This design comes from an exercise in tuning for small area on the open sky130 flow, not from production work. Where RTL was checked, it was by simulation tests only, not by an equivalence proof against the original. Some runs may be left out. An edit can pass the tests and still lose a function that they never use. Function not checked in run 7: the RTL went through the layout flow alone. No activity file was given, so power comes from the tool's default toggle rates.

Fig. 1: run 1, PDN straps and rails
Pins as bars on the die edge.
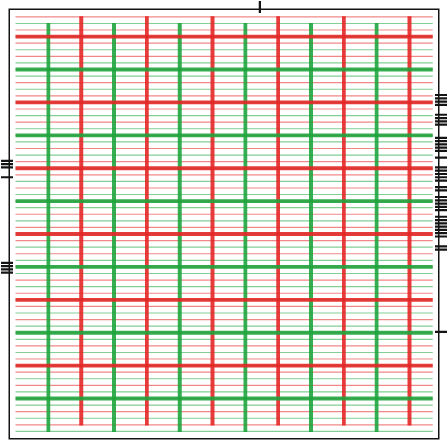
Fig. 2: run 1, cells coloured by class
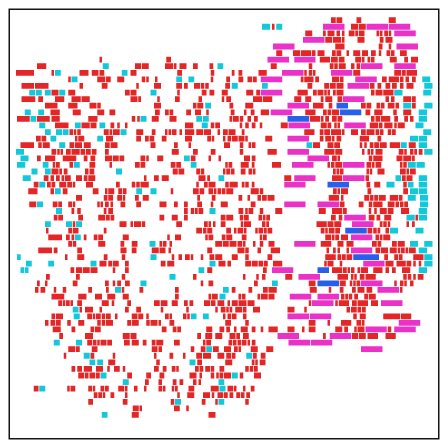
Fig. 3: run 1, clock distribution
Bar = 50 um.
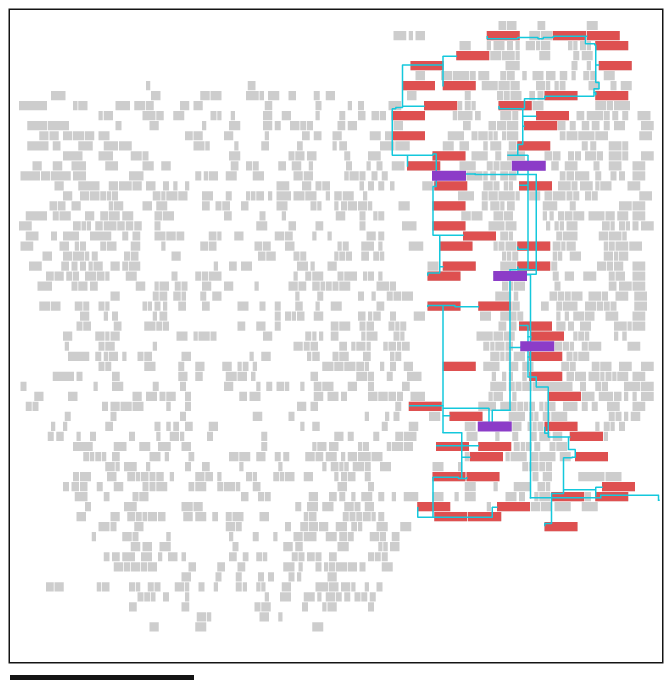
Fig. 4: run 1, routed metal, one colour a layer
Bar = 50 um.
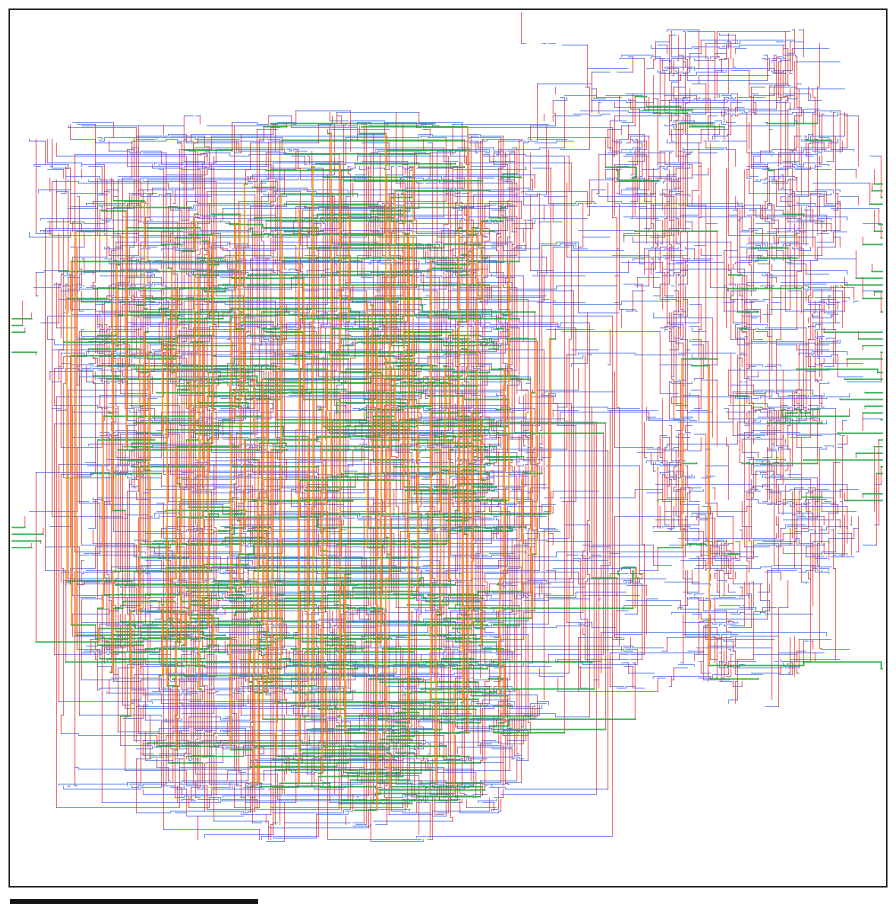
==> flow/design.v <==
module note2dds_1st_gen(
input wire CLK,
input wire RESET,
input wire [7:0] NOTE,
output reg [31:0] ADDER
);
always @ (posedge CLK or posedge RESET)  begin
  if (RESET)
    ADDER <= 32'd0;
  else
    case(NOTE)
8'd00: ADDER <= 32'd0702;
8'd01: ADDER <= 32'd0744;
8'd02: ADDER <= 32'd0788;
8'd03: ADDER <= 32'd0835;
8'd04: ADDER <= 32'd0885;
8'd05: ADDER <= 32'd0937;
8'd06: ADDER <= 32'd0993;
8'd07: ADDER <= 32'd01052;
8'd08: ADDER <= 32'd01115;
8'd09: ADDER <= 32'd01181;
8'd010: ADDER <= 32'd01251;
8'd011: ADDER <= 32'd01326;
8'd012: ADDER <= 32'd01405;
8'd013: ADDER <= 32'd01488;
8'd014: ADDER <= 32'd01577;
8'd015: ADDER <= 32'd01670;
8'd016: ADDER <= 32'd01770;
8'd017: ADDER <= 32'd01875;
8'd018: ADDER <= 32'd01986;
8'd019: ADDER <= 32'd02105;
8'd020: ADDER <= 32'd02230;
8'd021: ADDER <= 32'd02362;
8'd022: ADDER <= 32'd02503;
8'd023: ADDER <= 32'd02652;
8'd024: ADDER <= 32'd02809;
8'd025: ADDER <= 32'd02976;
8'd026: ADDER <= 32'd03153;
8'd027: ADDER <= 32'd03341;
8'd028: ADDER <= 32'd03539;
8'd029: ADDER <= 32'd03750;
8'd030: ADDER <= 32'd03973;
8'd031: ADDER <= 32'd04209;
8'd032: ADDER <= 32'd04459;
8'd033: ADDER <= 32'd04724;
8'd034: ADDER <= 32'd05005;
8'd035: ADDER <= 32'd05303;
8'd036: ADDER <= 32'd05618;
8'd037: ADDER <= 32'd05952;
8'd038: ADDER <= 32'd06306;
8'd039: ADDER <= 32'd06681;
8'd040: ADDER <= 32'd07079;
8'd041: ADDER <= 32'd07500;
8'd042: ADDER <= 32'd07946;
8'd043: ADDER <= 32'd08418;
8'd044: ADDER <= 32'd08919;
8'd045: ADDER <= 32'd09449;
8'd046: ADDER <= 32'd010011;
8'd047: ADDER <= 32'd010606;
8'd048: ADDER <= 32'd011237;
8'd049: ADDER <= 32'd011905;
8'd050: ADDER <= 32'd012613;
8'd051: ADDER <= 32'd013363;
8'd052: ADDER <= 32'd014157;
8'd053: ADDER <= 32'd014999;
8'd054: ADDER <= 32'd015891;
8'd055: ADDER <= 32'd016836;
8'd056: ADDER <= 32'd017837;
8'd057: ADDER <= 32'd018898;
8'd058: ADDER <= 32'd020022;
8'd059: ADDER <= 32'd021212;
8'd060: ADDER <= 32'd022473;
8'd061: ADDER <= 32'd023810;
8'd062: ADDER <= 32'd025226;
8'd063: ADDER <= 32'd026726;
8'd064: ADDER <= 32'd028315;
8'd065: ADDER <= 32'd029998;
8'd066: ADDER <= 32'd031782;
8'd067: ADDER <= 32'd033672;
8'd068: ADDER <= 32'd035674;
8'd069: ADDER <= 32'd037796;
8'd070: ADDER <= 32'd040043;
8'd071: ADDER <= 32'd042424;
8'd072: ADDER <= 32'd044947;
8'd073: ADDER <= 32'd047620;
8'd074: ADDER <= 32'd050451;
8'd075: ADDER <= 32'd053451;
8'd076: ADDER <= 32'd056630;
8'd077: ADDER <= 32'd059997;
8'd078: ADDER <= 32'd063565;
8'd079: ADDER <= 32'd067344;
8'd080: ADDER <= 32'd071349;
8'd081: ADDER <= 32'd075591;
8'd082: ADDER <= 32'd080086;
8'd083: ADDER <= 32'd084849;
8'd084: ADDER <= 32'd089894;
8'd085: ADDER <= 32'd095239;
8'd086: ADDER <= 32'd0100902;
8'd087: ADDER <= 32'd0106902;
8'd088: ADDER <= 32'd0113259;
8'd089: ADDER <= 32'd0119994;
8'd090: ADDER <= 32'd0127129;
8'd091: ADDER <= 32'd0134689;
8'd092: ADDER <= 32'd0142698;
8'd093: ADDER <= 32'd0151183;
8'd094: ADDER <= 32'd0160173;
8'd095: ADDER <= 32'd0169697;
8'd096: ADDER <= 32'd0179788;
8'd097: ADDER <= 32'd0190478;
8'd098: ADDER <= 32'd0201805;
8'd099: ADDER <= 32'd0213805;
8'd0100: ADDER <= 32'd0226518;
8'd0101: ADDER <= 32'd0239988;
8'd0102: ADDER <= 32'd0254258;
8'd0103: ADDER <= 32'd0269377;
8'd0104: ADDER <= 32'd0285395;
8'd0105: ADDER <= 32'd0302366;
8'd0106: ADDER <= 32'd0320345;
8'd0107: ADDER <= 32'd0339394;
8'd0108: ADDER <= 32'd0359575;
8'd0109: ADDER <= 32'd0380957;
8'd0110: ADDER <= 32'd0403610;
8'd0111: ADDER <= 32'd0427610;
8'd0112: ADDER <= 32'd0453037;
8'd0113: ADDER <= 32'd0479976;
8'd0114: ADDER <= 32'd0508516;
8'd0115: ADDER <= 32'd0538754;
8'd0116: ADDER <= 32'd0570790;
8'd0117: ADDER <= 32'd0604731;
8'd0118: ADDER <= 32'd0640691;
8'd0119: ADDER <= 32'd0678788;
8'd0120: ADDER <= 32'd0719151;
8'd0121: ADDER <= 32'd0761914;
8'd0122: ADDER <= 32'd0807220;
8'd0123: ADDER <= 32'd0855219;
8'd0124: ADDER <= 32'd0906073;
8'd0125: ADDER <= 32'd0959951;
8'd0126: ADDER <= 32'd01017033;
8'd0127: ADDER <= 32'd01077509;
8'd0128: ADDER <= 32'd01141581;
8'd0129: ADDER <= 32'd01209463;
8'd0130: ADDER <= 32'd01281381;
8'd0131: ADDER <= 32'd01357576;
8'd0132: ADDER <= 32'd01438302;
8'd0133: ADDER <= 32'd01523828;
8'd0134: ADDER <= 32'd01614439;
8'd0135: ADDER <= 32'd01710439;
8'd0136: ADDER <= 32'd01812147;
8'd0137: ADDER <= 32'd01919903;
8'd0138: ADDER <= 32'd02034066;
8'd0139: ADDER <= 32'd02155018;
8'd0140: ADDER <= 32'd02283162;
8'd0141: ADDER <= 32'd02418926;
8'd0142: ADDER <= 32'd02562762;
8'd0143: ADDER <= 32'd02715152;
8'd0144: ADDER <= 32'd02876604;
8'd0145: ADDER <= 32'd03047655;
8'd0146: ADDER <= 32'd03228878;
8'd0147: ADDER <= 32'd03420877;
8'd0148: ADDER <= 32'd03624293;
8'd0149: ADDER <= 32'd03839805;
8'd0150: ADDER <= 32'd04068132;
8'd0151: ADDER <= 32'd04310035;
8'd0152: ADDER <= 32'd04566323;
8'd0153: ADDER <= 32'd04837851;
8'd0154: ADDER <= 32'd05125525;
8'd0155: ADDER <= 32'd05430304;
8'd0156: ADDER <= 32'd05753207;
8'd0157: ADDER <= 32'd06095311;
8'd0158: ADDER <= 32'd06457757;
8'd0159: ADDER <= 32'd06841755;
8'd0160: ADDER <= 32'd07248587;
8'd0161: ADDER <= 32'd07679610;
8'd0162: ADDER <= 32'd08136263;
8'd0163: ADDER <= 32'd08620071;
8'd0164: ADDER <= 32'd09132647;
8'd0165: ADDER <= 32'd09675702;
8'd0166: ADDER <= 32'd010251050;
8'd0167: ADDER <= 32'd010860609;
    endcase
end
endmodule
module DDS( 
input wire CLK,
input wire RESET,
input wire [31:0] ADDER,
output reg [31:0]  DDS 
);
always@(posedge CLK or posedge RESET)
begin
  if(RESET)
   DDS <= 0;
    else
   DDS <= DDS + ADDER;
 end
endmodule
module form_wave (
input  wire [31:0] DDS,
input  wire [2:0]  form,
output reg  [31:0] WAVE
);
always @(*)
case (form)
3'b000: WAVE = DDS;
3'b001: WAVE = -DDS;
3'b010: WAVE = DDS[31] ? -DDS : DDS;
3'b011: WAVE = {32{DDS[31]}};
3'b100: WAVE = {32{DDS[31:30] == 2'b11}};
default: WAVE = 32'd0;
endcase
endmodule
module dds_synth (
input  wire        CLK,
input  wire        RESET,
input  wire [7:0]  NOTE,
input  wire [2:0]  FORM,
output wire [31:0] WAVE
);
wire [31:0] ADDER;
wire [31:0] DDS;
note2dds_1st_gen n2d (.CLK(CLK), .RESET(RESET), .NOTE(NOTE), .ADDER(ADDER));
DDS dds2 (.CLK(CLK), .RESET(RESET), .ADDER(ADDER), .DDS(DDS));
form_wave formw (.DDS(DDS), .form(FORM), .WAVE(WAVE));
endmodule
==> flow/run.sh <==
#!/bin/bash
# synth_recipe.tcl (not shown) runs the flow's synth.tcl, then flattens the netlist and writes it again
# the make line also repeats each setting of config.mk as NAME=value (left out here)
make -C /OpenROAD-flow-scripts/flow DESIGN_CONFIG=/design/flow/config.mk WORK_HOME=/design/flow/orfs CLKGATE_MAP_FILE= SYNTH_SCRIPT=/design/flow/synth_recipe.tcl finish
==> flow/config.mk <==
export PLATFORM = sky130hd
export DESIGN_NAME = dds_synth
export DESIGN_NICKNAME = dds_synth
export VERILOG_FILES = /design/flow/design.v
export SDC_FILE = /design/flow/constraint.sdc
export NUM_CORES = 4
export LEC_CHECK = 0
export CAP_MARGIN = 20
export CORE_MARGIN = 2
export CORE_UTILIZATION = 30
export SLEW_MARGIN = 20
==> flow/constraint.sdc <==
create_clock -name core_clock -period 6.0 [get_ports {CLK}]
set_input_delay 1.2000 -clock core_clock [delete_from_list [all_inputs] [get_ports {CLK}]]
set_output_delay 1.2000 -clock core_clock [all_outputs]
set_load 0.01 [all_outputs]
==> impl_metrics.csv, run 1 <==
group,metric,value,unit
outcome,status,"complete, no violations",
floorplan,num_tap_cells,390,
clock_network,cts_max_path_buffers,2,
synth,synthTopCellsByArea,"dfrtp_1 (16%), a21oi_1 (7.1%), o21ai_0 (5.9%), nand2_1 (4.5%), nor2_1 (4.5%)",
placement,place_ws,0.9712,ns
synth,synth_fp_nets,1351,
finish,buffers,133,
grt,gr-total-overflow,0,
finish,dominant-cell-class,"multi-input gates",
synth,yosysMostFrequentCell,"a21oi_1",
drt,drt_iter0_markers,2001,
synth,synthAdderAreaFrac,3.849,%
finish,top_regs,"dds2.DDS: 32 flops, n2d.ADDER: 24 flops",
finish,num-multi-input-gates,1078,
power,p_per_area,271.6,nW/um^2
floorplan,start_util,30.35,%
drt,drt_pass1_iterations,9,
power,finalPower,0.002773,W
drt,drcViolationCount,0,
power,leakage,3.790,nW
floorplan,num_io_pins,45,
placement,dpl.hpwl,38110,um
clock_network,htreeDepth,2,
synth,synth_top_family_by_area,"compound AO/OA/AOI/OAI gates",
power,p_comb_share,60.1,%
placement,io_buffer_count,44,
timing,tns,0,ns
power,switching_share,47.37,%
timing,slew_headroom,20.98,%
timing,fin_ws,0.8089,ns
hold_path,min_path_cells,1,
worst_setup_path,startpoint,"dds2.DDS[1]",
worst_setup_path,timing.rr.start,"n2d.ADDER[0]",
timing,tightest_slew,1.176,ns
clock_network,cts_resized,0,
drt,wl_per_cell,31.54,um
finish,top_register,"dds2.DDS",
worst_setup_path,path_max_fanout,8,
synth,yosys.area.top_type_share,15.62,%
synth,netlist_instances,1311,
synth,async_flop_share,100.0,%
finish,multi_input_area,6925,sq um
synth,synth-edff-count,0,
clock_network,cts-root-buf,"clkbuf_16",
timing,hold_viol,0,
worst_setup_path,crit_path_end_kind,"primary output",
synth,synth.distinct_cells,80,
timing,final_max_slew_viol_count,0,
synth,yosys-top-cells-count,"a21oi_1 (127), nand2_1 (108), nor2_1 (107), o21ai_0 (106), clkbuf_1 (86)",
finish,multi_input_area_share,67.85,%
timing,max_freq,0.1926,GHz
grt,grt_pass1_wl,78210,um
finish,fill_cells,3206,
synth,syn_avg_cell_area,6.843,sq um
synth,ys_warn_count,3,
worst_setup_path,rrSetupSlack,2.91,ns
drt,ant_nets,0,
power,ir_worst_vdd,0.0001339,V
finish,drive_above_1_share,10.72,%
grt,grt_pass1_vias,11130,
worst_setup_path,start_kind,"flip-flop",
finish,clkCellAreaFrac,1.790,%
clock_network,postCtsSetupRepairBufs,0,
drt,viasPerCell,7.032,
timing,setup_viol,0,
finish,nClkBuffers,7,
timing,rsz0062_at_grt,"no",
synth,ys_seq_area_share,15.62,%
finish,seq_cells,56,
floorplan,rows,63,
worst_setup_path,worstPathArrival,3.99,ns
finish,final_cell_mix,"a21oi_1 (127), nand2_1 (108), nor2_1 (107)",
clock_network,path_clk_slew,0.07,ns
placement,placed_cells,1688,
finish,layout_commonest_cell,"a21oi_1",
synth,yosys-mux-area-fraction,0.4603,%
clock_network,cts.sinks,56,
worst_setup_path,r2r_cells,9,
clock_network,cts_buffers,5,
power,p_switching,0.001313,W
timing,fin_crit_sh,86.52,%
finish,largest_reg_flops,32,
synth,synth_area,8971,sq um
worst_setup_path,endpoint,"WAVE[26]",
hold_path,whs_endpoint,"n2d.ADDER[22]",
drt,vias,11930,
timing,period_minus_slack,5.191,ns
floorplan,dieArea,31300,sq um
synth,synth-compound-area-share,39.62,%
synth,synth-seq-cells,56,
worst_setup_path,worstPathRequired,4.80,ns
synth,yosysTopAreaCell,"dfrtp_1",
grt,grt_max_degree,57,
synth,ys.flop_type,"dfrtp_1",
worst_setup_path,path_class,"flip-flop to primary output",
clock_network,hold_buffers,0,
hold_path,min_path_type,"flip-flop to flip-flop",
finish,register_area,1401,sq um
flow_run,cap_violations,0,
synth,synthSimpleGateAreaFrac,29.39,%
clock_network,cts_tree,"built",
finish,buf_share,10.69,%
worst_setup_path,regToRegEndpoint,"dds2.DDS[30]",
synth,synth_xor_area_share,2.929,%
finish,inverters,31,
placement,place_area,10020,sq um
power,pwr-share-seq,27.2,%
grt,antenna_found_initial,0,
power,p_int,0.001459,W
finish,fin_cells,1697,
finish,nNetsFinal,1345,
hold_path,min_from,"n2d.ADDER[22]",
finish,antennaDiodeCount,1,
finish,area_growth,13.78,%
placement,place.gp.congestion,1.092,
timing,hold_ws,0.4926,ns
-- Fig. 1 (at the start) --
- VDD: red
- VSS: green
- met5 straps: 12
- met1 rails: 64
- rows: 63
- met4 straps: 12
core area: 29,560 sq um
Die Ht: 176.9 um
die width: 176.9 um

-- Fig. 2 (at the start) --
- registers: magenta (cells 56)
- remaining buffers and delay cells: cyan (cells 133)
- clock drivers and dummy loads: blue (cells 8)
- remaining logic cells: red (cells 1,109)
Design Area, Final: 10,210 sq um
register share of the cell area: 13.73%
Final Util: 34.53%

-- Fig. 3 (at the start) --
- flip-flops: red (count 56)
- clock-net drivers: purple (count 5)
- clock wires: cyan (length 762 um)
- routed clock nets: 6
Clock Power Share: 12.8%
Clk. pwr: 0.000354 W
clk_skew: 0.009752 ns
Clk Latency, worst-skew pair: 0.30 ns

-- Fig. 4 (at the start) --
- M3: green (wire length 6,070 um)
- M2: red (wire length 22.4 mm)
- M1: blue (wire length 20.9 mm)
- M4: orange (wire length 4,090 um)
wirelength, routed: 53,520 um
Overall Global Routing Usage: 33.77%

-- run 1: per-layer routing --
metal / vias up / GRT usage (%) / share of wire (%)
met5: - / 0 / 0
met1: 5655 / 43.75 / 39
met4: 0 / 20.32 / 7.6
met3: 263 / 7.453 / 11
li1: 5063 / - / -
met2: 952 / 51.14 / 42
-- run 1: worst max-delay path, cell delays in order (launching register included) --
cell and delay [ns]:
dfrtp_1 0.45, inv_1 0.11, ha_1 0.19, or3b_4 0.41, or4_4 0.47, or4_4 0.54, or4_4 0.57, nor4_2 0.15
o21ai_0 0.12, o311ai_1 0.11, clkdlybuf4s50_1 0.59
-- run 1: logic make-up (layout without fill, tap and decap cells) --
family                     after synthesis  in the layout
muxes                                    4              4
buffers and inverters                  177            172
adders and majority gates               27             27
xor gates and xnor gates                30             30
DFF                                     56             56
and+or+nand+nor                        483            483
AOI/OAI and AO/OA                      534            534
other                                    0              1
-- run 1: power by group through the flow --
stage                     sequential, W  combinational (W)  clock [W]
final                          0.000754            0.00167   0.000354
after global routing           0.000787            0.00183   0.000378
after CTS                      0.000752            0.00163   0.000363
after detailed placement       0.000759            0.00162          0
after global placement         0.000753            0.00160          0
after floorplan                0.000654            0.00118          0
--- run 2 (diff from run 1) ---
==> flow/design.v (replaced) <==
module note2dds_1st_gen(
input wire CLK,
input wire RESET,
input wire [7:0] NOTE,
output wire [31:0] ADDER,
output wire ROUND
);
reg [3:0] K;
reg [3:0] S;
wire [5:0] m = NOTE[7:2];
reg [3:0] k_n;
reg [1:0] r_n;
always @(*) begin
  case (m)
    6'd0, 6'd1, 6'd2:    begin k_n = 4'd13; end
    6'd3, 6'd4, 6'd5:    begin k_n = 4'd12; end
    6'd6, 6'd7, 6'd8:    begin k_n = 4'd11; end
    6'd9, 6'd10, 6'd11:  begin k_n = 4'd10; end
    6'd12, 6'd13, 6'd14: begin k_n = 4'd9; end
    6'd15, 6'd16, 6'd17: begin k_n = 4'd8; end
    6'd18, 6'd19, 6'd20: begin k_n = 4'd7; end
    6'd21, 6'd22, 6'd23: begin k_n = 4'd6; end
    6'd24, 6'd25, 6'd26: begin k_n = 4'd5; end
    6'd27, 6'd28, 6'd29: begin k_n = 4'd4; end
    6'd30, 6'd31, 6'd32: begin k_n = 4'd3; end
    6'd33, 6'd34, 6'd35: begin k_n = 4'd2; end
    6'd36, 6'd37, 6'd38: begin k_n = 4'd1; end
    default:             begin k_n = 4'd0; end
  endcase
  r_n = m % 3;
end
wire valid = NOTE < 8'd168;
always @(posedge CLK or posedge RESET) begin
  if (RESET) begin
    K <= 4'd0;
    S <= 4'b1100;
  end else if (valid) begin
    K <= k_n;
    S <= {r_n, NOTE[1:0]};
  end
end
reg [24:0] B;
always @(*) begin
  case (S)
    4'd0: B = 25'd11506414;
    4'd1: B = 25'd12190621;
    4'd2: B = 25'd12915513;
    4'd3: B = 25'd13683509;
    4'd4: B = 25'd14497173;
    4'd5: B = 25'd15359220;
    4'd6: B = 25'd16272526;
    4'd7: B = 25'd17240141;
    4'd8: B = 25'd18265293;
    4'd9: B = 25'd19351404;
    4'd10: B = 25'd20502099;
    4'd11: B = 25'd21721217;
    default: B = 25'd0;
  endcase
end
wire [24:0] C = B >> K;
assign ADDER = {8'd0, C[24:1]};
assign ROUND = C[0];
endmodule
module DDS(
input wire CLK,
input wire RESET,
input wire [31:0] ADDER,
input wire ROUND,
output reg [31:0] DDS
);
always @(posedge CLK or posedge RESET)
begin
  if (RESET)
    DDS <= 0;
  else
    DDS <= DDS + ADDER + {31'd0, ROUND};
end
endmodule
module form_wave (
input  wire [31:0] DDS,
input  wire [2:0]  form,
output wire [31:0] WAVE
);
wire [31:0] lower_or;
assign lower_or[0] = 1'b0;
genvar i;
generate
  for (i = 1; i < 32; i = i + 1) begin : g_or
    assign lower_or[i] = lower_or[i-1] | DDS[i-1];
  end
endgenerate
wire ramp = ~form[2] & ~(form[1] & form[0]);          
wire neg  = ~form[2] & (form[1] ? DDS[31] : form[0]) & ~(form[1] & form[0]);
wire sq   = (form == 3'b011) ? DDS[31] :
            (form == 3'b100) ? (DDS[31] & DDS[30]) : 1'b0;
assign WAVE = ({32{ramp}} & (DDS ^ ({32{neg}} & lower_or))) | {32{sq}};
endmodule
module dds_synth (
input  wire        CLK,
input  wire        RESET,
input  wire [7:0]  NOTE,
input  wire [2:0]  FORM,
output wire [31:0] WAVE
);
wire [31:0] ADDER;
wire        ROUND;
wire [31:0] DDS;
note2dds_1st_gen n2d (.CLK(CLK), .RESET(RESET), .NOTE(NOTE), .ADDER(ADDER), .ROUND(ROUND));
DDS dds2 (.CLK(CLK), .RESET(RESET), .ADDER(ADDER), .ROUND(ROUND), .DDS(DDS));
form_wave formw (.DDS(DDS), .form(FORM), .WAVE(WAVE));
endmodule
--- a/flow/config.mk
+++ b/flow/config.mk
@@ -5,6 +5,7 @@
 export SDC_FILE = /design/flow/constraint.sdc
 export NUM_CORES = 4
 export LEC_CHECK = 0
+export ABC_AREA = 1
 export CAP_MARGIN = 20
 export CORE_MARGIN = 2
 export CORE_UTILIZATION = 30
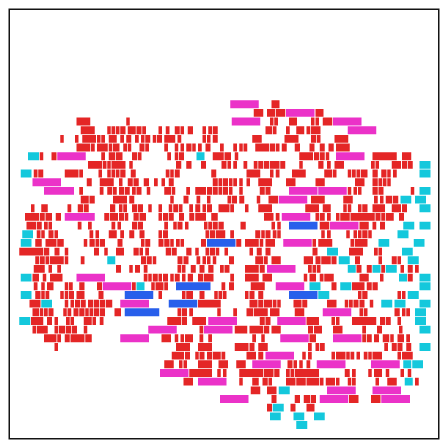
Fig. 5. Cells coloured by class (run 2).
- clock drivers and dummy loads: blue (cells 7)
- registers: magenta (cells 40)
- remaining logic cells: red (cells 705)
- remaining buffers and delay cells: cyan (cells 52)
register share of the cell area: 16.98%
Design Area, Final: 5909 sq um
num rows: 47

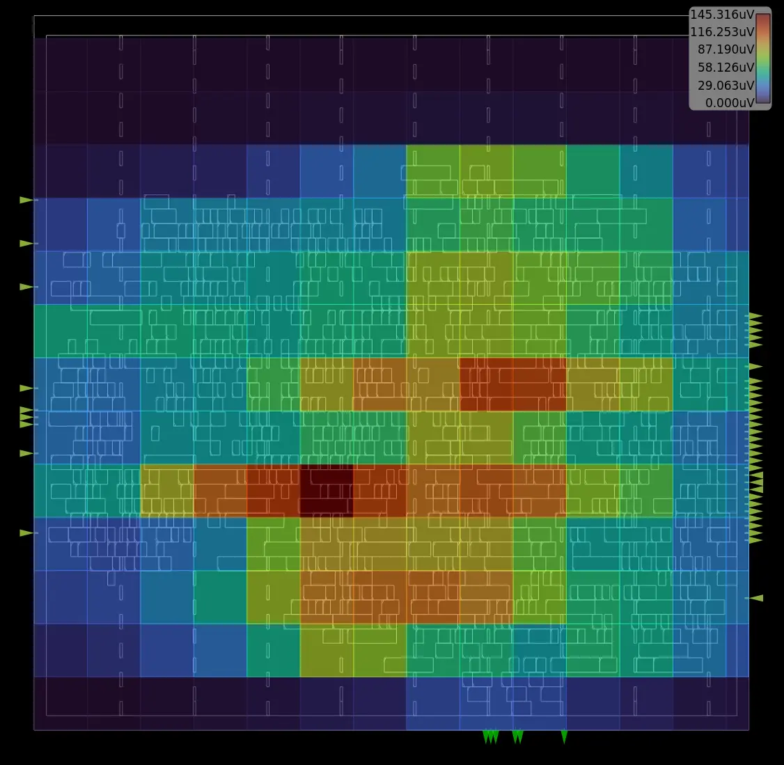
Fig. 6. Static IR drop (run 2).
Final Power: 0.002565 W
internal power: 0.001328 W

==> run 2 against run 1 <==
Register-to-register slack got worse by 2.4 ns. Area after synthesis down 43%. Non-clock buffer count is 81 lower. Cell count decreased by 40%. Via count decreased by 58%. Highest routed layer unchanged. Final area is 42% lower. Setup slack lost 0.27 ns.
==> impl_metrics.csv, run 2 <==
group,metric,value,unit
synth,yosysTopAreaCell,"dfrtp_1",
synth,synth_xor_area_share,8.086,%
synth,synth_top_family_by_area,"simple AND/OR/NAND/NOR gates",
grt,use_met1,19.00,%
finish,fin_cells,1024,
finish,final_util,35.63,%
grt,grt_pass1_vias,4704,
placement,place.gp.congestion,0.9179,
floorplan,core,16580,sq um
grt,gr-total-overflow,0,
worst_setup_path,rrSetupSlack,0.56,ns
finish,drive_above_1_share,6.592,%
clock_network,hold_buffers,0,
drt,route.met3.wl,542,um
placement,place_ws,0.4752,ns
timing,fin_ws,0.5407,ns
synth,ys_warn_count,2,
grt,antenna_found_initial,0,
timing,setup_viol,0,
hold_path,whs_endpoint,"dds2.DDS[29]",
power,leakage,2.715,nW
synth,yosysMostFrequentCell,"nand2_1",
hold_path,min_path_type,"flip-flop to flip-flop",
placement,io_buffer_count,44,
grt,gr-usage-met2,25.62,%
synth,synth-edff-count,0,
synth,synthAdderAreaFrac,9.388,%
worst_setup_path,path_class,"input port to primary output",
drt,wl_per_cell,12.58,um
timing,hold_viol,0,
floorplan,die_h,134.3,um
flow_run,cap_violations,0,
grt,grt_util_all_layers,14.59,%
clock_network,htreeDepth,2,
worst_setup_path,timing.rr.start,"n2d.S[1]",
synth,syn_avg_cell_area,6.535,sq um
clock_network,cts.sinks,40,
timing,tightest_slew,0.6503,ns
grt,met3_usage,2.381,%
outcome,status,"complete, no violations",
clock_network,postCtsSetupRepairBufs,0,
clock_network,cts_max_path_buffers,2,
synth,synthSimpleGateAreaFrac,28.21,%
synth,synth-seq-cells,40,
drt,drt_iter0_markers,274,
drt,top_layer,"met4",
finish,layout_commonest_cell,"nand2_1",
finish,antennaDiodeCount,0,
hold_path,min_from,"dds2.DDS[29]",
timing,period_minus_slack,5.459,ns
synth,synthTopCellsByArea,"dfrtp_1 (19%), nand2_1 (14%), o21ai_0 (12%), ha_1 (8.6%), xor2_1 (6.2%)",
drt,routed_wl,12880,um
floorplan,start_util,30.70,%
power,p_switching,0.001237,W
synth,ys_seq_area_share,19.71,%
floorplan,num_io_pins,45,
worst_setup_path,regToRegEndpoint,"dds2.DDS[30]",
drt,routed-wl-met2,6148,um
worst_setup_path,path_common_cell,"nand2_1",
clock_network,cts_resized,0,
synth,yosys.area.top_type_share,18.68,%
worst_setup_path,r2r_cells,26,
power,ir_worst_vdd,0.0001476,V
finish,largest_reg_flops,32,
grt,grt_max_degree,41,
timing,fin_crit_sh,90.99,%
finish,nNetsFinal,854,
floorplan,dieArea,18030,sq um
worst_setup_path,slowest_stage,"clkdlybuf4s50_1",
finish,multi_input_area,3645,sq um
clock_network,cts_tree,"built",
floorplan,die_x,134.3,um
clock_network,insertion_delay,0.28,ns
timing,max_freq,0.1832,GHz
power,switching_share,48.21,%
power,p_per_area,434.1,nW/um^2
synth,yosys-mux-area-fraction,1.180,%
placement,placed_cells,1017,
timing,skew,0.004379,ns
finish,top_register,"dds2.DDS",
synth,async_flop_share,100.0,%
finish,area_growth,16.07,%
power,power_frac_clock,13.4,%
worst_setup_path,worstPathRequired,4.80,ns
worst_setup_path,cp_num_buf_inv,3,
clock_network,cts-root-buf,"clkbuf_16",
power,pwr-share-seq,21.9,%
worst_setup_path,critPathTopFamily,"simple AND/OR/NAND/NOR gates",
power,p_comb_share,64.7,%
drt,wl_met1,6075,um
drt,drcViolationCount,0,
synth,synth-compound-area-share,24.63,%
synth,synth_fp_nets,829,
synth,yosys-top-cells-count,"nand2_1 (185), o21ai_0 (127), inv_1 (74), nor2_1 (57), a21oi_1 (45)",
hold_path,min_path_cells,1,
worst_setup_path,start_kind,"input port",
grt,busiest_layer,"met2",
synth,netlist_instances,779,
timing,rsz0062_at_grt,"no",
worst_setup_path,path_max_fanout,15,
worst_setup_path,slowest_delay,0.55,ns
clock_network,cts_buffers,5,
timing,final_max_slew_viol_count,0,
drt,drt_pass1_iterations,5,
placement,dpl.hpwl,10370,um
clock_network,path_clk_slew,0.06,ns
finish,final_cell_mix,"nand2_1 (185), o21ai_0 (126), inv_1 (73)",
drt,vias,5045,
drt,viasPerCell,4.927,
synth,synth_area,5091,sq um
timing,slew_headroom,56.65,%
timing,hold_ws,0.5490,ns
worst_setup_path,worstPathArrival,4.26,ns
synth,ys.flop_type,"dfrtp_1",
grt,grt_pass1_wl,22010,um
timing,tns,0,ns
drt,ant_nets,0,
worst_setup_path,crit_path_cell_trace,"clkdlybuf4s50_1, nor2_1, a21oi_1, nand2_1, inv_1, nand2_1, nand4_4, nor2_4, nand4_4, nor2_4, nand4_2, nor2_4, nand4_4, nor2_2, nand3_1, nand2_1, nand3_1, nand2_1, clkdlybuf4s50_1",
placement,place_area,5719,sq um
synth,synth.distinct_cells,51,
finish,fill_cells,1836,
finish,register_area,1003,sq um
finish,top_regs,"dds2.DDS: 32 flops, n2d.K: 4 flops, n2d.S: 4 flops",
worst_setup_path,crit_path_end_kind,"primary output",
==> run 2: final cells by class <==
cell class              instances  area share (%)
multi-input cells             625           61.68
flip-flops and latches         40           16.98
well taps                     220           4.658
repair buffers                 52           8.469
clock inverters                 2           1.016
inverters                      80           5.082
clock buffers                   5           2.117
==> run 2: power groups by stage <==
stage / logic, W / registers [W] / clock network (W)
after global routing: 0.00189 / 0.000586 / 0.000364
final: 0.00166 / 0.000562 / 0.000343
after global placement: 0.00164 / 0.000569 / 0
after CTS: 0.00167 / 0.000565 / 0.000353
after detailed placement: 0.00166 / 0.000571 / 0
after floorplan: 0.00130 / 0.000498 / 0
==> run 2: worst max path at each step <==
stage               startpoint            to  slack (ns)  depth (start not counted)
detailed placement    n2d.S[1]  dds2.DDS[30]        0.48                         28
floorplan             n2d.S[1]  dds2.DDS[30]        1.39                         28
finish                 FORM[1]      WAVE[31]        0.54                         19
global placement      n2d.S[1]  dds2.DDS[30]        0.53                         28
CTS                   n2d.S[1]  dds2.DDS[30]        0.44                         26
global route          n2d.S[1]  dds2.DDS[30]        0.03                         29
==> run 3: a larger rewrite; changed files in full <==
==> flow/design.v <==
module note2dds_1st_gen(
input wire CLK,
input wire RESET,
input wire [7:0] NOTE,
output wire [31:0] ADDER,
output wire ROUND
);
reg [3:0] K;
reg [3:0] S;
wire [5:0] m = NOTE[7:2];
reg [3:0] k_n;
always @(*) begin
  case (m)
    6'd0, 6'd1, 6'd2: k_n = 4'd13;
    6'd3, 6'd4, 6'd5: k_n = 4'd12;
    6'd6, 6'd7, 6'd8: k_n = 4'd11;
    6'd9, 6'd10, 6'd11: k_n = 4'd10;
    6'd12, 6'd13, 6'd14: k_n = 4'd9;
    6'd15, 6'd16, 6'd17: k_n = 4'd8;
    6'd18, 6'd19, 6'd20: k_n = 4'd7;
    6'd21, 6'd22, 6'd23: k_n = 4'd6;
    6'd24, 6'd25, 6'd26: k_n = 4'd5;
    6'd27, 6'd28, 6'd29: k_n = 4'd4;
    6'd30, 6'd31, 6'd32: k_n = 4'd3;
    6'd33, 6'd34, 6'd35: k_n = 4'd2;
    6'd36, 6'd37, 6'd38: k_n = 4'd1;
    default: k_n = 4'd0;
  endcase
end
wire [1:0] r_n = m % 3;
wire valid = NOTE < 8'd168;
always @(posedge CLK or posedge RESET) begin
  if (RESET)
    S[3:2] <= 2'b11;
  else if (valid)
    S[3:2] <= r_n;
end
always @(posedge CLK) begin
  if (valid) begin
    K <= k_n;
    S[1:0] <= NOTE[1:0];
  end
end
reg [24:0] B;
always @(*) begin
  case (S)
    4'd0: B = 25'd11506414;
    4'd1: B = 25'd12190621;
    4'd2: B = 25'd12915513;
    4'd3: B = 25'd13683509;
    4'd4: B = 25'd14497173;
    4'd5: B = 25'd15359220;
    4'd6: B = 25'd16272526;
    4'd7: B = 25'd17240141;
    4'd8: B = 25'd18265293;
    4'd9: B = 25'd19351404;
    4'd10: B = 25'd20502099;
    4'd11: B = 25'd21721217;
    default: B = 25'd0;
  endcase
end
wire [24:0] c0 = K[0] ? (B >> 1) : B;
wire [24:0] c1 = K[1] ? (c0 >> 2) : c0;
wire [24:0] c2 = K[2] ? (c1 >> 4) : c1;
wire [24:0] c3 = K[3] ? (c2 >> 8) : c2;
wire [24:0] C = c3;
assign ADDER = {8'd0, C[24:1]};
assign ROUND = C[0];
endmodule
module DDS(
input wire CLK,
input wire RESET,
input wire [31:0] ADDER,
input wire ROUND,
output wire [31:0] DDS
);
reg [31:0] P;
assign DDS = P;
wire [31:0] sum;
wire [24:0] c;
assign c[0] = ROUND;
wire [23:0] p = P[23:0] ^ ADDER[23:0];
wire [23:0] g = P[23:0] & ADDER[23:0];
wire g0c = g[0] | (p[0] & ROUND);
wire x1g = g[1] | (p[1] & g0c);
wire x1p = p[1] & p[0];
wire x2g = g[3] | (p[3] & g[2]);
wire x2p = p[3] & p[2];
wire x3g = g[5] | (p[5] & g[4]);
wire x3p = p[5] & p[4];
wire x4g = g[7] | (p[7] & g[6]);
wire x4p = p[7] & p[6];
wire x5g = g[9] | (p[9] & g[8]);
wire x5p = p[9] & p[8];
wire x6g = g[11] | (p[11] & g[10]);
wire x6p = p[11] & p[10];
wire x7g = g[13] | (p[13] & g[12]);
wire x7p = p[13] & p[12];
wire x8g = g[15] | (p[15] & g[14]);
wire x8p = p[15] & p[14];
wire x9g = g[17] | (p[17] & g[16]);
wire x9p = p[17] & p[16];
wire x10g = g[19] | (p[19] & g[18]);
wire x10p = p[19] & p[18];
wire x11g = g[21] | (p[21] & g[20]);
wire x11p = p[21] & p[20];
wire x12g = g[23] | (p[23] & g[22]);
wire x12p = p[23] & p[22];
wire x13g = x2g | (x2p & x1g);
wire x13p = x2p & x1p;
wire x14g = x4g | (x4p & x3g);
wire x14p = x4p & x3p;
wire x15g = x6g | (x6p & x5g);
wire x15p = x6p & x5p;
wire x16g = x8g | (x8p & x7g);
wire x16p = x8p & x7p;
wire x17g = x10g | (x10p & x9g);
wire x17p = x10p & x9p;
wire x18g = x12g | (x12p & x11g);
wire x18p = x12p & x11p;
wire x19g = x14g | (x14p & x13g);
wire x19p = x14p & x13p;
wire x20g = x16g | (x16p & x15g);
wire x20p = x16p & x15p;
wire x21g = x18g | (x18p & x17g);
wire x21p = x18p & x17p;
wire x22g = x20g | (x20p & x19g);
wire x22p = x20p & x19p;
wire x23g = x21g | (x21p & x22g);
wire x23p = x21p & x22p;
wire x24g = x15g | (x15p & x19g);
wire x24p = x15p & x19p;
wire x25g = x17g | (x17p & x22g);
wire x25p = x17p & x22p;
wire x26g = x3g | (x3p & x13g);
wire x26p = x3p & x13p;
wire x27g = x5g | (x5p & x19g);
wire x27p = x5p & x19p;
wire x28g = x7g | (x7p & x24g);
wire x28p = x7p & x24p;
wire x29g = x9g | (x9p & x22g);
wire x29p = x9p & x22p;
wire x30g = x11g | (x11p & x25g);
wire x30p = x11p & x25p;
wire x31g = g[2] | (p[2] & x1g);
wire x31p = p[2] & x1p;
wire x32g = g[4] | (p[4] & x13g);
wire x32p = p[4] & x13p;
wire x33g = g[6] | (p[6] & x26g);
wire x33p = p[6] & x26p;
wire x34g = g[8] | (p[8] & x19g);
wire x34p = p[8] & x19p;
wire x35g = g[10] | (p[10] & x27g);
wire x35p = p[10] & x27p;
wire x36g = g[12] | (p[12] & x24g);
wire x36p = p[12] & x24p;
wire x37g = g[14] | (p[14] & x28g);
wire x37p = p[14] & x28p;
wire x38g = g[16] | (p[16] & x22g);
wire x38p = p[16] & x22p;
wire x39g = g[18] | (p[18] & x29g);
wire x39p = p[18] & x29p;
wire x40g = g[20] | (p[20] & x25g);
wire x40p = p[20] & x25p;
wire x41g = g[22] | (p[22] & x30g);
wire x41p = p[22] & x30p;
assign c[1] = g0c;
assign c[2] = x1g;
assign c[3] = x31g;
assign c[4] = x13g;
assign c[5] = x32g;
assign c[6] = x26g;
assign c[7] = x33g;
assign c[8] = x19g;
assign c[9] = x34g;
assign c[10] = x27g;
assign c[11] = x35g;
assign c[12] = x24g;
assign c[13] = x36g;
assign c[14] = x28g;
assign c[15] = x37g;
assign c[16] = x22g;
assign c[17] = x38g;
assign c[18] = x29g;
assign c[19] = x39g;
assign c[20] = x25g;
assign c[21] = x40g;
assign c[22] = x30g;
assign c[23] = x41g;
assign c[24] = x23g;
assign sum[23:0] = p ^ c[23:0];
wire [7:0] hp;
assign hp[0] = 1'b1;
genvar k;
generate for (k=1;k<8;k=k+1) begin: ginc
 assign hp[k] = hp[k-1] & P[23+k];
end endgenerate
assign sum[31:24] = P[31:24] ^ ({8{c[24]}} & hp);
always @(posedge CLK or posedge RESET)
begin
  if (RESET)
    P <= 32'd0;
  else
    P <= sum;
end
endmodule
module form_wave (
input  wire [31:0] DDS,
input  wire [2:0]  form,
output wire [31:0] WAVE
);
wire [31:0] lower_or;
assign lower_or[0] = 1'b0;
genvar i;
generate
  for (i = 1; i < 32; i = i + 1) begin : g_or
    assign lower_or[i] = lower_or[i-1] | DDS[i-1];
  end
endgenerate
wire ramp = ~form[2] & ~(form[1] & form[0]);          
wire neg  = ~form[2] & (form[1] ? DDS[31] : form[0]) & ~(form[1] & form[0]);
wire sq   = (form == 3'b011) ? DDS[31] :
            (form == 3'b100) ? (DDS[31] & DDS[30]) : 1'b0;
assign WAVE = ({32{ramp}} & (DDS ^ ({32{neg}} & lower_or))) | {32{sq}};
endmodule
module dds_synth (
input  wire        CLK,
input  wire        RESET,
input  wire [7:0]  NOTE,
input  wire [2:0]  FORM,
output wire [31:0] WAVE
);
wire [31:0] ADDER;
wire        ROUND;
wire [31:0] DDS;
note2dds_1st_gen n2d (.CLK(CLK), .RESET(RESET), .NOTE(NOTE), .ADDER(ADDER), .ROUND(ROUND));
DDS dds2 (.CLK(CLK), .RESET(RESET), .ADDER(ADDER), .ROUND(ROUND), .DDS(DDS));
form_wave formw (.DDS(DDS), .form(FORM), .WAVE(WAVE));
endmodule
==> flow/config.mk <==
export PLATFORM = sky130hd
export DESIGN_NAME = dds_synth
export DESIGN_NICKNAME = dds_synth
export VERILOG_FILES = /design/flow/design.v
export SDC_FILE = /design/flow/constraint.sdc
export NUM_CORES = 4
export LEC_CHECK = 0
export ABC_AREA = 1
export CAP_MARGIN = 20
export CORE_MARGIN = 2
export CORE_UTILIZATION = 60
export CTS_BUF_LIST = sky130_fd_sc_hd__clkbuf_8
export SLEW_MARGIN = 20
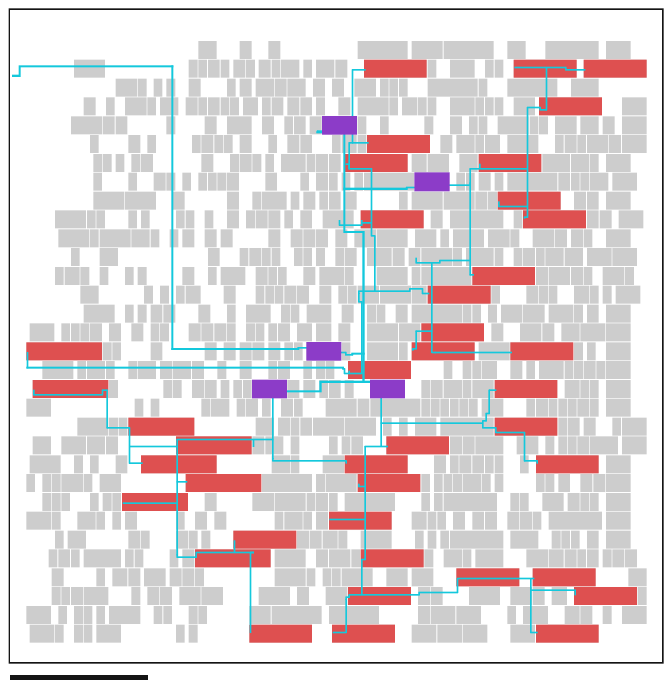
Fig. 7. Clock distribution (run 3).
Bar = 20 um.
- clock-net drivers: purple (count 5)
- flip-flops: red (count 40)
- clock wires: cyan (length 651 um)
- routed clock nets: 6
Clock Power Share: 8.2%
clk_skew: 0.005350 ns
Clk. pwr: 0.000191 W

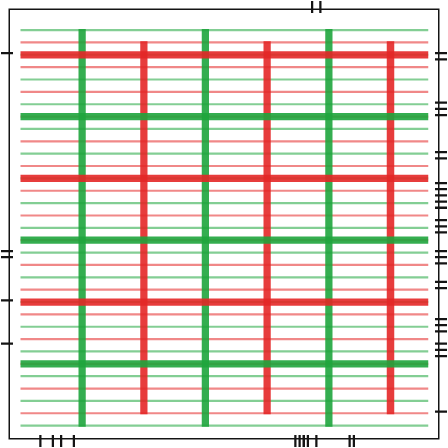
Fig. 8. PDN straps and rails (run 3).
Pins as bars on the die edge.
- VSS: green
- VDD: red
- met5 straps: 6
- met4 straps: 6
Max IR drop VDD: 0.0001664 V
Die Ht: 94.17 um
die width: 94.17 um
core area: 7807 sq um

==> run 3 against run 2 <==
Still clean. Critical endpoint is now WAVE[30]. Clock skew is 0.00097 ns higher. Register-to-register slack barely moved. Routed wire length down 7.5%.
==> impl_metrics.csv, run 3 <==
group,metric,value,unit
finish,area_growth,12.13,%
timing,hold_viol,0,
worst_setup_path,worstPathArrival,4.39,ns
worst_setup_path,cp_num_buf_inv,3,
outcome,status,"complete, no violations",
drt,ant_nets,0,
placement,placed_cells,834,
timing,period_minus_slack,5.586,ns
timing,tns,0,ns
worst_setup_path,path_max_fanout,28,
clock_network,cts.sinks,40,
drt,drt_pass1_iterations,5,
drt,viasPerCell,5.751,
synth,async_flop_share,85.00,%
finish,final_cell_mix,"nand2_1 (170), o21ai_0 (105), inv_1 (73)",
worst_setup_path,regToRegEndpoint,"dds2.P[22]",
power,p_switching,0.001192,W
grt,grt_max_degree,37,
placement,dpl.hpwl,9365,um
clock_network,cts_resized,0,
finish,layout_commonest_cell,"nand2_1",
clock_network,cts_tree,"built",
finish,largest_reg_flops,32,
synth,ys.flop_type,"dfrtp_1",
grt,grt_pass1_wl,20710,um
drt,top_layer,"met4",
clock_network,hold_buffers,0,
clock_network,htreeDepth,2,
synth,ys_seq_area_share,21.18,%
synth,synthTopCellsByArea,"dfrtp_1 (16%), nand2_1 (13%), o21ai_0 (11%), ha_1 (9.0%), inv_1 (5.6%)",
grt,grt_pass1_vias,4666,
worst_setup_path,crit_path_end_kind,"primary output",
grt,gr-usage-met2,52.62,%
timing,rsz0062_at_grt,"no",
finish,fin_cells,842,
synth,synth.distinct_cells,51,
timing,fin_ws,0.4142,ns
power,p_comb,0.00158,W
power,pwr-share-seq,24.1,%
power,finalPower,0.002331,W
worst_setup_path,critPathTopFamily,"simple AND/OR/NAND/NOR gates",
grt,gr-total-overflow,0,
floorplan,start_util,62.48,%
synth,synth-edff-count,6,
worst_setup_path,worstPathRequired,4.80,ns
synth,netlist_instances,710,
power,leakage,2.588,nW
floorplan,dieArea,8868,sq um
power,p_per_area,426.2,nW/um^2
clock_network,insertion_delay,0.30,ns
drt,drcViolationCount,0,
finish,antennaDiodeCount,0,
placement,place_area,5378,sq um
synth,syn_avg_cell_area,6.871,sq um
timing,max_freq,0.1790,GHz
power,pg_seq,0.000563,W
drt,wl_met1,5133,um
worst_setup_path,r2r_cells,25,
worst_setup_path,startpoint,"FORM[1]",
synth,synth_area,4878,sq um
drt,wl_per_cell,14.15,um
worst_setup_path,path_class,"input port to primary output",
worst_setup_path,rrSetupSlack,0.56,ns
finish,drive_above_1_share,6.622,%
grt,busiest_layer,"met2",
placement,place.gp.congestion,0.9392,
grt,met3_usage,2.729,%
clock_network,cts_buffers,5,
clock_network,cts-root-buf,"clkbuf_8",
worst_setup_path,critical_path_depth,18,
worst_setup_path,endpoint,"WAVE[30]",
drt,vias,4842,
worst_setup_path,start_kind,"input port",
worst_setup_path,slowest_delay,0.55,ns
power,switching_share,51.13,%
synth,yosys.area.top_type_share,16.41,%
synth,synth_fp_nets,771,
timing,final_max_slew_viol_count,0,
drt,routed-wl-met2,6114,um
synth,yosysMostFrequentCell,"nand2_1",
timing,tightest_slew,0.8401,ns
grt,grt_util_all_layers,28.49,%
floorplan,rows,32,
drt,routed_wl,11910,um
worst_setup_path,timing.rr.start,"n2d.S[2]",
power,p_comb_share,67.7,%
drt,drt_iter0_markers,238,
flow_run,cap_violations,0,
drt,route.met3.wl,492,um
timing,fin_crit_sh,93.10,%
timing,setup_viol,0,
hold_path,min_path_type,"flip-flop to flip-flop",
finish,final_util,70.06,%
floorplan,num_io_pins,45,
synth,synth-seq-cells,40,
clock_network,postCtsSetupRepairBufs,0,
finish,final_cell_area,5470,sq um
power,p_int,0.001139,W
power,power_leader,"combinational cells",
worst_setup_path,crit_path_cell_trace,"clkdlybuf4s50_1, a21oi_2, nand2_2, inv_2, nand2_1, nand4_4, nor2_4, nand4_4, nor2_4, nand4_4, nor2_4, nand4_4, nor2_4, nand2_1, nand2_1, nand3_1, nand2_1, clkdlybuf4s50_1",
synth,yosys-top-cells-count,"nand2_1 (170), o21ai_0 (105), inv_1 (73), nor2_1 (58), a21oi_1 (38)",
timing,hold_ws,0.5657,ns
grt,use_met1,35.33,%
finish,nNetsFinal,800,
synth,yosysTopAreaCell,"dfrtp_1",
timing,slew_headroom,43.99,%
clock_network,path_clk_slew,0.09,ns
finish,top_register,"dds2.P",
grt,antenna_found_initial,0,
worst_setup_path,slowest_stage,"clkdlybuf4s50_1",
finish,top_regs,"dds2.P: 32 flops, n2d.K: 4 flops, n2d.S: 4 flops",
placement,place_ws,0.4339,ns
placement,io_buffer_count,44,
synth,ys_warn_count,2,
clock_network,cts_max_path_buffers,2,
run 3: worst min path at each step:
stage                     slack (ns)  startpoint    endpoint  cells past startpoint
after floorplan                 0.50  dds2.P[29]  dds2.P[29]                      2
after global placement          0.53  dds2.P[29]  dds2.P[29]                      2
after detailed placement        0.55  dds2.P[25]  dds2.P[25]                      1
after CTS                       0.56  dds2.P[25]  dds2.P[25]                      1
after global routing            0.60  dds2.P[25]  dds2.P[25]                      1
final                           0.57  dds2.P[25]  dds2.P[25]                      1
run 3: kinds of logic after synthesis:
group                      Yosys count  share of synthesized area (%)
DFF                                 40                          21.18
adders and majority gates           48                          14.31
buffers and inverters              110                          8.874
AOI/OAI and AO/OA                  185                          21.34
muxes                                7                          1.436
and+or+nand+nor                    290                          27.47
xor gates and xnor gates            30                          5.386
run 3: final cells by class:
type                            instances  area [sq um]
Multi-Input combinational cell        560          3417
Timing Repair Buffer                   53         508.0
Fill cell                             677          2337
Inverter                               79         296.5
Clock inverter                          3         18.77
Sequential cell                        40          1033
Tap cell                              102         127.6
Clock buffer                            5         68.82
--- run 4 (diff from run 3) ---
==> flow/flow/run.sh (new file) <==
#!/bin/bash
# Standard ORFS layout (standard.sh) with two changes:
#  - synthesis maps with the ABC script in flow/abc_area.script (no change to
#    the rest of the synthesis: same registers, same names and cell types);
#  - the port buffers that buffer_ports inserts are sky130_fd_sc_hd__buf_1.
# Every tool's output is kept in the ORFS logs under orfs/logs/ and in
# flow_make.log here.
set -euo pipefail
rm -rf scripts_local
cp -r "$FLOW_HOME/scripts" scripts_local
cp flow/abc_area.script scripts_local/abc_area.script
bash standard.sh "SCRIPTS_DIR=$PWD/scripts_local" \
  "BUFFER_PORTS_ARGS=-buffer_cell sky130_fd_sc_hd__buf_1" finish > flow_make.log 2>&1
==> flow/flow/abc_area.script (new file) <==
strash
dch
map -D 4000
topo
stime -c
==> flow/standard.sh (new file) <==
#!/bin/bash
# synth_recipe.tcl (not shown) runs the flow's synth.tcl, then flattens the netlist and writes it again
# the make line also repeats each setting of config.mk as NAME=value (left out here)
make -C /OpenROAD-flow-scripts/flow DESIGN_CONFIG=/design/flow/config.mk WORK_HOME=/design/flow/orfs CLKGATE_MAP_FILE= SYNTH_SCRIPT=/design/flow/synth_recipe.tcl "${@:-finish}"
removed: flow/run.sh
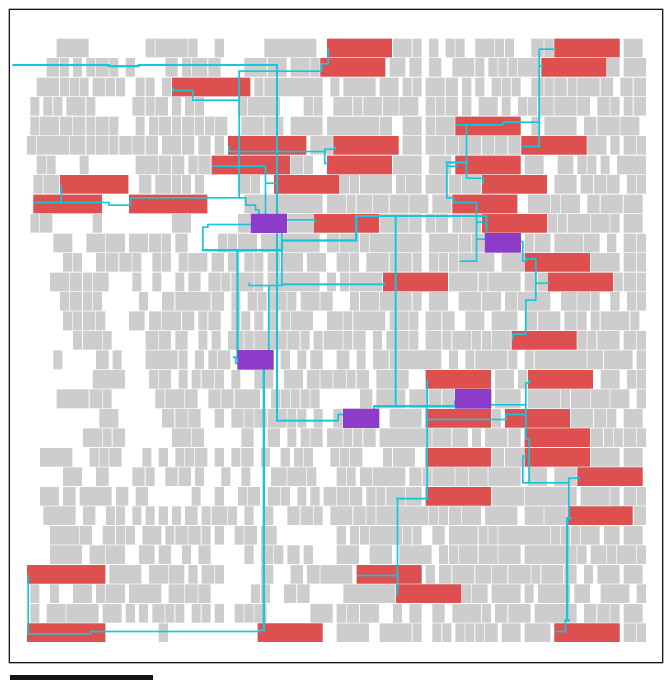
Fig. 9. Clock distribution (run 4).
Bar = 20 um.
- clock wires: cyan (length 670 um)
- flip-flops: red (count 40)
- clock-net drivers: purple (count 5)
- routed clock nets: 6
- flops lie: spread over the die
Clock Power Share: 10.1%
Clk Latency, worst-skew pair: 0.32 ns

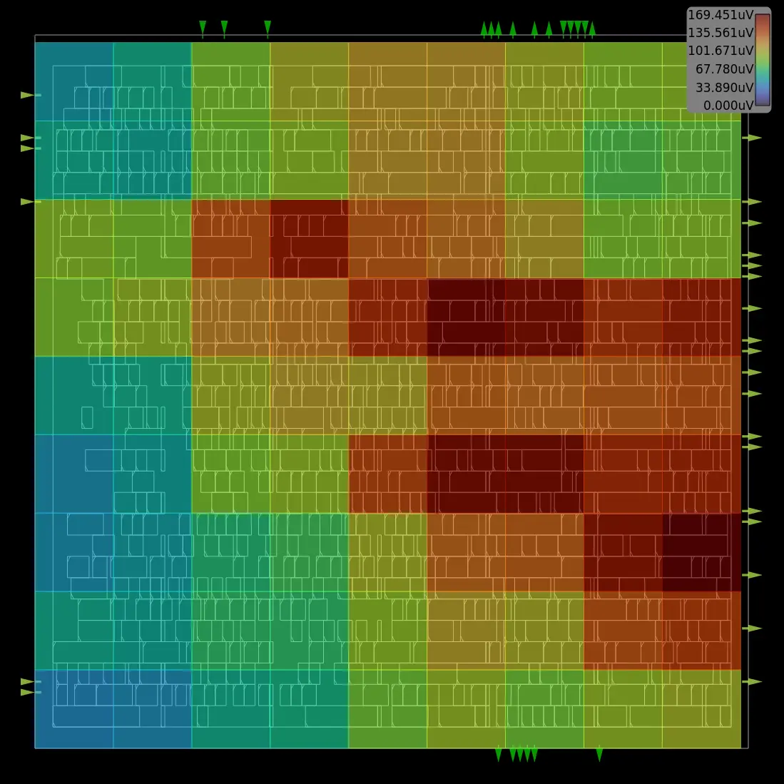
Fig. 10. Static IR drop (run 4).
internal power: 0.001229 W
pwr dens: 423.9 nW/um^2
Final Power: 0.002463 W
Sw Pwr: 0.001233 W

==> run 4 against run 3 <==
Now fails the layout checks on setup timing. Maximum frequency shrank 9.8%. Sequential power down 2%. Count of clock-buffer cells in the layout up 1. Non-clock buffer count increased by 73. Global-route usage up 2.6 points. Routed wire length up 20%. Combinational power rose by 5%. Hold slack lost 0.058 ns.
==> impl_metrics.csv, run 4 <==
group,metric,value,unit
flow_run,cap_violations,0,
grt,use_met1,36.03,%
finish,buffers,126,
worst_setup_path,worstPathRequired,4.80,ns
finish,buf_share,13.74,%
finish,layout_commonest_cell,"nand2_1",
timing,hold_ws,0.5075,ns
worst_setup_path,crit_path_end_kind,"primary output",
finish,inverters,100,
drt,routed-wl-met2,7391,um
synth,synth_fp_nets,751,
synth,netlist_instances,690,
floorplan,die_x,90.97,um
finish,final_cell_mix,"nand2_1 (139), clkinv_1 (89), o21ai_0 (81)",
outcome,violations,"setup timing",
synth,synthTopCellsByArea,"dfrtp_1 (18%), nand2_1 (12%), o21ai_0 (11%), ha_1 (9.6%), clkinv_1 (8.3%)",
drt,wl_met1,5567,um
grt,grt_util_all_layers,31.10,%
finish,final_util,79.67,%
outcome,status,"failed layout checks",
floorplan,die_h,90.97,um
clock_network,cts_resized,27,
timing,period_minus_slack,6.193,ns
grt,grt_pass1_vias,4695,
drt,ant_nets,0,
finish,largest_reg_flops,32,
placement,io_buffer_count,44,
synth,ys_seq_area_share,22.77,%
hold_path,min_path_type,"flip-flop to flip-flop",
grt,grt_pass1_wl,21100,um
synth,yosys-top-cells-count,"nand2_1 (148), o21ai_0 (103), clkinv_1 (100), nor2_1 (90), a21oi_1 (42)",
grt,busiest_layer,"met2",
worst_setup_path,slowest_stage,"dfrtp_1",
timing,setup_viol,2,
drt,drt_pass1_iterations,5,
drt,drt_iter0_markers,350,
placement,place.gp.congestion,0.9317,
drt,wl_per_cell,15.48,um
worst_setup_path,worstPathArrival,4.99,ns
worst_setup_path,cp_num_buf_inv,11,
synth,yosysTopAreaCell,"dfrtp_1",
worst_setup_path,path_max_fanout,3,
synth,syn_avg_cell_area,6.577,sq um
finish,seq_cells,40,
floorplan,core,7292,sq um
worst_setup_path,critPathTopFamily,"simple AND/OR/NAND/NOR gates",
finish,top_register,"dds2.P",
floorplan,num_tap_cells,99,
timing,slew_headroom,21.60,%
timing,fin_ws,-0.1926,ns
clock_network,path_clk_slew,0.08,ns
finish,clkCellAreaFrac,2.089,%
grt,antenna_found_initial,0,
finish,top_regs,"dds2.P: 32 flops, n2d.K: 4 flops, n2d.S: 4 flops",
timing,max_freq,0.1615,GHz
finish,final_cell_area,5809,sq um
floorplan,rows,31,
clock_network,cts_max_path_buffers,2,
synth,async_flop_share,85.00,%
synth,yosys.area.top_type_share,17.65,%
grt,gr-usage-met2,57.78,%
finish,drive_above_1_share,19.44,%
drt,vias,5253,
clock_network,hold_buffers,0,
finish,fin_cells,922,
grt,grt_max_degree,35,
drt,viasPerCell,5.697,
placement,place_ws,-0.4538,ns
clock_network,cts_buffers,5,
finish,nClkBuffers,6,
placement,placed_cells,886,
synth,ys_warn_count,2,
clock_network,htreeDepth,2,
timing,skew,0.007508,ns
finish,area_growth,28.01,%
finish,register_area,1033,sq um
finish,fill_cells,529,
synth,synth-edff-count,6,
floorplan,dieArea,8276,sq um
synth,synth.distinct_cells,28,
clock_network,postCtsSetupRepairBufs,20,
synth,synth_area,4538,sq um
floorplan,start_util,62.23,%
synth,yosysMostFrequentCell,"nand2_1",
timing,hold_viol,0,
finish,seq_share,17.79,%
timing,final_max_slew_viol_count,0,
finish,num-multi-input-gates,549,
finish,dominant-cell-class,"multi-input gates",
timing,tns,-0.3678,ns
clock_network,cts-root-buf,"clkbuf_8",
drt,drcViolationCount,0,
placement,place_area,5229,sq um
grt,met3_usage,4.315,%
clock_network,cts_tree,"built",
drt,route.met3.wl,716,um
finish,antennaDiodeCount,0,
worst_setup_path,path_class,"flip-flop to primary output",
finish,multi_input_area,3353,sq um
power,ir_worst_vdd,0.0001918,V
## run 4: logic make-up (layout without fill, tap and decap cells)
kind of cell | Yosys count | in the layout | synth area share (%)
xor gates and xnor gates | 32 | 32 | 6.176
DFF | 40 | 40 | 22.77
and+or+nand+nor | 285 | 285 | 25.03
AOI/OAI and AO/OA | 181 | 181 | 21.62
adders and majority gates | 48 | 48 | 15.38
muxes | 3 | 3 | 0.6617
buffers and inverters | 101 | 234 | 8.354
## run 4: path summary, 6_finish.rpt
check | startpoint | to | slack (ns) | cells after the start
setup / recovery | dds2.P[0] | WAVE[30] | -0.19 | 42
hold / removal | dds2.P[31] | dds2.P[31] | 0.51 | 1
setup reg to reg | n2d.S[1] | dds2.P[31] | 0.16 | 38
hold reg to reg | dds2.P[31] | dds2.P[31] | 0.51 | 1
max in group asynchronous | RESET | n2d.S[3] | 4.69 | 3
min in group asynchronous | RESET | dds2.P[0] | 0.95 | 3
## run 4: power by group
| group | internal, W | switching [W] | leakage [nW] |
|---|---|---|---|
| clock network | 0.000136 | 0.000112 | 0.0614 |
| registers | 0.000403 | 0.000149 | 0.468 |
| logic | 0.000690 | 0.000972 | 2.03 |
| total | 0.00123 | 0.00123 | 2.56 |
--- run 5 (diff from run 4) ---
==> flow/flow/abc_area.script (replaced) <==
strash
dch
map -B 0.9
topo
stime -c
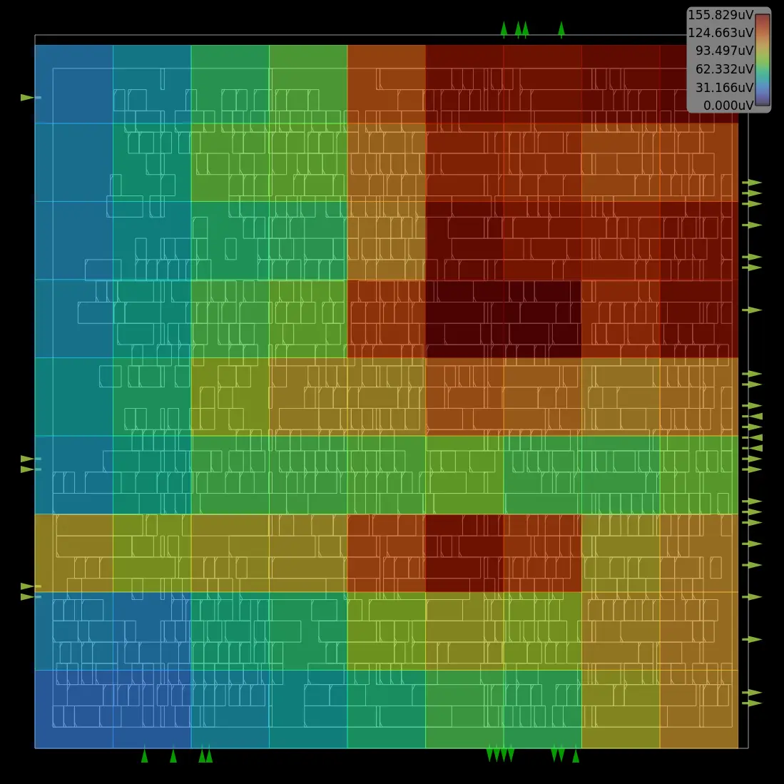
Fig. 11. Static IR drop (run 5).
Final Power: 0.002210 W
pwr dens: 437.9 nW/um^2
Sw Pwr: 0.001149 W

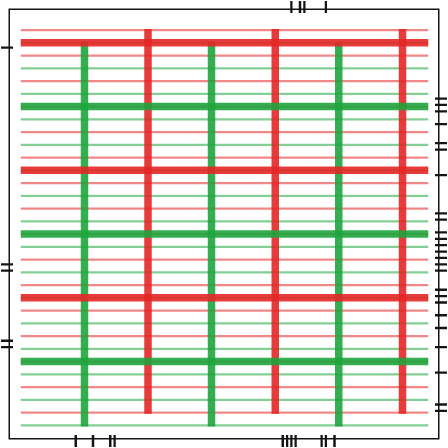
Fig. 12. PDN straps and rails (run 5).
Pins as bars on the die edge.
- VSS: green
- VDD: red
- met1 rails: 32
- met5 straps: 6
- rows: 31
- signal pins: 45
die width: 91.32 um
Die Ht: 91.32 um
Max IR drop VDD: 0.0002065 V

==> run 5 against run 4 <==
The run now finishes clean. Non-clock buffer count down 70. Setup slack better by 0.69 ns. Die area up 0.76%. Final area down 13%. Hold slack better by 0.056 ns. Clock skew down 0.0015 ns. Combinational power down 11%. Sequential share of layout area up 2.7 points. Via count down 7.3%. Critical endpoint is now WAVE[31]. Largest power group unchanged.
==> impl_metrics.csv, run 5 <==
group,metric,value,unit
outcome,status,"complete, no violations",
grt,grt_pass1_wl,20020,um
finish,area_growth,10.31,%
synth,ys_seq_area_share,22.59,%
drt,drt_pass1_iterations,5,
synth,netlist_instances,680,
drt,wl_per_cell,13.55,um
timing,period_minus_slack,5.504,ns
finish,top_regs,"dds2.P: 32 flops, n2d.K: 4 flops, n2d.S: 4 flops",
timing,skew,0.005993,ns
synth,yosys-top-cells-count,"nand2_1 (172), o21ai_0 (107), clkinv_1 (79), nor2_1 (66), a21oi_1 (39)",
clock_network,hold_buffers,0,
grt,busiest_layer,"met2",
grt,grt_util_all_layers,28.89,%
worst_setup_path,critPathTopFamily,"simple AND/OR/NAND/NOR gates",
finish,layout_commonest_cell,"nand2_1",
clock_network,cts-root-buf,"clkbuf_8",
power,p_int,0.001061,W
grt,antenna_found_initial,0,
finish,largest_reg_flops,32,
synth,yosysMostFrequentCell,"nand2_1",
drt,route.met3.wl,505,um
timing,tns,0,ns
finish,final_util,68.83,%
clock_network,htreeDepth,2,
worst_setup_path,slowest_stage,"clkinv_1",
clock_network,path_clk_slew,0.08,ns
synth,synth_area,4574,sq um
grt,grt_pass1_vias,4513,
placement,place_area,4950,sq um
hold_path,min_path_type,"flip-flop to flip-flop",
clock_network,cts_tree,"built",
floorplan,rows,31,
floorplan,core,7331,sq um
drt,routed-wl-met2,5706,um
drt,viasPerCell,5.786,
timing,hold_viol,0,
clock_network,cts_max_path_buffers,2,
drt,drt_iter0_markers,275,
power,power_leader,"combinational cells",
power,pg_seq,0.000552,W
clock_network,cts_resized,0,
timing,final_max_slew_viol_count,0,
synth,ys_warn_count,2,
floorplan,dieArea,8338,sq um
synth,synth.distinct_cells,34,
finish,antennaDiodeCount,0,
finish,drive_above_1_share,4.307,%
clock_network,insertion_delay,0.30,ns
synth,synthTopCellsByArea,"dfrtp_1 (18%), nand2_1 (14%), o21ai_0 (12%), ha_1 (9.6%), clkinv_1 (6.5%)",
grt,met3_usage,2.988,%
worst_setup_path,crit_path_end_kind,"primary output",
placement,dpl.hpwl,9125,um
worst_setup_path,slowest_delay,0.32,ns
worst_setup_path,cp_num_buf_inv,3,
placement,place_ws,0.3422,ns
drt,ant_nets,0,
timing,max_freq,0.1817,GHz
power,power_frac_clock,8.3,%
worst_setup_path,path_max_fanout,15,
drt,wl_met1,4927,um
drt,drcViolationCount,0,
finish,top_register,"dds2.P",
timing,fin_ws,0.4963,ns
synth,async_flop_share,85.00,%
timing,slew_headroom,31.87,%
drt,vias,4872,
timing,setup_viol,0,
placement,placed_cells,834,
placement,place.gp.congestion,0.9271,
finish,nNetsFinal,803,
power,p_comb,0.00147,W
power,p_comb_share,66.7,%
synth,yosys.area.top_type_share,17.51,%
finish,fill_cells,651,
grt,gr-usage-met2,52.22,%
clock_network,postCtsSetupRepairBufs,0,
grt,grt_max_degree,37,
finish,final_cell_mix,"nand2_1 (172), o21ai_0 (106), clkinv_1 (79)",
synth,syn_avg_cell_area,6.727,sq um
power,pwr-share-seq,25.0,%
finish,final_cell_area,5046,sq um
synth,yosysTopAreaCell,"dfrtp_1",
timing,hold_ws,0.5637,ns
clock_network,cts_buffers,5,
synth,synth_fp_nets,741,
finish,fin_cells,842,
worst_setup_path,path_class,"input port to primary output",
floorplan,start_util,62.40,%
placement,io_buffer_count,44,
flow_run,cap_violations,0,
grt,use_met1,35.97,%
finish,multi_input_area,3249,sq um
power,p_clk,0.000184,W
power,switching_share,52.00,%
worst_setup_path,worstPathRequired,4.80,ns
worst_setup_path,worstPathArrival,4.30,ns
run 5: cell count changes in the layout (fill, tap and decap cells not counted), sizes merged, moves of 8 or more:
cell	change
buf	-70
inv	-8
nor3	-11
nor2	-24
nand2	+24
clkinv	-11
run 5: cell families after synthesis:
family | synth area share (%)
simple gates | 25.82
xor+xnor | 5.744
buf+inv | 6.564
fa+ha+maj | 15.26
mux | 1.532
flops | 22.59
compound gates | 22.48
run 5: layout make-up:
class	instances	share of cell area, %
tap	99	2.455
clock inverter	3	0.3719
timing repair buffer	56	5.058
inverter	79	5.877
sequential	40	20.48
multi-input combinational	560	64.39
clock buffer	5	1.364
run 5: worst paths after layout:
| kind | slack [ns] | from | to | depth (start not counted) |
|---|---|---|---|---|
| min | 0.56 | dds2.P[25] | dds2.P[25] | 1 |
| min in group asynchronous | 0.96 | RESET | dds2.P[24] | 3 |
| min reg2reg | 0.56 | dds2.P[25] | dds2.P[25] | 1 |
| max in group asynchronous | 4.69 | RESET | n2d.S[2] | 3 |
| max reg2reg | 0.57 | n2d.S[0] | dds2.P[22] | 27 |
| max | 0.50 | FORM[1] | WAVE[31] | 18 |
--- run 6 (diff from run 5) ---
==> flow/flow/run.sh (replaced) <==
#!/bin/bash
# Standard ORFS layout (standard.sh) with three changes:
#  - synthesis maps with the ABC script in flow/abc_area.script;
#  - synthesis does not extract full/half adder cells (ADDER_MAP_FILE empty),
#    so ABC maps the adder logic itself.
#    Registers are unchanged: same count, names and cell types;
#  - the port buffers that buffer_ports inserts are sky130_fd_sc_hd__buf_1.
# Every tool's output is kept in the ORFS logs under orfs/logs/ and in
# flow_make.log here.
set -euo pipefail
rm -rf scripts_local
cp -r "$FLOW_HOME/scripts" scripts_local
cp flow/abc_area.script scripts_local/abc_area.script
bash standard.sh "SCRIPTS_DIR=$PWD/scripts_local" "ADDER_MAP_FILE=" \
  "BUFFER_PORTS_ARGS=-buffer_cell sky130_fd_sc_hd__buf_1" finish > flow_make.log 2>&1
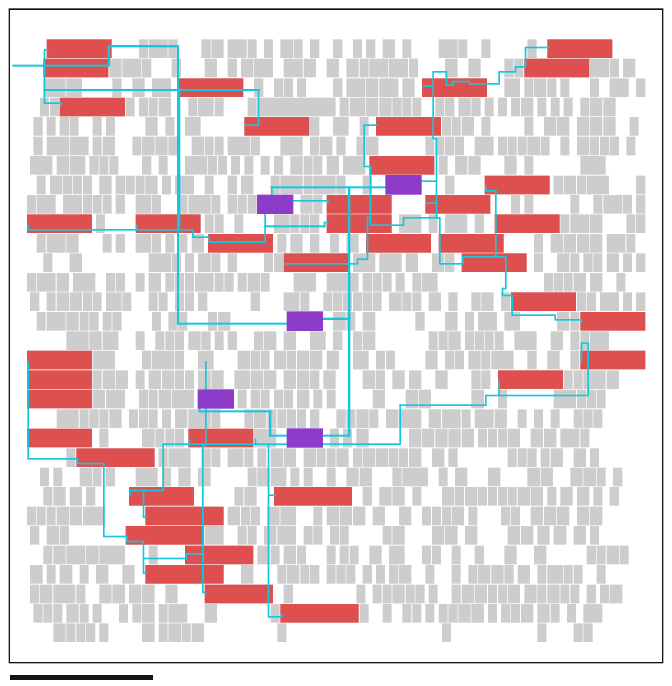
Fig. 13. Clock distribution (run 6).
Bar = 20 um.
- clock wires: cyan (length 658 um)
- flip-flops: red (count 40)
- clock-net drivers: purple (count 5)
- routed clock nets: 6
- flops lie: spread over the die
Clk. pwr: 0.000242 W
Clk Latency, worst-skew pair: 0.31 ns
Clock Power Share: 11.3%

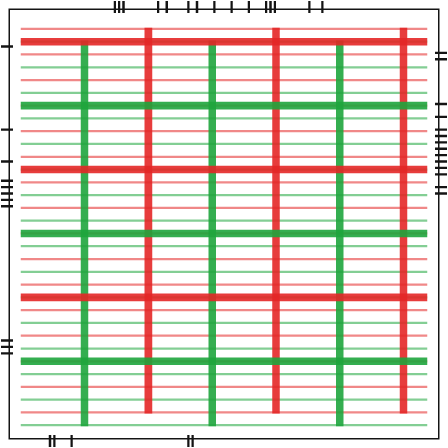
Fig. 14. PDN straps and rails (run 6).
Pins as bars on the die edge.
- VSS: green
- VDD: red
- met4 straps: 6
- met5 straps: 6
- signal pins: 45
- rows: 31
- met1 rails: 32
Die Ht: 91.07 um
Max IR drop VDD: 0.0003397 V
core area: 7292 sq um
die width: 91.07 um

==> run 6 against run 5 <==
Highest routed layer unchanged. Core utilization fell by 0.41 points. Count of clock-buffer cells in the layout unchanged. Non-clock buffer count is 8 lower. Largest cell class unchanged. Largest power group unchanged. Critical path depth grew 1. Setup slack improved by 0.53 ns. Sequential share of layout area grew 0.23 points. Synthesized cell count grew 18%.
==> impl_metrics.csv, run 6 <==
group,metric,value,unit
drt,routed-wl-met2,5644,um
timing,final_max_slew_viol_count,0,
placement,placed_cells,948,
power,power_leader,"combinational cells",
synth,synthTopCellsByArea,"nand2_1 (24%), dfrtp_1 (18%), nand3_1 (15%), clkinv_1 (7.0%), o21ai_0 (6.8%)",
finish,largest_reg_flops,32,
finish,nNetsFinal,869,
drt,vias,5492,
worst_setup_path,worstPathArrival,3.77,ns
finish,top_register,"dds2.P",
finish,layout_commonest_cell,"nand2_1",
clock_network,cts_buffers,5,
synth,ys.flop_type,"dfrtp_1",
worst_setup_path,worstPathRequired,4.80,ns
timing,hold_viol,0,
grt,busiest_layer,"met2",
clock_network,path_clk_slew,0.10,ns
grt,met3_usage,4.647,%
timing,fin_crit_sh,82.86,%
power,p_comb,0.00135,W
placement,place_ws,1.433,ns
finish,fin_cells,956,
power,p_switching,0.001150,W
clock_network,htreeDepth,2,
clock_network,hold_buffers,0,
finish,antennaDiodeCount,0,
power,pg_seq,0.000541,W
synth,yosys-top-cells-count,"nand2_1 (289), nand3_1 (139), clkinv_1 (85), o21ai_0 (62), nor2_1 (57)",
grt,grt_pass1_vias,4938,
floorplan,dieArea,8293,sq um
timing,rsz0062_at_grt,"no",
timing,hold_ws,0.5586,ns
finish,top_regs,"dds2.P: 32 flops, n2d.K: 4 flops, n2d.S: 4 flops",
grt,grt_pass1_wl,21940,um
grt,gr-total-overflow,0,
power,p_int,0.0009862,W
drt,drt_iter0_markers,413,
synth,yosys.area.top_type_share,23.85,%
grt,gr-usage-met2,50.25,%
synth,synth_xor_area_share,5.392,%
drt,top_layer,"met4",
finish,area_growth,9.711,%
grt,use_met1,43.22,%
grt,grt_util_all_layers,31.45,%
synth,synthAdderAreaFrac,0,%
grt,antenna_found_initial,0,
placement,place_area,4871,sq um
floorplan,num_io_pins,45,
power,p_comb_share,63.3,%
synth,synth_top_family_by_area,"simple AND/OR/NAND/NOR gates",
worst_setup_path,crit_path_end_kind,"primary output",
power,switching_share,53.82,%
synth,yosys-mux-area-fraction,0.2201,%
clock_network,cts-root-buf,"clkbuf_8",
synth,async_flop_share,85.00,%
finish,final_util,68.43,%
drt,route.met3.wl,937,um
worst_setup_path,start_kind,"flip-flop",
synth,synth-edff-count,6,
timing,max_freq,0.2011,GHz
finish,final_cell_mix,"nand2_1 (289), nand3_1 (138), clkinv_1 (85)",
finish,drive_above_1_share,2.917,%
synth,netlist_instances,801,
synth,synthSimpleGateAreaFrac,47.90,%
power,p_per_area,428.0,nW/um^2
drt,routed_wl,12670,um
clock_network,cts.sinks,40,
worst_setup_path,path_max_fanout,6,
placement,io_buffer_count,44,
worst_setup_path,path_class,"flip-flop to primary output",
drt,drcViolationCount,0,
drt,wl_met1,5722,um
drt,ant_nets,0,
synth,synth_area,4548,sq um
worst_setup_path,r2r_cells,23,
timing,tightest_slew,0.8735,ns
timing,tns,0,ns
drt,drt_pass1_iterations,5,
clock_network,cts_tree,"built",
timing,slew_headroom,41.77,%
timing,period_minus_slack,4.972,ns
power,leakage,2.265,nW
synth,synth.distinct_cells,24,
synth,yosysTopAreaCell,"nand2_1",
synth,syn_avg_cell_area,5.678,sq um
hold_path,min_path_cells,2,
synth,yosysMostFrequentCell,"nand2_1",
synth,synth-seq-cells,40,
timing,fin_ws,1.028,ns
drt,wl_per_cell,13.26,um
finish,final_cell_area,4990,sq um
floorplan,start_util,62.37,%
power,finalPower,0.002136,W
timing,setup_viol,0,
timing,skew,0.01420,ns
synth,ys_warn_count,2,
floorplan,rows,31,
hold_path,min_path_type,"flip-flop to flip-flop",
clock_network,cts_max_path_buffers,2,
synth,ys_seq_area_share,22.72,%
flow_run,cap_violations,0,
power,pwr-share-seq,25.3,%
clock_network,postCtsSetupRepairBufs,0,
synth,synth_fp_nets,814,
outcome,status,"complete, no violations",
synth,synth-compound-area-share,16.75,%
drt,viasPerCell,5.745,
placement,dpl.hpwl,9779,um
grt,grt_max_degree,33,
clock_network,cts_resized,0,
placement,place.gp.congestion,1.019,
run 6: layout make-up:
type,count,area [sq um]
clock buffers,5,68.82
flip-flops and latches,40,1033
fillers,756,2302
well taps,99,123.9
multi-input cells,676,3204
repair buffers,48,195.2
inverters,85,319.1
clock inverters,3,45.04
run 6: critical path: stages (launching register included):
cell and delay [ns]:
dfrtp_1 0.45, nor2_1 0.16, nand4_1 0.20, nor2_1 0.19
nand4_1 0.19, nor3_1 0.29, nand4_1 0.17, nor2_1 0.20
nand4_1 0.17, nor2_1 0.17, nand4_1 0.18, nor2_1 0.18
nand4_1 0.17, nor2_1 0.15, nand4_1 0.13, nand2_1 0.11
nand3_1 0.09, nand3_1 0.09, nand2_1 0.05, buf_1 0.14
run 6: final timing paths:
check | from | end | slack, ns
setup / recovery | dds2.P[0] | WAVE[31] | 1.03
hold reg to reg | dds2.P[31] | dds2.P[31] | 0.56
max in group asynchronous | RESET | n2d.S[3] | 4.61
min in group asynchronous | RESET | dds2.P[1] | 0.72
hold / removal | dds2.P[31] | dds2.P[31] | 0.56
setup reg to reg | n2d.K[0] | dds2.P[28] | 1.38
--- run 7 (diff from run 6) ---
--- a/flow/design.v
+++ b/flow/design.v
@@ -209,18 +209,53 @@
 input  wire [2:0]  form,
 output wire [31:0] WAVE
 );
+wire ramp = ~form[2] & ~(form[1] & form[0]);          
+wire neg  = ~form[2] & ~(form[1] & form[0]) & (form[1] ? DDS[31] : form[0]);
+wire sq   = (form == 3'b011) ? DDS[31] :
+            (form == 3'b100) ? (DDS[31] & DDS[30]) : 1'b0;
 wire [31:0] lower_or;
 assign lower_or[0] = 1'b0;
-genvar i;
-generate
-  for (i = 1; i < 32; i = i + 1) begin : g_or
-    assign lower_or[i] = lower_or[i-1] | DDS[i-1];
-  end
-endgenerate
-wire ramp = ~form[2] & ~(form[1] & form[0]);          
-wire neg  = ~form[2] & (form[1] ? DDS[31] : form[0]) & ~(form[1] & form[0]);
-wire sq   = (form == 3'b011) ? DDS[31] :
-            (form == 3'b100) ? (DDS[31] & DDS[30]) : 1'b0;
+wire [8:0] grp;
+assign grp[0] = 1'b0;
+assign grp[1] = grp[0] | (|DDS[3:0]);
+assign lower_or[1] = grp[0] | (|DDS[0:0]);
+assign lower_or[2] = grp[0] | (|DDS[1:0]);
+assign lower_or[3] = grp[0] | (|DDS[2:0]);
+assign grp[2] = grp[1] | (|DDS[7:4]);
+assign lower_or[5] = grp[1] | (|DDS[4:4]);
+assign lower_or[6] = grp[1] | (|DDS[5:4]);
+assign lower_or[7] = grp[1] | (|DDS[6:4]);
+assign lower_or[4] = grp[1];
+assign grp[3] = grp[2] | (|DDS[11:8]);
+assign lower_or[9] = grp[2] | (|DDS[8:8]);
+assign lower_or[10] = grp[2] | (|DDS[9:8]);
+assign lower_or[11] = grp[2] | (|DDS[10:8]);
+assign lower_or[8] = grp[2];
+assign grp[4] = grp[3] | (|DDS[15:12]);
+assign lower_or[13] = grp[3] | (|DDS[12:12]);
+assign lower_or[14] = grp[3] | (|DDS[13:12]);
+assign lower_or[15] = grp[3] | (|DDS[14:12]);
+assign lower_or[12] = grp[3];
+assign grp[5] = grp[4] | (|DDS[19:16]);
+assign lower_or[17] = grp[4] | (|DDS[16:16]);
+assign lower_or[18] = grp[4] | (|DDS[17:16]);
+assign lower_or[19] = grp[4] | (|DDS[18:16]);
+assign lower_or[16] = grp[4];
+assign grp[6] = grp[5] | (|DDS[23:20]);
+assign lower_or[21] = grp[5] | (|DDS[20:20]);
+assign lower_or[22] = grp[5] | (|DDS[21:20]);
+assign lower_or[23] = grp[5] | (|DDS[22:20]);
+assign lower_or[20] = grp[5];
+assign grp[7] = grp[6] | (|DDS[27:24]);
+assign lower_or[25] = grp[6] | (|DDS[24:24]);
+assign lower_or[26] = grp[6] | (|DDS[25:24]);
+assign lower_or[27] = grp[6] | (|DDS[26:24]);
+assign lower_or[24] = grp[6];
+assign grp[8] = grp[7] | (|DDS[31:28]);
+assign lower_or[29] = grp[7] | (|DDS[28:28]);
+assign lower_or[30] = grp[7] | (|DDS[29:28]);
+assign lower_or[31] = grp[7] | (|DDS[30:28]);
+assign lower_or[28] = grp[7];
 assign WAVE = ({32{ramp}} & (DDS ^ ({32{neg}} & lower_or))) | {32{sq}};
 endmodule
 module dds_synth (
==> flow/flow/abc_area.script (replaced) <==
strash
dch
map -a
topo
stime -c
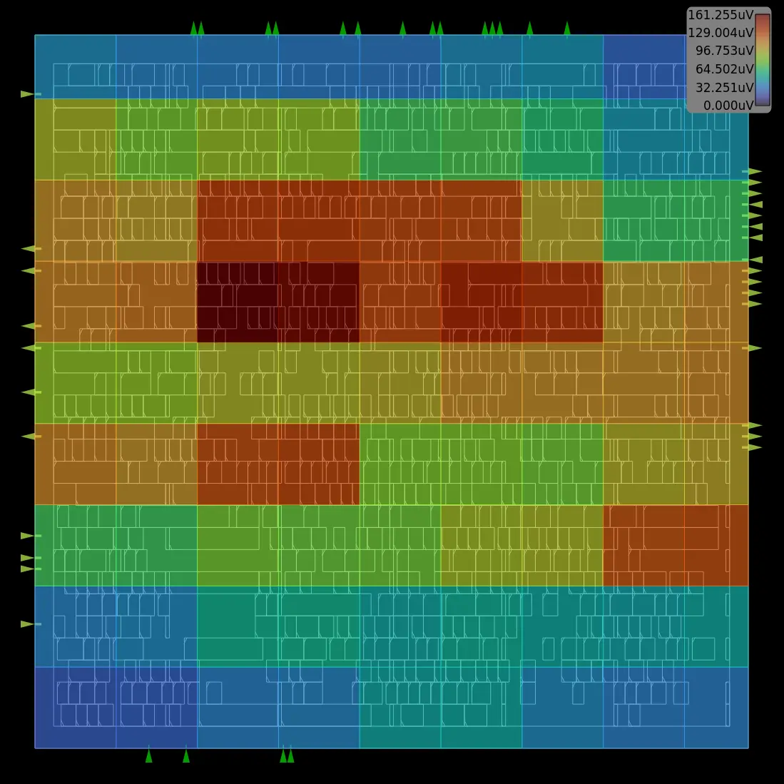
Fig. 15. Static IR drop (run 7).
internal power: 0.0009466 W
pwr dens: 412.8 nW/um^2
Final Power: 0.002005 W

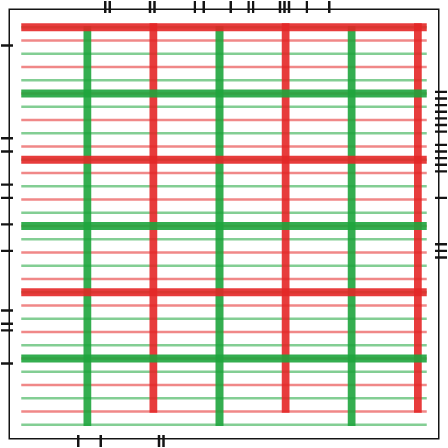
Fig. 16. PDN straps and rails (run 7).
Pins as bars on the die edge.
- VSS: green
- VDD: red
- met4 straps: 6
- met5 straps: 6
Max IR drop VDD: 0.0002472 V
Die Ht: 87.87 um
die width: 87.87 um
core area: 6794 sq um

==> run 7 against run 6 <==
Area after synthesis is 7.2% lower. Count of clock-buffer cells in the layout did not move. Clock skew fell by 0.0069 ns. First-iteration DRC count is 15% higher. Sequential power shrank 0.7%. Still clean. Sequential cell count did not move. Critical path depth rose by 10. Power shrank 6.1%. Setup slack got worse by 0.71 ns.
==> impl_metrics.csv, run 7 <==
group,metric,value,unit
finish,final_util,71.49,%
finish,area_growth,15.09,%
timing,skew,0.007316,ns
drt,ant_nets,0,
worst_setup_path,critPathTopFamily,"simple AND/OR/NAND/NOR gates",
power,power_leader,"combinational cells",
power,switching_share,52.79,%
worst_setup_path,start_kind,"flip-flop",
synth,synth_area,4220,sq um
floorplan,dieArea,7720,sq um
timing,hold_ws,0.4811,ns
worst_setup_path,rrSetupSlack,0.45,ns
placement,dpl.hpwl,8753,um
clock_network,cts_resized,4,
timing,slew_headroom,42.38,%
placement,io_buffer_count,44,
drt,vias,4962,
clock_network,cts.sinks,40,
synth,synth.distinct_cells,33,
outcome,status,"complete, no violations",
hold_path,min_path_cells,1,
synth,yosys.area.top_type_share,18.97,%
grt,grt_max_degree,35,
grt,gr-total-overflow,0,
power,leakage,1.936,nW
timing,tightest_slew,0.8643,ns
placement,place_area,4586,sq um
clock_network,cts_buffers,5,
synth,netlist_instances,708,
clock_network,cts_max_path_buffers,2,
grt,grt_pass1_vias,4181,
power,pwr-share-seq,26.8,%
finish,nNetsFinal,792,
placement,placed_cells,858,
finish,final_cell_mix,"nand2_1 (145), nor2_1 (117), o21ai_0 (92)",
power,pg_seq,0.000537,W
clock_network,path_clk_slew,0.09,ns
timing,hold_viol,0,
synth,yosysTopAreaCell,"dfrtp_1",
worst_setup_path,slowest_delay,0.45,ns
grt,gr-usage-met2,50.07,%
timing,fin_ws,0.3174,ns
clock_network,postCtsSetupRepairBufs,0,
grt,busiest_layer,"met2",
timing,final_max_slew_viol_count,0,
power,power_frac_clock,9.1,%
timing,tns,0,ns
hold_path,min_path_type,"flip-flop to flip-flop",
floorplan,num_io_pins,45,
worst_setup_path,path_common_cell,"nor2_2",
power,p_switching,0.001059,W
synth,synth-edff-count,6,
worst_setup_path,r2r_cells,29,
timing,period_minus_slack,5.683,ns
synth,synth-seq-cells,40,
finish,antennaDiodeCount,0,
finish,drive_above_1_share,8.729,%
drt,routed_wl,11630,um
finish,final_cell_area,4857,sq um
drt,drt_pass1_iterations,7,
floorplan,rows,30,
synth,yosys-top-cells-count,"nand2_1 (145), nor2_1 (130), o21ai_0 (97), clkinv_1 (94), a21oi_1 (59)",
synth,ys_seq_area_share,24.49,%
finish,register_area,1035,sq um
finish,largest_reg_flops,32,
finish,fill_cells,608,
worst_setup_path,path_max_fanout,5,
worst_setup_path,cp_num_buf_inv,5,
synth,ys_warn_count,2,
clock_network,cts_tree,"built",
worst_setup_path,slowest_stage,"dfrtp_2",
worst_setup_path,regToRegEndpoint,"dds2.P[15]",
clock_network,htreeDepth,2,
grt,grt_pass1_wl,18690,um
hold_path,min_from,"dds2.P[31]",
synth,async_flop_share,85.00,%
clock_network,hold_buffers,0,
grt,met3_usage,3.110,%
finish,top_regs,"dds2.P: 32 flops, n2d.K: 4 flops, n2d.S: 4 flops",
grt,use_met1,42.31,%
power,p_comb,0.00129,W
placement,place_ws,-0.05879,ns
drt,wl_per_cell,13.30,um
worst_setup_path,timing.rr.start,"n2d.S[3]",
hold_path,whs_endpoint,"dds2.P[31]",
power,p_clk,0.000182,W
synth,yosysMostFrequentCell,"nand2_1",
clock_network,insertion_delay,0.30,ns
timing,fin_crit_sh,94.71,%
drt,viasPerCell,5.671,
timing,max_freq,0.1760,GHz
worst_setup_path,path_class,"flip-flop to primary output",
grt,antenna_found_initial,0,
drt,drcViolationCount,0,
timing,setup_viol,0,
synth,synthTopCellsByArea,"dfrtp_1 (19%), nand2_1 (13%), nor2_1 (12%), o21ai_0 (12%), clkinv_1 (8.4%)",
drt,drt_iter0_markers,474,
worst_setup_path,worstPathArrival,4.48,ns
synth,synth_fp_nets,721,
synth,syn_avg_cell_area,5.961,sq um
power,p_comb_share,64.1,%
synth,ys.flop_type,"dfrtp_1",
finish,fin_cells,875,
grt,grt_util_all_layers,30.01,%
floorplan,start_util,62.12,%
flow_run,cap_violations,0,
finish,layout_commonest_cell,"nand2_1",
worst_setup_path,worstPathRequired,4.80,ns
clock_network,cts-root-buf,"clkbuf_8",
placement,place.gp.congestion,0.9872,
finish,top_register,"dds2.P",
worst_setup_path,crit_path_end_kind,"primary output",
finish,multi_input_area,2945,sq um
## run 7: kinds of logic after synthesis
| group | synth area share, % |
|---|---|
| xor gates and xnor gates | 7.264 |
| AOI/OAI and AO/OA | 27.96 |
| muxes | 0.7116 |
| buffers and inverters | 8.361 |
| adders and majority gates | 0.4744 |
| and+or+nand+nor | 30.74 |
| DFF | 24.49 |
## run 7: layer usage
| layer | vias to the layer above | share of wire, % |
|---|---|---|
| li1 | 2540 | - |
| met1 | 2217 | 46 |
| met2 | 179 | 46 |
| met3 | 26 | 6.3 |
| met4 | 0 | 1.6 |
| met5 | - | 0 |
## run 7: final cells by class
class	instances	area share (%)
repair buffers	64	6.491
inverters	94	7.419
clock buffers	5	1.417
multi-input cells	574	60.64
clock inverters	2	0.2576
well taps	96	2.473
flip-flops and latches	40	21.30
## run 7: how the worst max path moves through the flow
stage / from / to / depth (start not counted)
detailed placement: n2d.S[1] / dds2.P[27] / 35
global route: n2d.S[2] / dds2.P[30] / 36
finish: dds2.P[1] / WAVE[31] / 29
CTS: n2d.S[2] / dds2.P[27] / 35
floorplan: n2d.S[1] / dds2.P[15] / 31
global placement: dds2.P[1] / WAVE[31] / 29
--- run 8 (diff from run 7) ---
--- a/flow/design.v
+++ b/flow/design.v
@@ -59,10 +59,10 @@
     default: B = 25'd0;
   endcase
 end
-wire [24:0] c0 = K[0] ? (B >> 1) : B;
-wire [24:0] c1 = K[1] ? (c0 >> 2) : c0;
-wire [24:0] c2 = K[2] ? (c1 >> 4) : c1;
-wire [24:0] c3 = K[3] ? (c2 >> 8) : c2;
+wire [24:0] c0 = K[3] ? (B >> 8) : B;
+wire [24:0] c1 = K[2] ? (c0 >> 4) : c0;
+wire [24:0] c2 = K[1] ? (c1 >> 2) : c1;
+wire [24:0] c3 = K[0] ? (c2 >> 1) : c2;
 wire [24:0] C = c3;
 assign ADDER = {8'd0, C[24:1]};
 assign ROUND = C[0];
@@ -215,47 +215,43 @@
             (form == 3'b100) ? (DDS[31] & DDS[30]) : 1'b0;
 wire [31:0] lower_or;
 assign lower_or[0] = 1'b0;
-wire [8:0] grp;
+wire [4:0] grp;
 assign grp[0] = 1'b0;
-assign grp[1] = grp[0] | (|DDS[3:0]);
+assign grp[1] = grp[0] | (|DDS[7:0]);
 assign lower_or[1] = grp[0] | (|DDS[0:0]);
 assign lower_or[2] = grp[0] | (|DDS[1:0]);
 assign lower_or[3] = grp[0] | (|DDS[2:0]);
-assign grp[2] = grp[1] | (|DDS[7:4]);
-assign lower_or[5] = grp[1] | (|DDS[4:4]);
-assign lower_or[6] = grp[1] | (|DDS[5:4]);
-assign lower_or[7] = grp[1] | (|DDS[6:4]);
-assign lower_or[4] = grp[1];
-assign grp[3] = grp[2] | (|DDS[11:8]);
-assign lower_or[9] = grp[2] | (|DDS[8:8]);
-assign lower_or[10] = grp[2] | (|DDS[9:8]);
-assign lower_or[11] = grp[2] | (|DDS[10:8]);
-assign lower_or[8] = grp[2];
-assign grp[4] = grp[3] | (|DDS[15:12]);
-assign lower_or[13] = grp[3] | (|DDS[12:12]);
-assign lower_or[14] = grp[3] | (|DDS[13:12]);
-assign lower_or[15] = grp[3] | (|DDS[14:12]);
-assign lower_or[12] = grp[3];
-assign grp[5] = grp[4] | (|DDS[19:16]);
-assign lower_or[17] = grp[4] | (|DDS[16:16]);
-assign lower_or[18] = grp[4] | (|DDS[17:16]);
-assign lower_or[19] = grp[4] | (|DDS[18:16]);
-assign lower_or[16] = grp[4];
-assign grp[6] = grp[5] | (|DDS[23:20]);
-assign lower_or[21] = grp[5] | (|DDS[20:20]);
-assign lower_or[22] = grp[5] | (|DDS[21:20]);
-assign lower_or[23] = grp[5] | (|DDS[22:20]);
-assign lower_or[20] = grp[5];
-assign grp[7] = grp[6] | (|DDS[27:24]);
-assign lower_or[25] = grp[6] | (|DDS[24:24]);
-assign lower_or[26] = grp[6] | (|DDS[25:24]);
-assign lower_or[27] = grp[6] | (|DDS[26:24]);
-assign lower_or[24] = grp[6];
-assign grp[8] = grp[7] | (|DDS[31:28]);
-assign lower_or[29] = grp[7] | (|DDS[28:28]);
-assign lower_or[30] = grp[7] | (|DDS[29:28]);
-assign lower_or[31] = grp[7] | (|DDS[30:28]);
-assign lower_or[28] = grp[7];
+assign lower_or[4] = grp[0] | (|DDS[3:0]);
+assign lower_or[5] = grp[0] | (|DDS[4:0]);
+assign lower_or[6] = grp[0] | (|DDS[5:0]);
+assign lower_or[7] = grp[0] | (|DDS[6:0]);
+assign grp[2] = grp[1] | (|DDS[15:8]);
+assign lower_or[9] = grp[1] | (|DDS[8:8]);
+assign lower_or[10] = grp[1] | (|DDS[9:8]);
+assign lower_or[11] = grp[1] | (|DDS[10:8]);
+assign lower_or[12] = grp[1] | (|DDS[11:8]);
+assign lower_or[13] = grp[1] | (|DDS[12:8]);
+assign lower_or[14] = grp[1] | (|DDS[13:8]);
+assign lower_or[15] = grp[1] | (|DDS[14:8]);
+assign lower_or[8] = grp[1];
+assign grp[3] = grp[2] | (|DDS[23:16]);
+assign lower_or[17] = grp[2] | (|DDS[16:16]);
+assign lower_or[18] = grp[2] | (|DDS[17:16]);
+assign lower_or[19] = grp[2] | (|DDS[18:16]);
+assign lower_or[20] = grp[2] | (|DDS[19:16]);
+assign lower_or[21] = grp[2] | (|DDS[20:16]);
+assign lower_or[22] = grp[2] | (|DDS[21:16]);
+assign lower_or[23] = grp[2] | (|DDS[22:16]);
+assign lower_or[16] = grp[2];
+assign grp[4] = grp[3] | (|DDS[31:24]);
+assign lower_or[25] = grp[3] | (|DDS[24:24]);
+assign lower_or[26] = grp[3] | (|DDS[25:24]);
+assign lower_or[27] = grp[3] | (|DDS[26:24]);
+assign lower_or[28] = grp[3] | (|DDS[27:24]);
+assign lower_or[29] = grp[3] | (|DDS[28:24]);
+assign lower_or[30] = grp[3] | (|DDS[29:24]);
+assign lower_or[31] = grp[3] | (|DDS[30:24]);
+assign lower_or[24] = grp[3];
 assign WAVE = ({32{ramp}} & (DDS ^ ({32{neg}} & lower_or))) | {32{sq}};
 endmodule
 module dds_synth (
==> flow/flow/abc_area.script (replaced) <==
strash
dch
amap -m
topo
stime -c
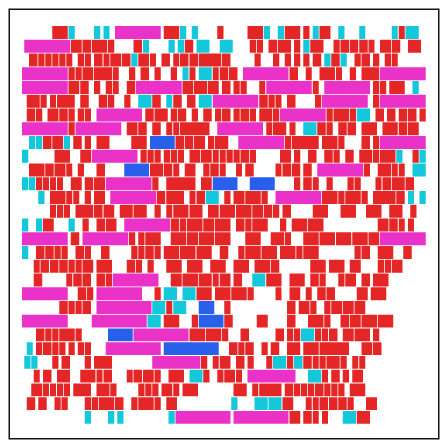
Fig. 17. Cells coloured by class (run 8).
- clock drivers and dummy loads: blue (cells 8)
- remaining buffers and delay cells: cyan (cells 68)
- registers: magenta (cells 40)
- remaining logic cells: red (cells 552)
core area: 6314 sq um
num rows: 29
Design Area, Final: 4592 sq um
Final Util: 72.73%
register share of the cell area: 22.51%

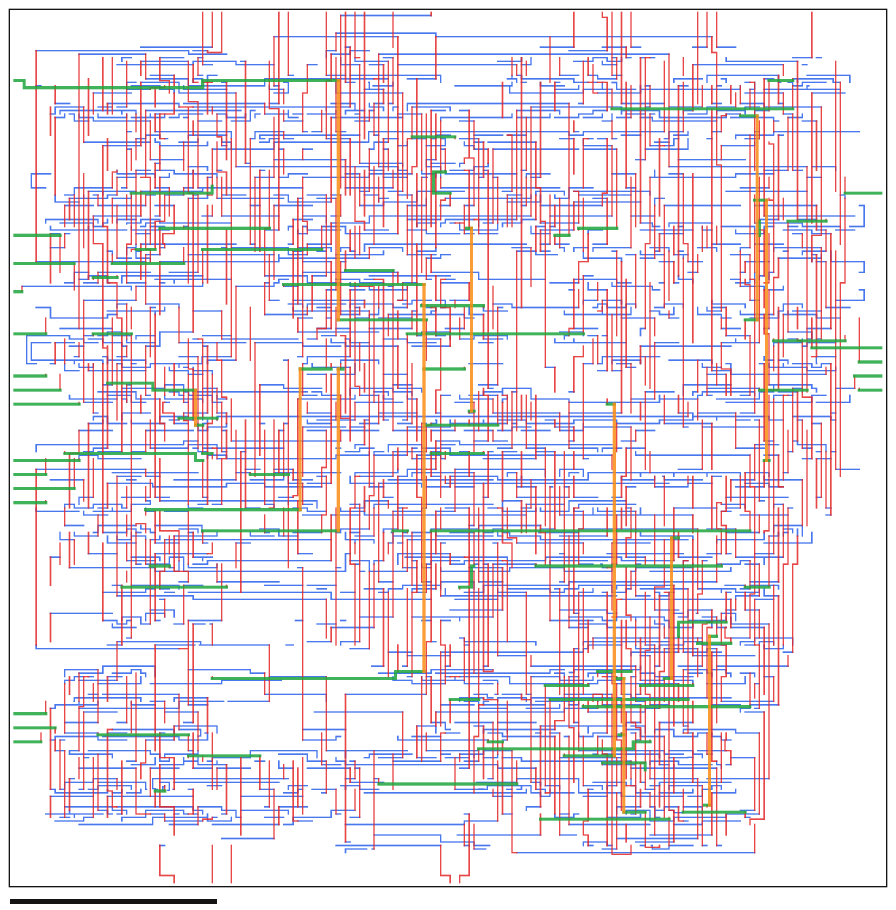
Fig. 18. Routed metal, one colour a layer (run 8).
Bar = 20 um.
- M4: orange (wire length 233 um)
- M1: blue (wire length 5,270 um)
- M2: red (wire length 4,970 um)
- M3: green (wire length 559 um)
Overall Global Routing Usage: 29.83%
Routed WL per cell: 14.80 um
Via Count: 4,745
wirelength, routed: 11,030 um

==> run 8 against run 7 <==
Setup slack better by 0.054 ns. Critical path depth rose by 11. Power grew 5.2%. Sequential power decreased by 3%. Count of clock-buffer cells in the layout up 1. Final area is 5.5% lower. Largest cell class unchanged. Largest power group unchanged.
==> impl_metrics.csv, run 8 <==
group,metric,value,unit
drt,drt_pass1_iterations,5,
timing,period_minus_slack,5.629,ns
power,p_switching,0.001058,W
worst_setup_path,slowest_delay,0.45,ns
floorplan,die_x,84.69,um
power,pg_seq,0.000523,W
timing,tightest_slew,0.7641,ns
clock_network,cts.sinks,40,
synth,synthSimpleGateAreaFrac,23.57,%
worst_setup_path,worstPathRequired,6.19,ns
power,p_per_area,459.4,nW/um^2
timing,skew,0.01528,ns
worst_setup_path,crit_path_end_kind,"flip-flop",
power,switching_share,50.14,%
finish,largest_reg_flops,32,
clock_network,htreeDepth,2,
clock_network,cts_max_path_buffers,2,
synth,synthTopCellsByArea,"dfrtp_1 (20%), o22a_1 (11%), nor2_1 (11%), o21ai_0 (9.5%), nand2_1 (8.1%)",
synth,netlist_instances,592,
worst_setup_path,endpoint,"dds2.P[31]",
worst_setup_path,rrSetupSlack,0.37,ns
worst_setup_path,path_common_cell,"nor2_1",
floorplan,num_io_pins,45,
finish,fill_cells,518,
placement,place_ws,-0.01433,ns
hold_path,min_from,"dds2.P[29]",
worst_setup_path,path_class,"flip-flop to flip-flop",
drt,viasPerCell,6.369,
clock_network,path_clk_slew,0.09,ns
worst_setup_path,start_kind,"flip-flop",
timing,setup_viol,0,
worst_setup_path,r2r_cells,40,
hold_path,min_path_cells,2,
grt,antenna_found_initial,0,
grt,busiest_layer,"met2",
power,power_leader,"combinational cells",
synth,synthAdderAreaFrac,0,%
synth,synth_xor_area_share,0.2242,%
synth,yosys.area.top_type_share,20.50,%
clock_network,cts_buffers,5,
flow_run,cap_violations,0,
finish,fin_cells,745,
placement,dpl.hpwl,8051,um
finish,top_regs,"dds2.P: 32 flops, n2d.K: 4 flops, n2d.S: 4 flops",
worst_setup_path,worstPathArrival,5.81,ns
timing,max_freq,0.1777,GHz
floorplan,die_h,84.69,um
synth,yosysTopAreaCell,"dfrtp_1",
placement,placed_cells,727,
synth,async_flop_share,85.00,%
synth,synth_area,3906,sq um
finish,drive_above_1_share,9.880,%
outcome,status,"complete, no violations",
timing,slew_headroom,49.06,%
power,p_comb_share,63.7,%
finish,final_cell_mix,"nor2_1 (104), nand2_1 (81), o21ai_0 (69)",
grt,grt_max_degree,35,
synth,synth_top_family_by_area,"compound AO/OA/AOI/OAI gates",
finish,nNetsFinal,680,
power,pwr-share-seq,24.8,%
clock_network,hold_buffers,0,
finish,area_growth,17.55,%
hold_path,min_path_type,"flip-flop to flip-flop",
grt,grt_pass1_wl,17970,um
synth,synth-seq-cells,40,
worst_setup_path,startpoint,"n2d.S[1]",
clock_network,cts-root-buf,"clkbuf_8",
synth,ys_warn_count,2,
timing,tns,0,ns
floorplan,dieArea,7172,sq um
timing,fin_crit_sh,93.81,%
synth,yosys-top-cells-count,"nor2_1 (110), nand2_1 (84), o21ai_0 (74), clkinv_1 (56), a21oi_1 (51)",
placement,place_area,4273,sq um
drt,drt_iter0_markers,370,
synth,synth_fp_nets,605,
worst_setup_path,path_max_fanout,6,
hold_path,whs_endpoint,"dds2.P[29]",
drt,drcViolationCount,0,
synth,synth-compound-area-share,44.36,%
power,power_frac_clock,11.5,%
power,p_comb,0.00134,W
power,p_int,0.001052,W
synth,syn_avg_cell_area,6.598,sq um
grt,met3_usage,5.113,%
worst_setup_path,regToRegEndpoint,"dds2.P[31]",
grt,use_met1,42.02,%
drt,ant_nets,0,
synth,synth-edff-count,6,
finish,antennaDiodeCount,0,
power,leakage,1.679,nW
power,p_clk,0.000243,W
synth,yosysMostFrequentCell,"nor2_1",
grt,gr-total-overflow,0,
grt,grt_pass1_vias,4051,
worst_setup_path,timing.rr.start,"n2d.S[1]",
synth,synth.distinct_cells,33,
worst_setup_path,slowest_stage,"edfxtp_1",
synth,yosys-mux-area-fraction,0,%
power,ir_worst_vdd,0.0003414,V
finish,layout_commonest_cell,"nor2_1",
clock_network,cts_tree,"built",
floorplan,start_util,61.87,%
synth,ys.flop_type,"dfrtp_1",
timing,final_max_slew_viol_count,0,
timing,fin_ws,0.3712,ns
synth,ys_seq_area_share,26.46,%
finish,top_register,"dds2.P",
placement,place.gp.congestion,0.9317,
timing,rsz0062_at_grt,"yes",
placement,io_buffer_count,44,
grt,gr-usage-met2,47.17,%
power,finalPower,0.002110,W
timing,hold_viol,0,
clock_network,insertion_delay,0.30,ns
timing,hold_ws,0.5182,ns
## run 8: kinds of logic (layout without fill, tap and decap cells)
family	after synthesis	after routing
AND/OR/NAND/NOR	229	229
XOR/XNOR	1	1
flip-flops	40	40
AO/OA/AOI/OAI	266	266
buffers and inverters	56	132
## run 8: critical path: cells and delay by family (launching register included)
family / cells / cell delay [ns]
simple gates: 18 / 2.01
buf+inv: 6 / 0.72
compound gates: 16 / 2.31
flops: 1 / 0.45
## run 8: timing repair
item / CTS / global route
endpoints found under the setup margin: 3 / 21
pin swaps: 0 / 7
gates resized for setup: 1 / 36
setup buffers: 0 / 10
hold endpoints to repair: 0 / 0
## run 8: metal layers
layer  share of wire [%]  wire length, um  vias to the layer above
met4                 2.1              232                        0
met3                 5.1              558                       26
met5                   0                0                        -
li1                    -                -                     2384
met1                  48             5266                     2182
met2                  45             4968                      153
## run 8: area by class of cell
cell class                 instances  area (sq um)  share of cell area (%)
clock buffer                       6         82.58                   1.798
clock inverter                     2         38.79                  0.8447
inverter                          56         215.2                   4.687
multi-input combinational        496          2783                   60.60
sequential                        40          1033                   22.51
tap                               77         96.34                   2.098
timing repair buffer              68         342.8                   7.466
--- run 9 (diff from run 8) ---
==> flow/flow/abc_area.script (replaced) <==
strash
dch
amap
topo
stime -c
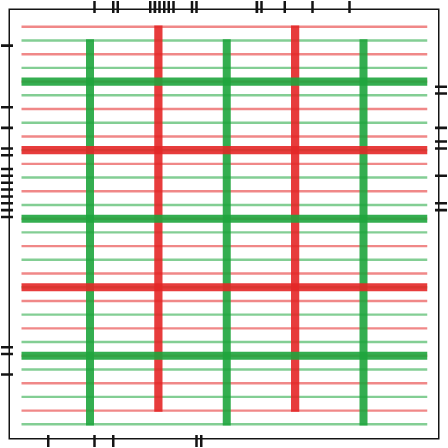
Fig. 19. PDN straps and rails (run 9).
Pins as bars on the die edge.
- VDD: red
- VSS: green
- met4 straps: 5
- met5 straps: 5
Max IR drop VDD: 0.0003392 V
Die Ht: 84.93 um
die width: 84.93 um

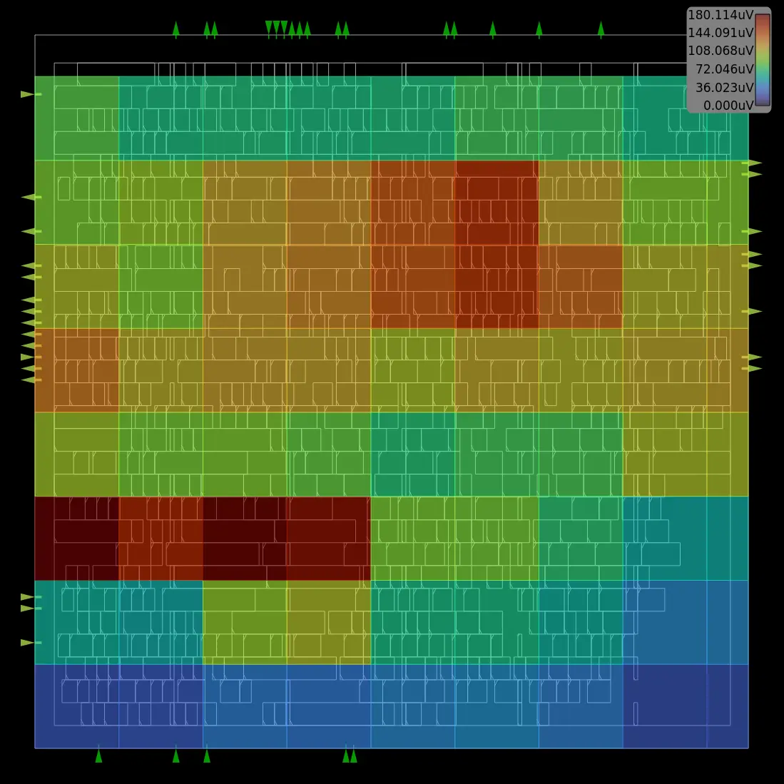
Fig. 20. Static IR drop (run 9).
Final Power: 0.002189 W
internal power: 0.001087 W
pwr dens: 470.6 nW/um^2

==> run 9 against run 8 <==
Setup slack lost 0.20 ns. Die area grew 0.58%. Hold slack better by 0.025 ns. Count of clock-buffer cells in the layout is 1 lower. Sequential share of layout area is 0.20 points lower. Core utilization grew 0.51 points. Critical path depth down 7. Power is 3.7% higher. Critical endpoint unchanged. Largest power group unchanged.
==> impl_metrics.csv, run 9 <==
group,metric,value,unit
timing,max_freq,0.1717,GHz
worst_setup_path,crit_path_end_kind,"flip-flop",
timing,period_minus_slack,5.825,ns
power,switching_share,50.34,%
synth,ys_seq_area_share,26.30,%
grt,gr-total-overflow,0,
timing,slew_headroom,52.57,%
worst_setup_path,startpoint,"n2d.S[3]",
timing,tightest_slew,0.7068,ns
finish,final_cell_mix,"nor2_1 (119), nand2_1 (76), clkinv_1 (57)",
finish,area_growth,18.34,%
worst_setup_path,path_common_cell,"nand2_1",
worst_setup_path,start_kind,"flip-flop",
placement,place_area,4297,sq um
clock_network,path_clk_slew,0.08,ns
synth,async_flop_share,85.00,%
floorplan,num_io_pins,45,
worst_setup_path,worstPathRequired,6.23,ns
hold_path,min_path_type,"flip-flop to flip-flop",
synth,syn_avg_cell_area,6.507,sq um
synth,synth-seq-cells,40,
finish,fin_cells,755,
power,power_leader,"combinational cells",
power,p_comb,0.00141,W
worst_setup_path,critPathTopFamily,"compound AO/OA/AOI/OAI gates",
finish,final_cell_area,4651,sq um
power,pwr-share-seq,23.2,%
timing,fin_ws,0.1748,ns
clock_network,cts_buffers,5,
synth,synth-edff-count,6,
synth,ys_warn_count,2,
synth,synth_area,3930,sq um
drt,drcViolationCount,0,
worst_setup_path,critical_path_depth,33,
timing,setup_viol,0,
synth,netlist_instances,604,
floorplan,rows,29,
synth,ys.flop_type,"dfrtp_1",
synth,synthAdderAreaFrac,0,%
grt,antenna_found_initial,0,
clock_network,hold_buffers,0,
finish,nNetsFinal,691,
hold_path,whs_endpoint,"dds2.P[29]",
synth,synth_top_family_by_area,"compound AO/OA/AOI/OAI gates",
placement,dpl.hpwl,8132,um
synth,synthTopCellsByArea,"dfrtp_1 (20%), nor2_1 (12%), o22a_1 (8.7%), nand2_1 (7.7%), a21oi_1 (7.1%)",
timing,final_max_slew_viol_count,0,
worst_setup_path,r2r_cells,33,
placement,io_buffer_count,44,
drt,viasPerCell,6.490,
worst_setup_path,regToRegEndpoint,"dds2.P[31]",
worst_setup_path,timing.rr.start,"n2d.S[3]",
floorplan,start_util,61.89,%
hold_path,min_path_cells,2,
timing,tns,0,ns
synth,yosys-top-cells-count,"nor2_1 (128), nand2_1 (81), clkinv_1 (63), a21oi_1 (56), o21ai_0 (55)",
timing,hold_viol,0,
drt,wl_per_cell,15.09,um
worst_setup_path,cp_num_buf_inv,3,
timing,hold_ws,0.5434,ns
synth,yosysMostFrequentCell,"nor2_1",
synth,synth-compound-area-share,42.63,%
flow_run,cap_violations,0,
synth,synth_fp_nets,617,
clock_network,cts_max_path_buffers,2,
worst_setup_path,slowest_delay,0.72,ns
power,p_clk,0.000267,W
clock_network,htreeDepth,2,
power,pg_seq,0.000507,W
placement,place.gp.congestion,0.9696,
drt,drt_iter0_markers,676,
finish,top_register,"dds2.P",
synth,yosysTopAreaCell,"dfrtp_1",
worst_setup_path,path_max_fanout,16,
power,leakage,1.695,nW
worst_setup_path,path_class,"flip-flop to flip-flop",
drt,routed_wl,11390,um
clock_network,cts_tree,"built",
hold_path,min_from,"dds2.P[29]",
finish,layout_commonest_cell,"nor2_1",
finish,antennaDiodeCount,0,
worst_setup_path,slowest_stage,"dfstp_4",
synth,synthSimpleGateAreaFrac,24.83,%
clock_network,postCtsSetupRepairBufs,0,
grt,grt_max_degree,35,
floorplan,dieArea,7213,sq um
timing,skew,0.01639,ns
synth,yosys-mux-area-fraction,0,%
grt,grt_pass1_wl,18000,um
clock_network,insertion_delay,0.31,ns
clock_network,cts_resized,1,
clock_network,cts-root-buf,"clkbuf_8",
finish,top_regs,"dds2.P: 32 flops, n2d.K: 4 flops, n2d.S: 4 flops",
timing,fin_crit_sh,97.09,%
power,p_switching,0.001102,W
grt,grt_util_all_layers,30.09,%
finish,final_util,73.24,%
power,p_comb_share,64.6,%
grt,grt_pass1_vias,4053,
finish,drive_above_1_share,10.77,%
clock_network,cts.sinks,40,
placement,place_ws,0.01912,ns
outcome,status,"complete, no violations",
worst_setup_path,rrSetupSlack,0.17,ns
drt,drt_pass1_iterations,5,
drt,ant_nets,0,
worst_setup_path,endpoint,"dds2.P[31]",
synth,synth_xor_area_share,0.2229,%
synth,synth.distinct_cells,34,
worst_setup_path,worstPathArrival,6.05,ns
power,power_frac_clock,12.2,%
placement,placed_cells,739,
drt,vias,4900,
finish,largest_reg_flops,32,
floorplan,core,6350,sq um
synth,yosys.area.top_type_share,20.38,%
==> run 9: cell count changes after synthesis, moves of 3 or more <==
| cell | delta |
|---|---|
| o22ai_1 | +5 |
| o21ai_0 | -19 |
| nand2_1 | -3 |
| o21a_1 | +6 |
| nor2_1 | +18 |
| o32a_1 | +3 |
| a21oi_1 | +5 |
| o22a_1 | -11 |
| clkinv_1 | +7 |
==> run 9: cells by family (layout without fill, tap and decap cells) <==
logic type | after synthesis | count (layout)
buf+inv | 63 | 137
flops | 40 | 40
xor+xnor | 1 | 1
simple gates | 244 | 244
compound gates | 256 | 256
==> run 9: layer usage <==
metal	vias to the layer above	global-route usage [%]	share of wire (%)
li1	2386	-	-
met1	2273	42.32	45
met2	212	49.11	46
met3	29	4.475	6.7
met4	0	7.359	1.7
met5	-	0	0
==> run 9: cell type report <==
| class | instances | area (sq um) |
|---|---|---|
| clock buffer | 5 | 68.82 |
| sequential | 40 | 1037 |
| fill | 502 | 1699 |
| clock inverter | 2 | 60.06 |
| inverter | 63 | 246.5 |
| timing repair buffer | 67 | 337.8 |
| tap | 77 | 96.34 |
| multi-input combinational | 501 | 2804 |
--- run 10 (diff from run 9) ---
--- a/flow/design.v
+++ b/flow/design.v
@@ -59,10 +59,10 @@
     default: B = 25'd0;
   endcase
 end
-wire [24:0] c0 = K[3] ? (B >> 8) : B;
-wire [24:0] c1 = K[2] ? (c0 >> 4) : c0;
-wire [24:0] c2 = K[1] ? (c1 >> 2) : c1;
-wire [24:0] c3 = K[0] ? (c2 >> 1) : c2;
+wire [24:0] c0 = K[0] ? (B >> 1) : B;
+wire [24:0] c1 = K[1] ? (c0 >> 2) : c0;
+wire [24:0] c2 = K[2] ? (c1 >> 4) : c1;
+wire [24:0] c3 = K[3] ? (c2 >> 8) : c2;
 wire [24:0] C = c3;
 assign ADDER = {8'd0, C[24:1]};
 assign ROUND = C[0];
==> flow/flow/abc_area.script (replaced) <==
strash
dch
map -a
topo
stime -c
--- a/flow/config.mk
+++ b/flow/config.mk
@@ -10,4 +10,6 @@
 export CORE_MARGIN = 2
 export CORE_UTILIZATION = 60
 export CTS_BUF_LIST = sky130_fd_sc_hd__clkbuf_8
+export CTS_CLUSTER_DIAMETER = 500
+export CTS_CLUSTER_SIZE = 40
 export SLEW_MARGIN = 20
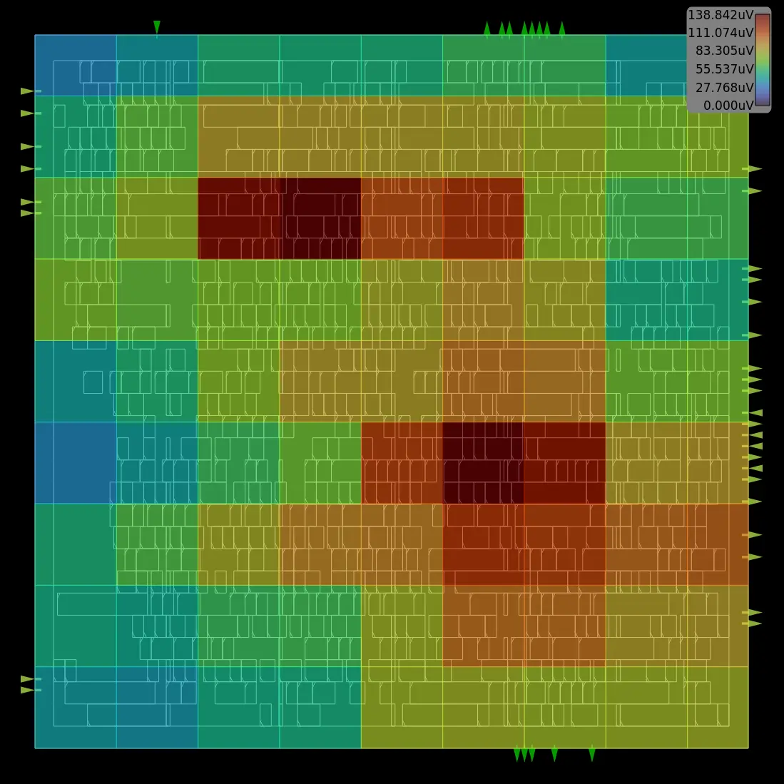
Fig. 21. Static IR drop (run 10).
Sw Pwr: 0.0009993 W
pwr dens: 401.6 nW/um^2
Final Power: 0.001918 W

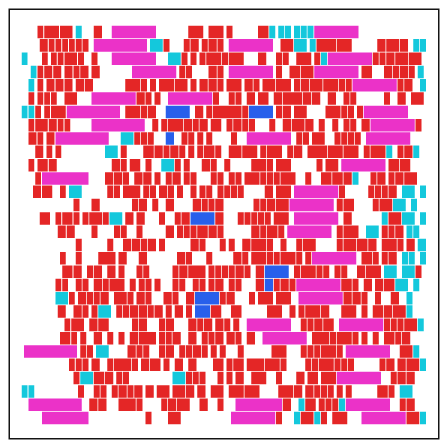
Fig. 22. Cells coloured by class (run 10).
- registers: magenta (cells 40)
- remaining buffers and delay cells: cyan (cells 65)
- clock drivers and dummy loads: blue (cells 8)
- remaining logic cells: red (cells 651)
register share of the cell area: 21.67%
Final Util: 70.69%

==> run 10 against run 9 <==
Synthesized cell count rose by 14%. Maximum frequency grew 5.3%. Still clean on timing, DRC and antenna. Sequential share of layout area fell by 0.64 points. Setup slack improved by 0.29 ns.
==> impl_metrics.csv, run 10 <==
group,metric,value,unit
clock_network,cts_resized,0,
synth,synthTopCellsByArea,"dfrtp_1 (19%), nand2_1 (13%), nor2_1 (11%), o21ai_0 (11%), clkinv_1 (8.1%)",
finish,buf_share,6.785,%
power,power_frac_clock,9.6,%
power,p_comb_share,62.1,%
timing,period_minus_slack,5.533,ns
clock_network,htreeDepth,2,
power,ir_worst_vdd,0.0001692,V
outcome,status,"complete, no violations",
synth,synth-edff-count,6,
worst_setup_path,path_class,"flip-flop to primary output",
worst_setup_path,regToRegEndpoint,"dds2.P[23]",
timing,skew,0.01477,ns
worst_setup_path,slowest_stage,"dfrtp_2",
grt,met3_usage,3.412,%
finish,multi_input_area_share,60.47,%
power,p_clk,0.000183,W
finish,largest_reg_flops,32,
power,pwr-share-seq,28.4,%
floorplan,rows,30,
clock_network,cts_buffers,5,
synth,ys_warn_count,2,
clock_network,postCtsSetupRepairBufs,0,
finish,num-multi-input-gates,561,
synth,async_flop_share,85.00,%
worst_setup_path,endpoint,"WAVE[31]",
drt,routed-wl-met2,5410,um
finish,layout_commonest_cell,"nand2_1",
synth,synth-seq-cells,40,
finish,fin_cells,844,
drt,wl_met1,4882,um
timing,setup_viol,0,
clock_network,cts_tree,"built",
drt,ant_nets,0,
drt,route.met3.wl,550,um
grt,gr-usage-met2,53.17,%
grt,grt_pass1_vias,4260,
finish,top_register,"dds2.P",
worst_setup_path,worstPathRequired,4.80,ns
placement,place.gp.congestion,0.9438,
worst_setup_path,cp_num_buf_inv,6,
floorplan,dieArea,7651,sq um
finish,area_growth,14.25,%
finish,drive_above_1_share,7.723,%
drt,top_layer,"met4",
timing,tightest_slew,0.5917,ns
worst_setup_path,worstPathArrival,4.33,ns
timing,fin_crit_sh,92.22,%
drt,drt_iter0_markers,195,
floorplan,die_h,87.47,um
drt,drt_pass1_iterations,6,
synth,synth.distinct_cells,29,
clock_network,cts-root-buf,"clkbuf_8",
finish,dominant-cell-class,"multi-input gates",
timing,max_freq,0.1807,GHz
timing,final_max_slew_viol_count,0,
power,p_comb,0.00119,W
placement,placed_cells,830,
grt,grt_util_all_layers,29.27,%
drt,vias,4893,
placement,dpl.hpwl,8632,um
synth,synth_fp_nets,704,
grt,grt_max_degree,35,
timing,hold_viol,0,
worst_setup_path,timing.rr.start,"n2d.S[2]",
finish,buffers,65,
synth,yosysTopAreaCell,"dfrtp_1",
synth,syn_avg_cell_area,6.050,sq um
finish,inverters,90,
worst_setup_path,r2r_cells,36,
worst_setup_path,path_common_cell,"nor2_2",
synth,ys.flop_type,"dfrtp_1",
drt,wl_per_cell,13.19,um
finish,top_regs,"dds2.P: 32 flops, n2d.K: 4 flops, n2d.S: 4 flops",
finish,seq_cells,40,
synth,yosys-top-cells-count,"nand2_1 (150), nor2_1 (120), clkinv_1 (90), o21ai_0 (90), a21oi_1 (49)",
finish,fill_cells,609,
floorplan,start_util,61.87,%
timing,tns,0,ns
worst_setup_path,slowest_delay,0.45,ns
drt,routed_wl,11130,um
grt,use_met1,35.18,%
finish,nNetsFinal,776,
worst_setup_path,critPathTopFamily,"simple AND/OR/NAND/NOR gates",
worst_setup_path,startpoint,"dds2.P[1]",
drt,drcViolationCount,0,
floorplan,num_tap_cells,80,
finish,multi_input_area,2888,sq um
clock_network,cts.sinks,40,
power,switching_share,52.10,%
synth,yosys.area.top_type_share,19.16,%
synth,yosysMostFrequentCell,"nand2_1",
worst_setup_path,path_max_fanout,5,
finish,register_area,1035,sq um
==> run 10: per-stage QoR <==
stage / hold slack (ns) / utilization, % / worst slack, ns
2_1_floorplan: 0.4493 / - / 0.6936
3_3_place_gp: 0.4717 / 67.46 / 0.2965
3_5_place_dp: 0.4764 / 67.46 / 0.1098
4_1_cts: 0.4920 / 68.76 / 0.03231
5_1_grt: 0.5141 / 70.69 / -0.05779
6_report: 0.4893 / 70.69 / 0.4669
==> run 10: cell families after synthesis <==
family	Yosys count	share of synthesized area, %
buf+inv	90	8.081
flops	40	24.72
mux	5	1.197
fa+ha+maj	2	0.4789
compound gates	204	27.87
xor+xnor	39	8.171
simple gates	311	29.48
==> run 10: worst min path at each step <==
stage | to | depth (start not counted) | from | slack, ns
2_1_floorplan | dds2.P[31] | 1 | dds2.P[31] | 0.45
3_3_place_gp | dds2.P[31] | 1 | dds2.P[31] | 0.47
3_5_place_dp | dds2.P[31] | 1 | dds2.P[31] | 0.48
4_1_cts | dds2.P[31] | 1 | dds2.P[31] | 0.49
5_1_grt | dds2.P[31] | 1 | dds2.P[31] | 0.51
6_report | dds2.P[31] | 1 | dds2.P[31] | 0.49

## Gallery

Routed metal, one colour a layer.
panel A
Bar = 20 um.
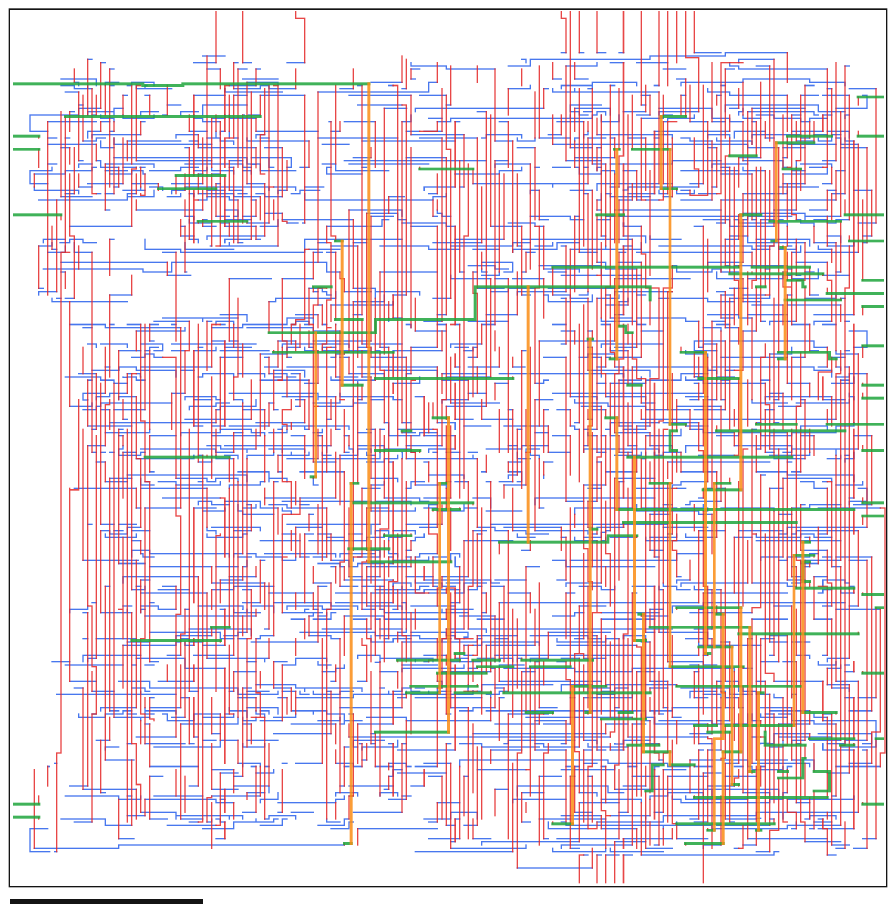
panel B
Bar = 20 um.
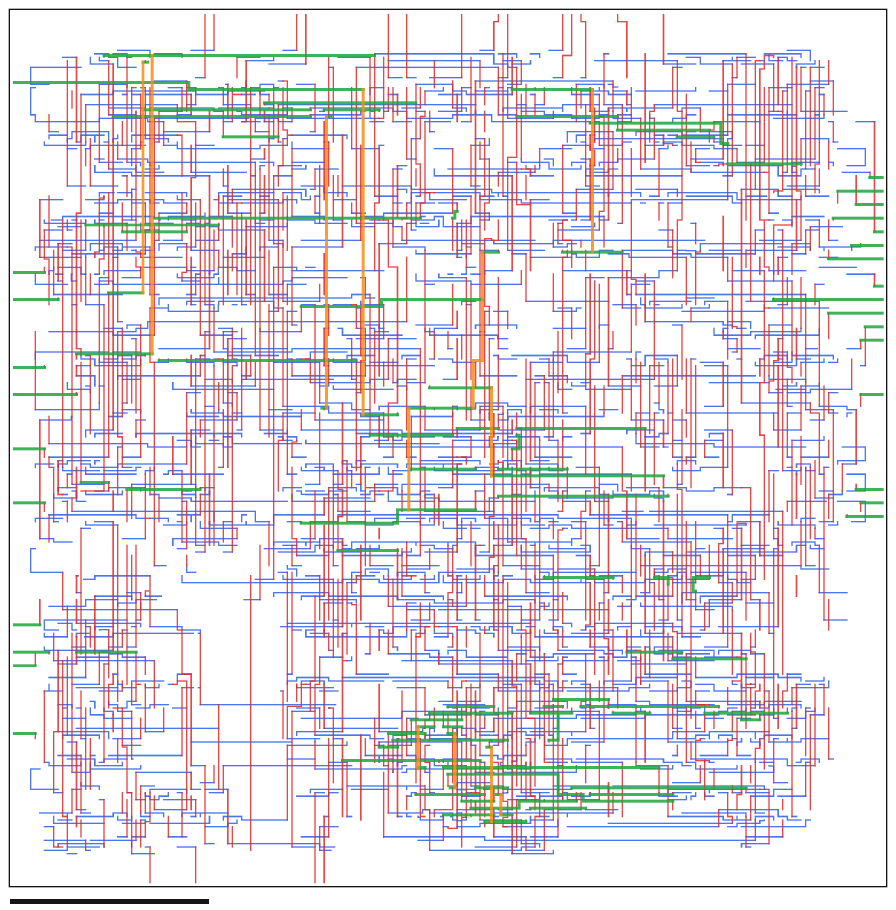
panel C
Bar = 20 um.
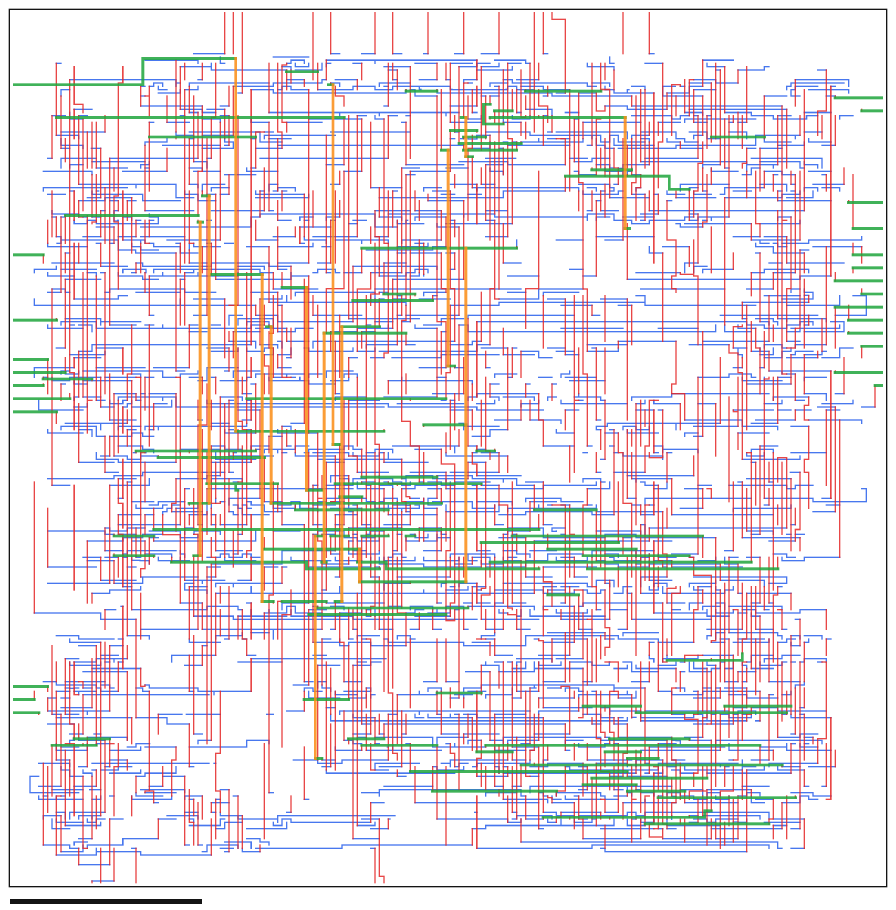
panel D
Bar = 50 um.
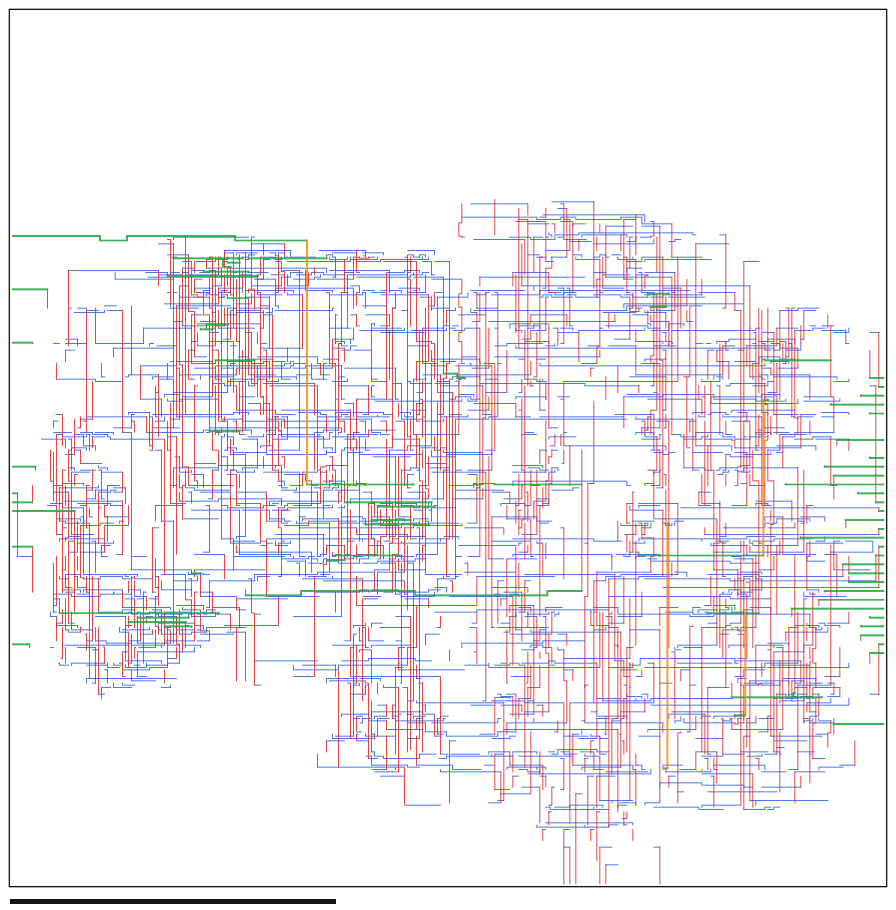
panel E
Bar = 20 um.
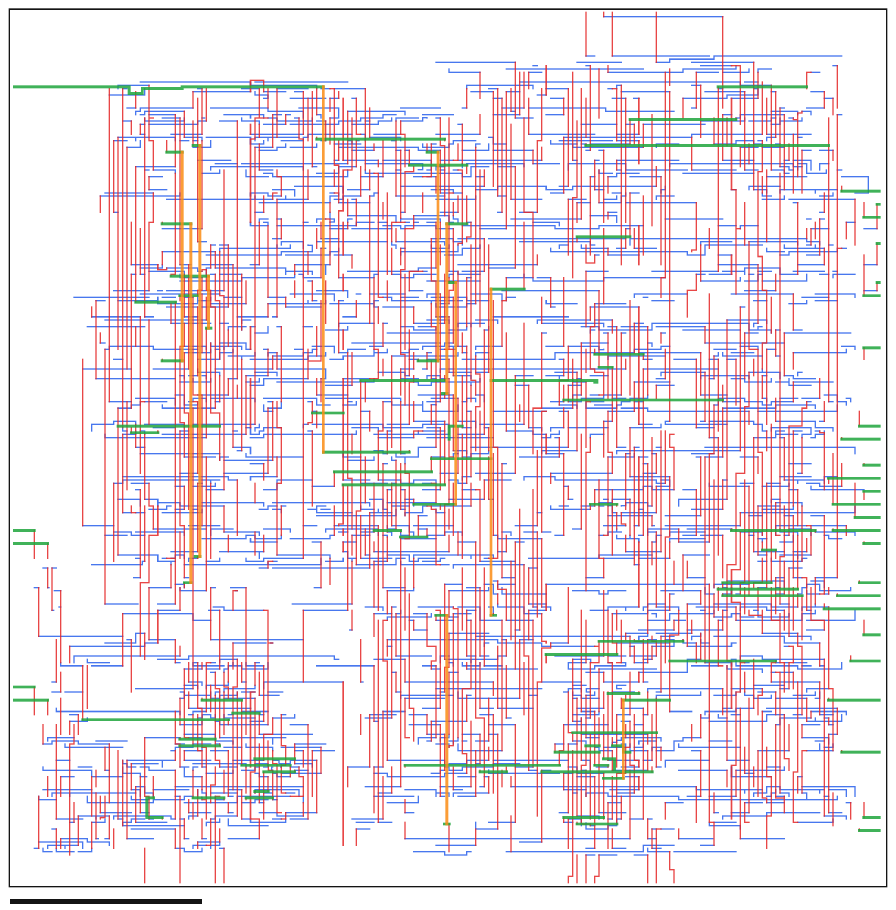
| from | picture |
|---|---|
| run 5 | panel E |
| run 2 | panel D |
| run 6 | panel C |
| run 4 | panel A |
| run 7 | panel B |
The one with the largest die is panel D.

Key to panel B:
- M4: orange (wire length 186 um)
- M1: blue (wire length 5,310 um)
- M3: green (wire length 739 um)
- M2: red (wire length 5,400 um)

-- what the ideal ports hide --
The flow's constraints put no driver on any port. The routed layouts listed below were extracted and timed again, unchanged, in two steps.
Step 1: set_driving_cell puts a clkbuf_16 on CLK and a buf_2 on each other input, an assumption about the parent block.
Step 2 moves the port delays by t, midway between the first and last clock arrival at a register: inputs arrive t later, outputs are due t later. That takes back most of the time a late clock gives input paths.
Three values: ideal ports, drivers, drivers and shift; two values: the first two.
| run | t, ns | setup slack, ns | worst setup path at the end | slew at the worst register clock pin (ns) | pins driven straight from the clock port |
|---|---|---|---|---|---|
| run 1 | 0.336 | 0.809 / 0.767 / 0.790 | input to register | 0.07 / 0.07 | 1 |
| run 2 | 0.320 | 0.541 / 0.518 / 0.518 | input to output | 0.06 / 0.06 | 1 |
| run 3 | 0.333 | 0.414 / 0.388 / 0.388 | input to output | 0.09 / 0.09 | 1 |
| run 4 | 0.348 | -0.193 / -0.228 / 0.120 | register to output | 0.09 / 0.09 | 1 |
| run 5 | 0.326 | 0.496 / 0.472 / 0.472 | input to output | 0.08 / 0.08 | 1 |
| run 6 | 0.334 | 1.028 / 0.997 / 1.331 | register to output | 0.10 / 0.10 | 1 |
| run 7 | 0.327 | 0.317 / 0.287 / 0.452 | register to register | 0.09 / 0.09 | 1 |
| run 8 | 0.327 | 0.371 / 0.371 / 0.371 | register to register | 0.09 / 0.09 | 1 |
| run 9 | 0.333 | 0.175 / 0.175 / 0.175 | register to register | 0.09 / 0.09 | 1 |
| run 10 | 0.328 | 0.467 / 0.437 / 0.501 | register to register | 0.09 / 0.09 | 1 |
For run 3, which loses most, drivers alone change the setup slack by -0.026 ns; drivers and shift together by -0.026 ns.
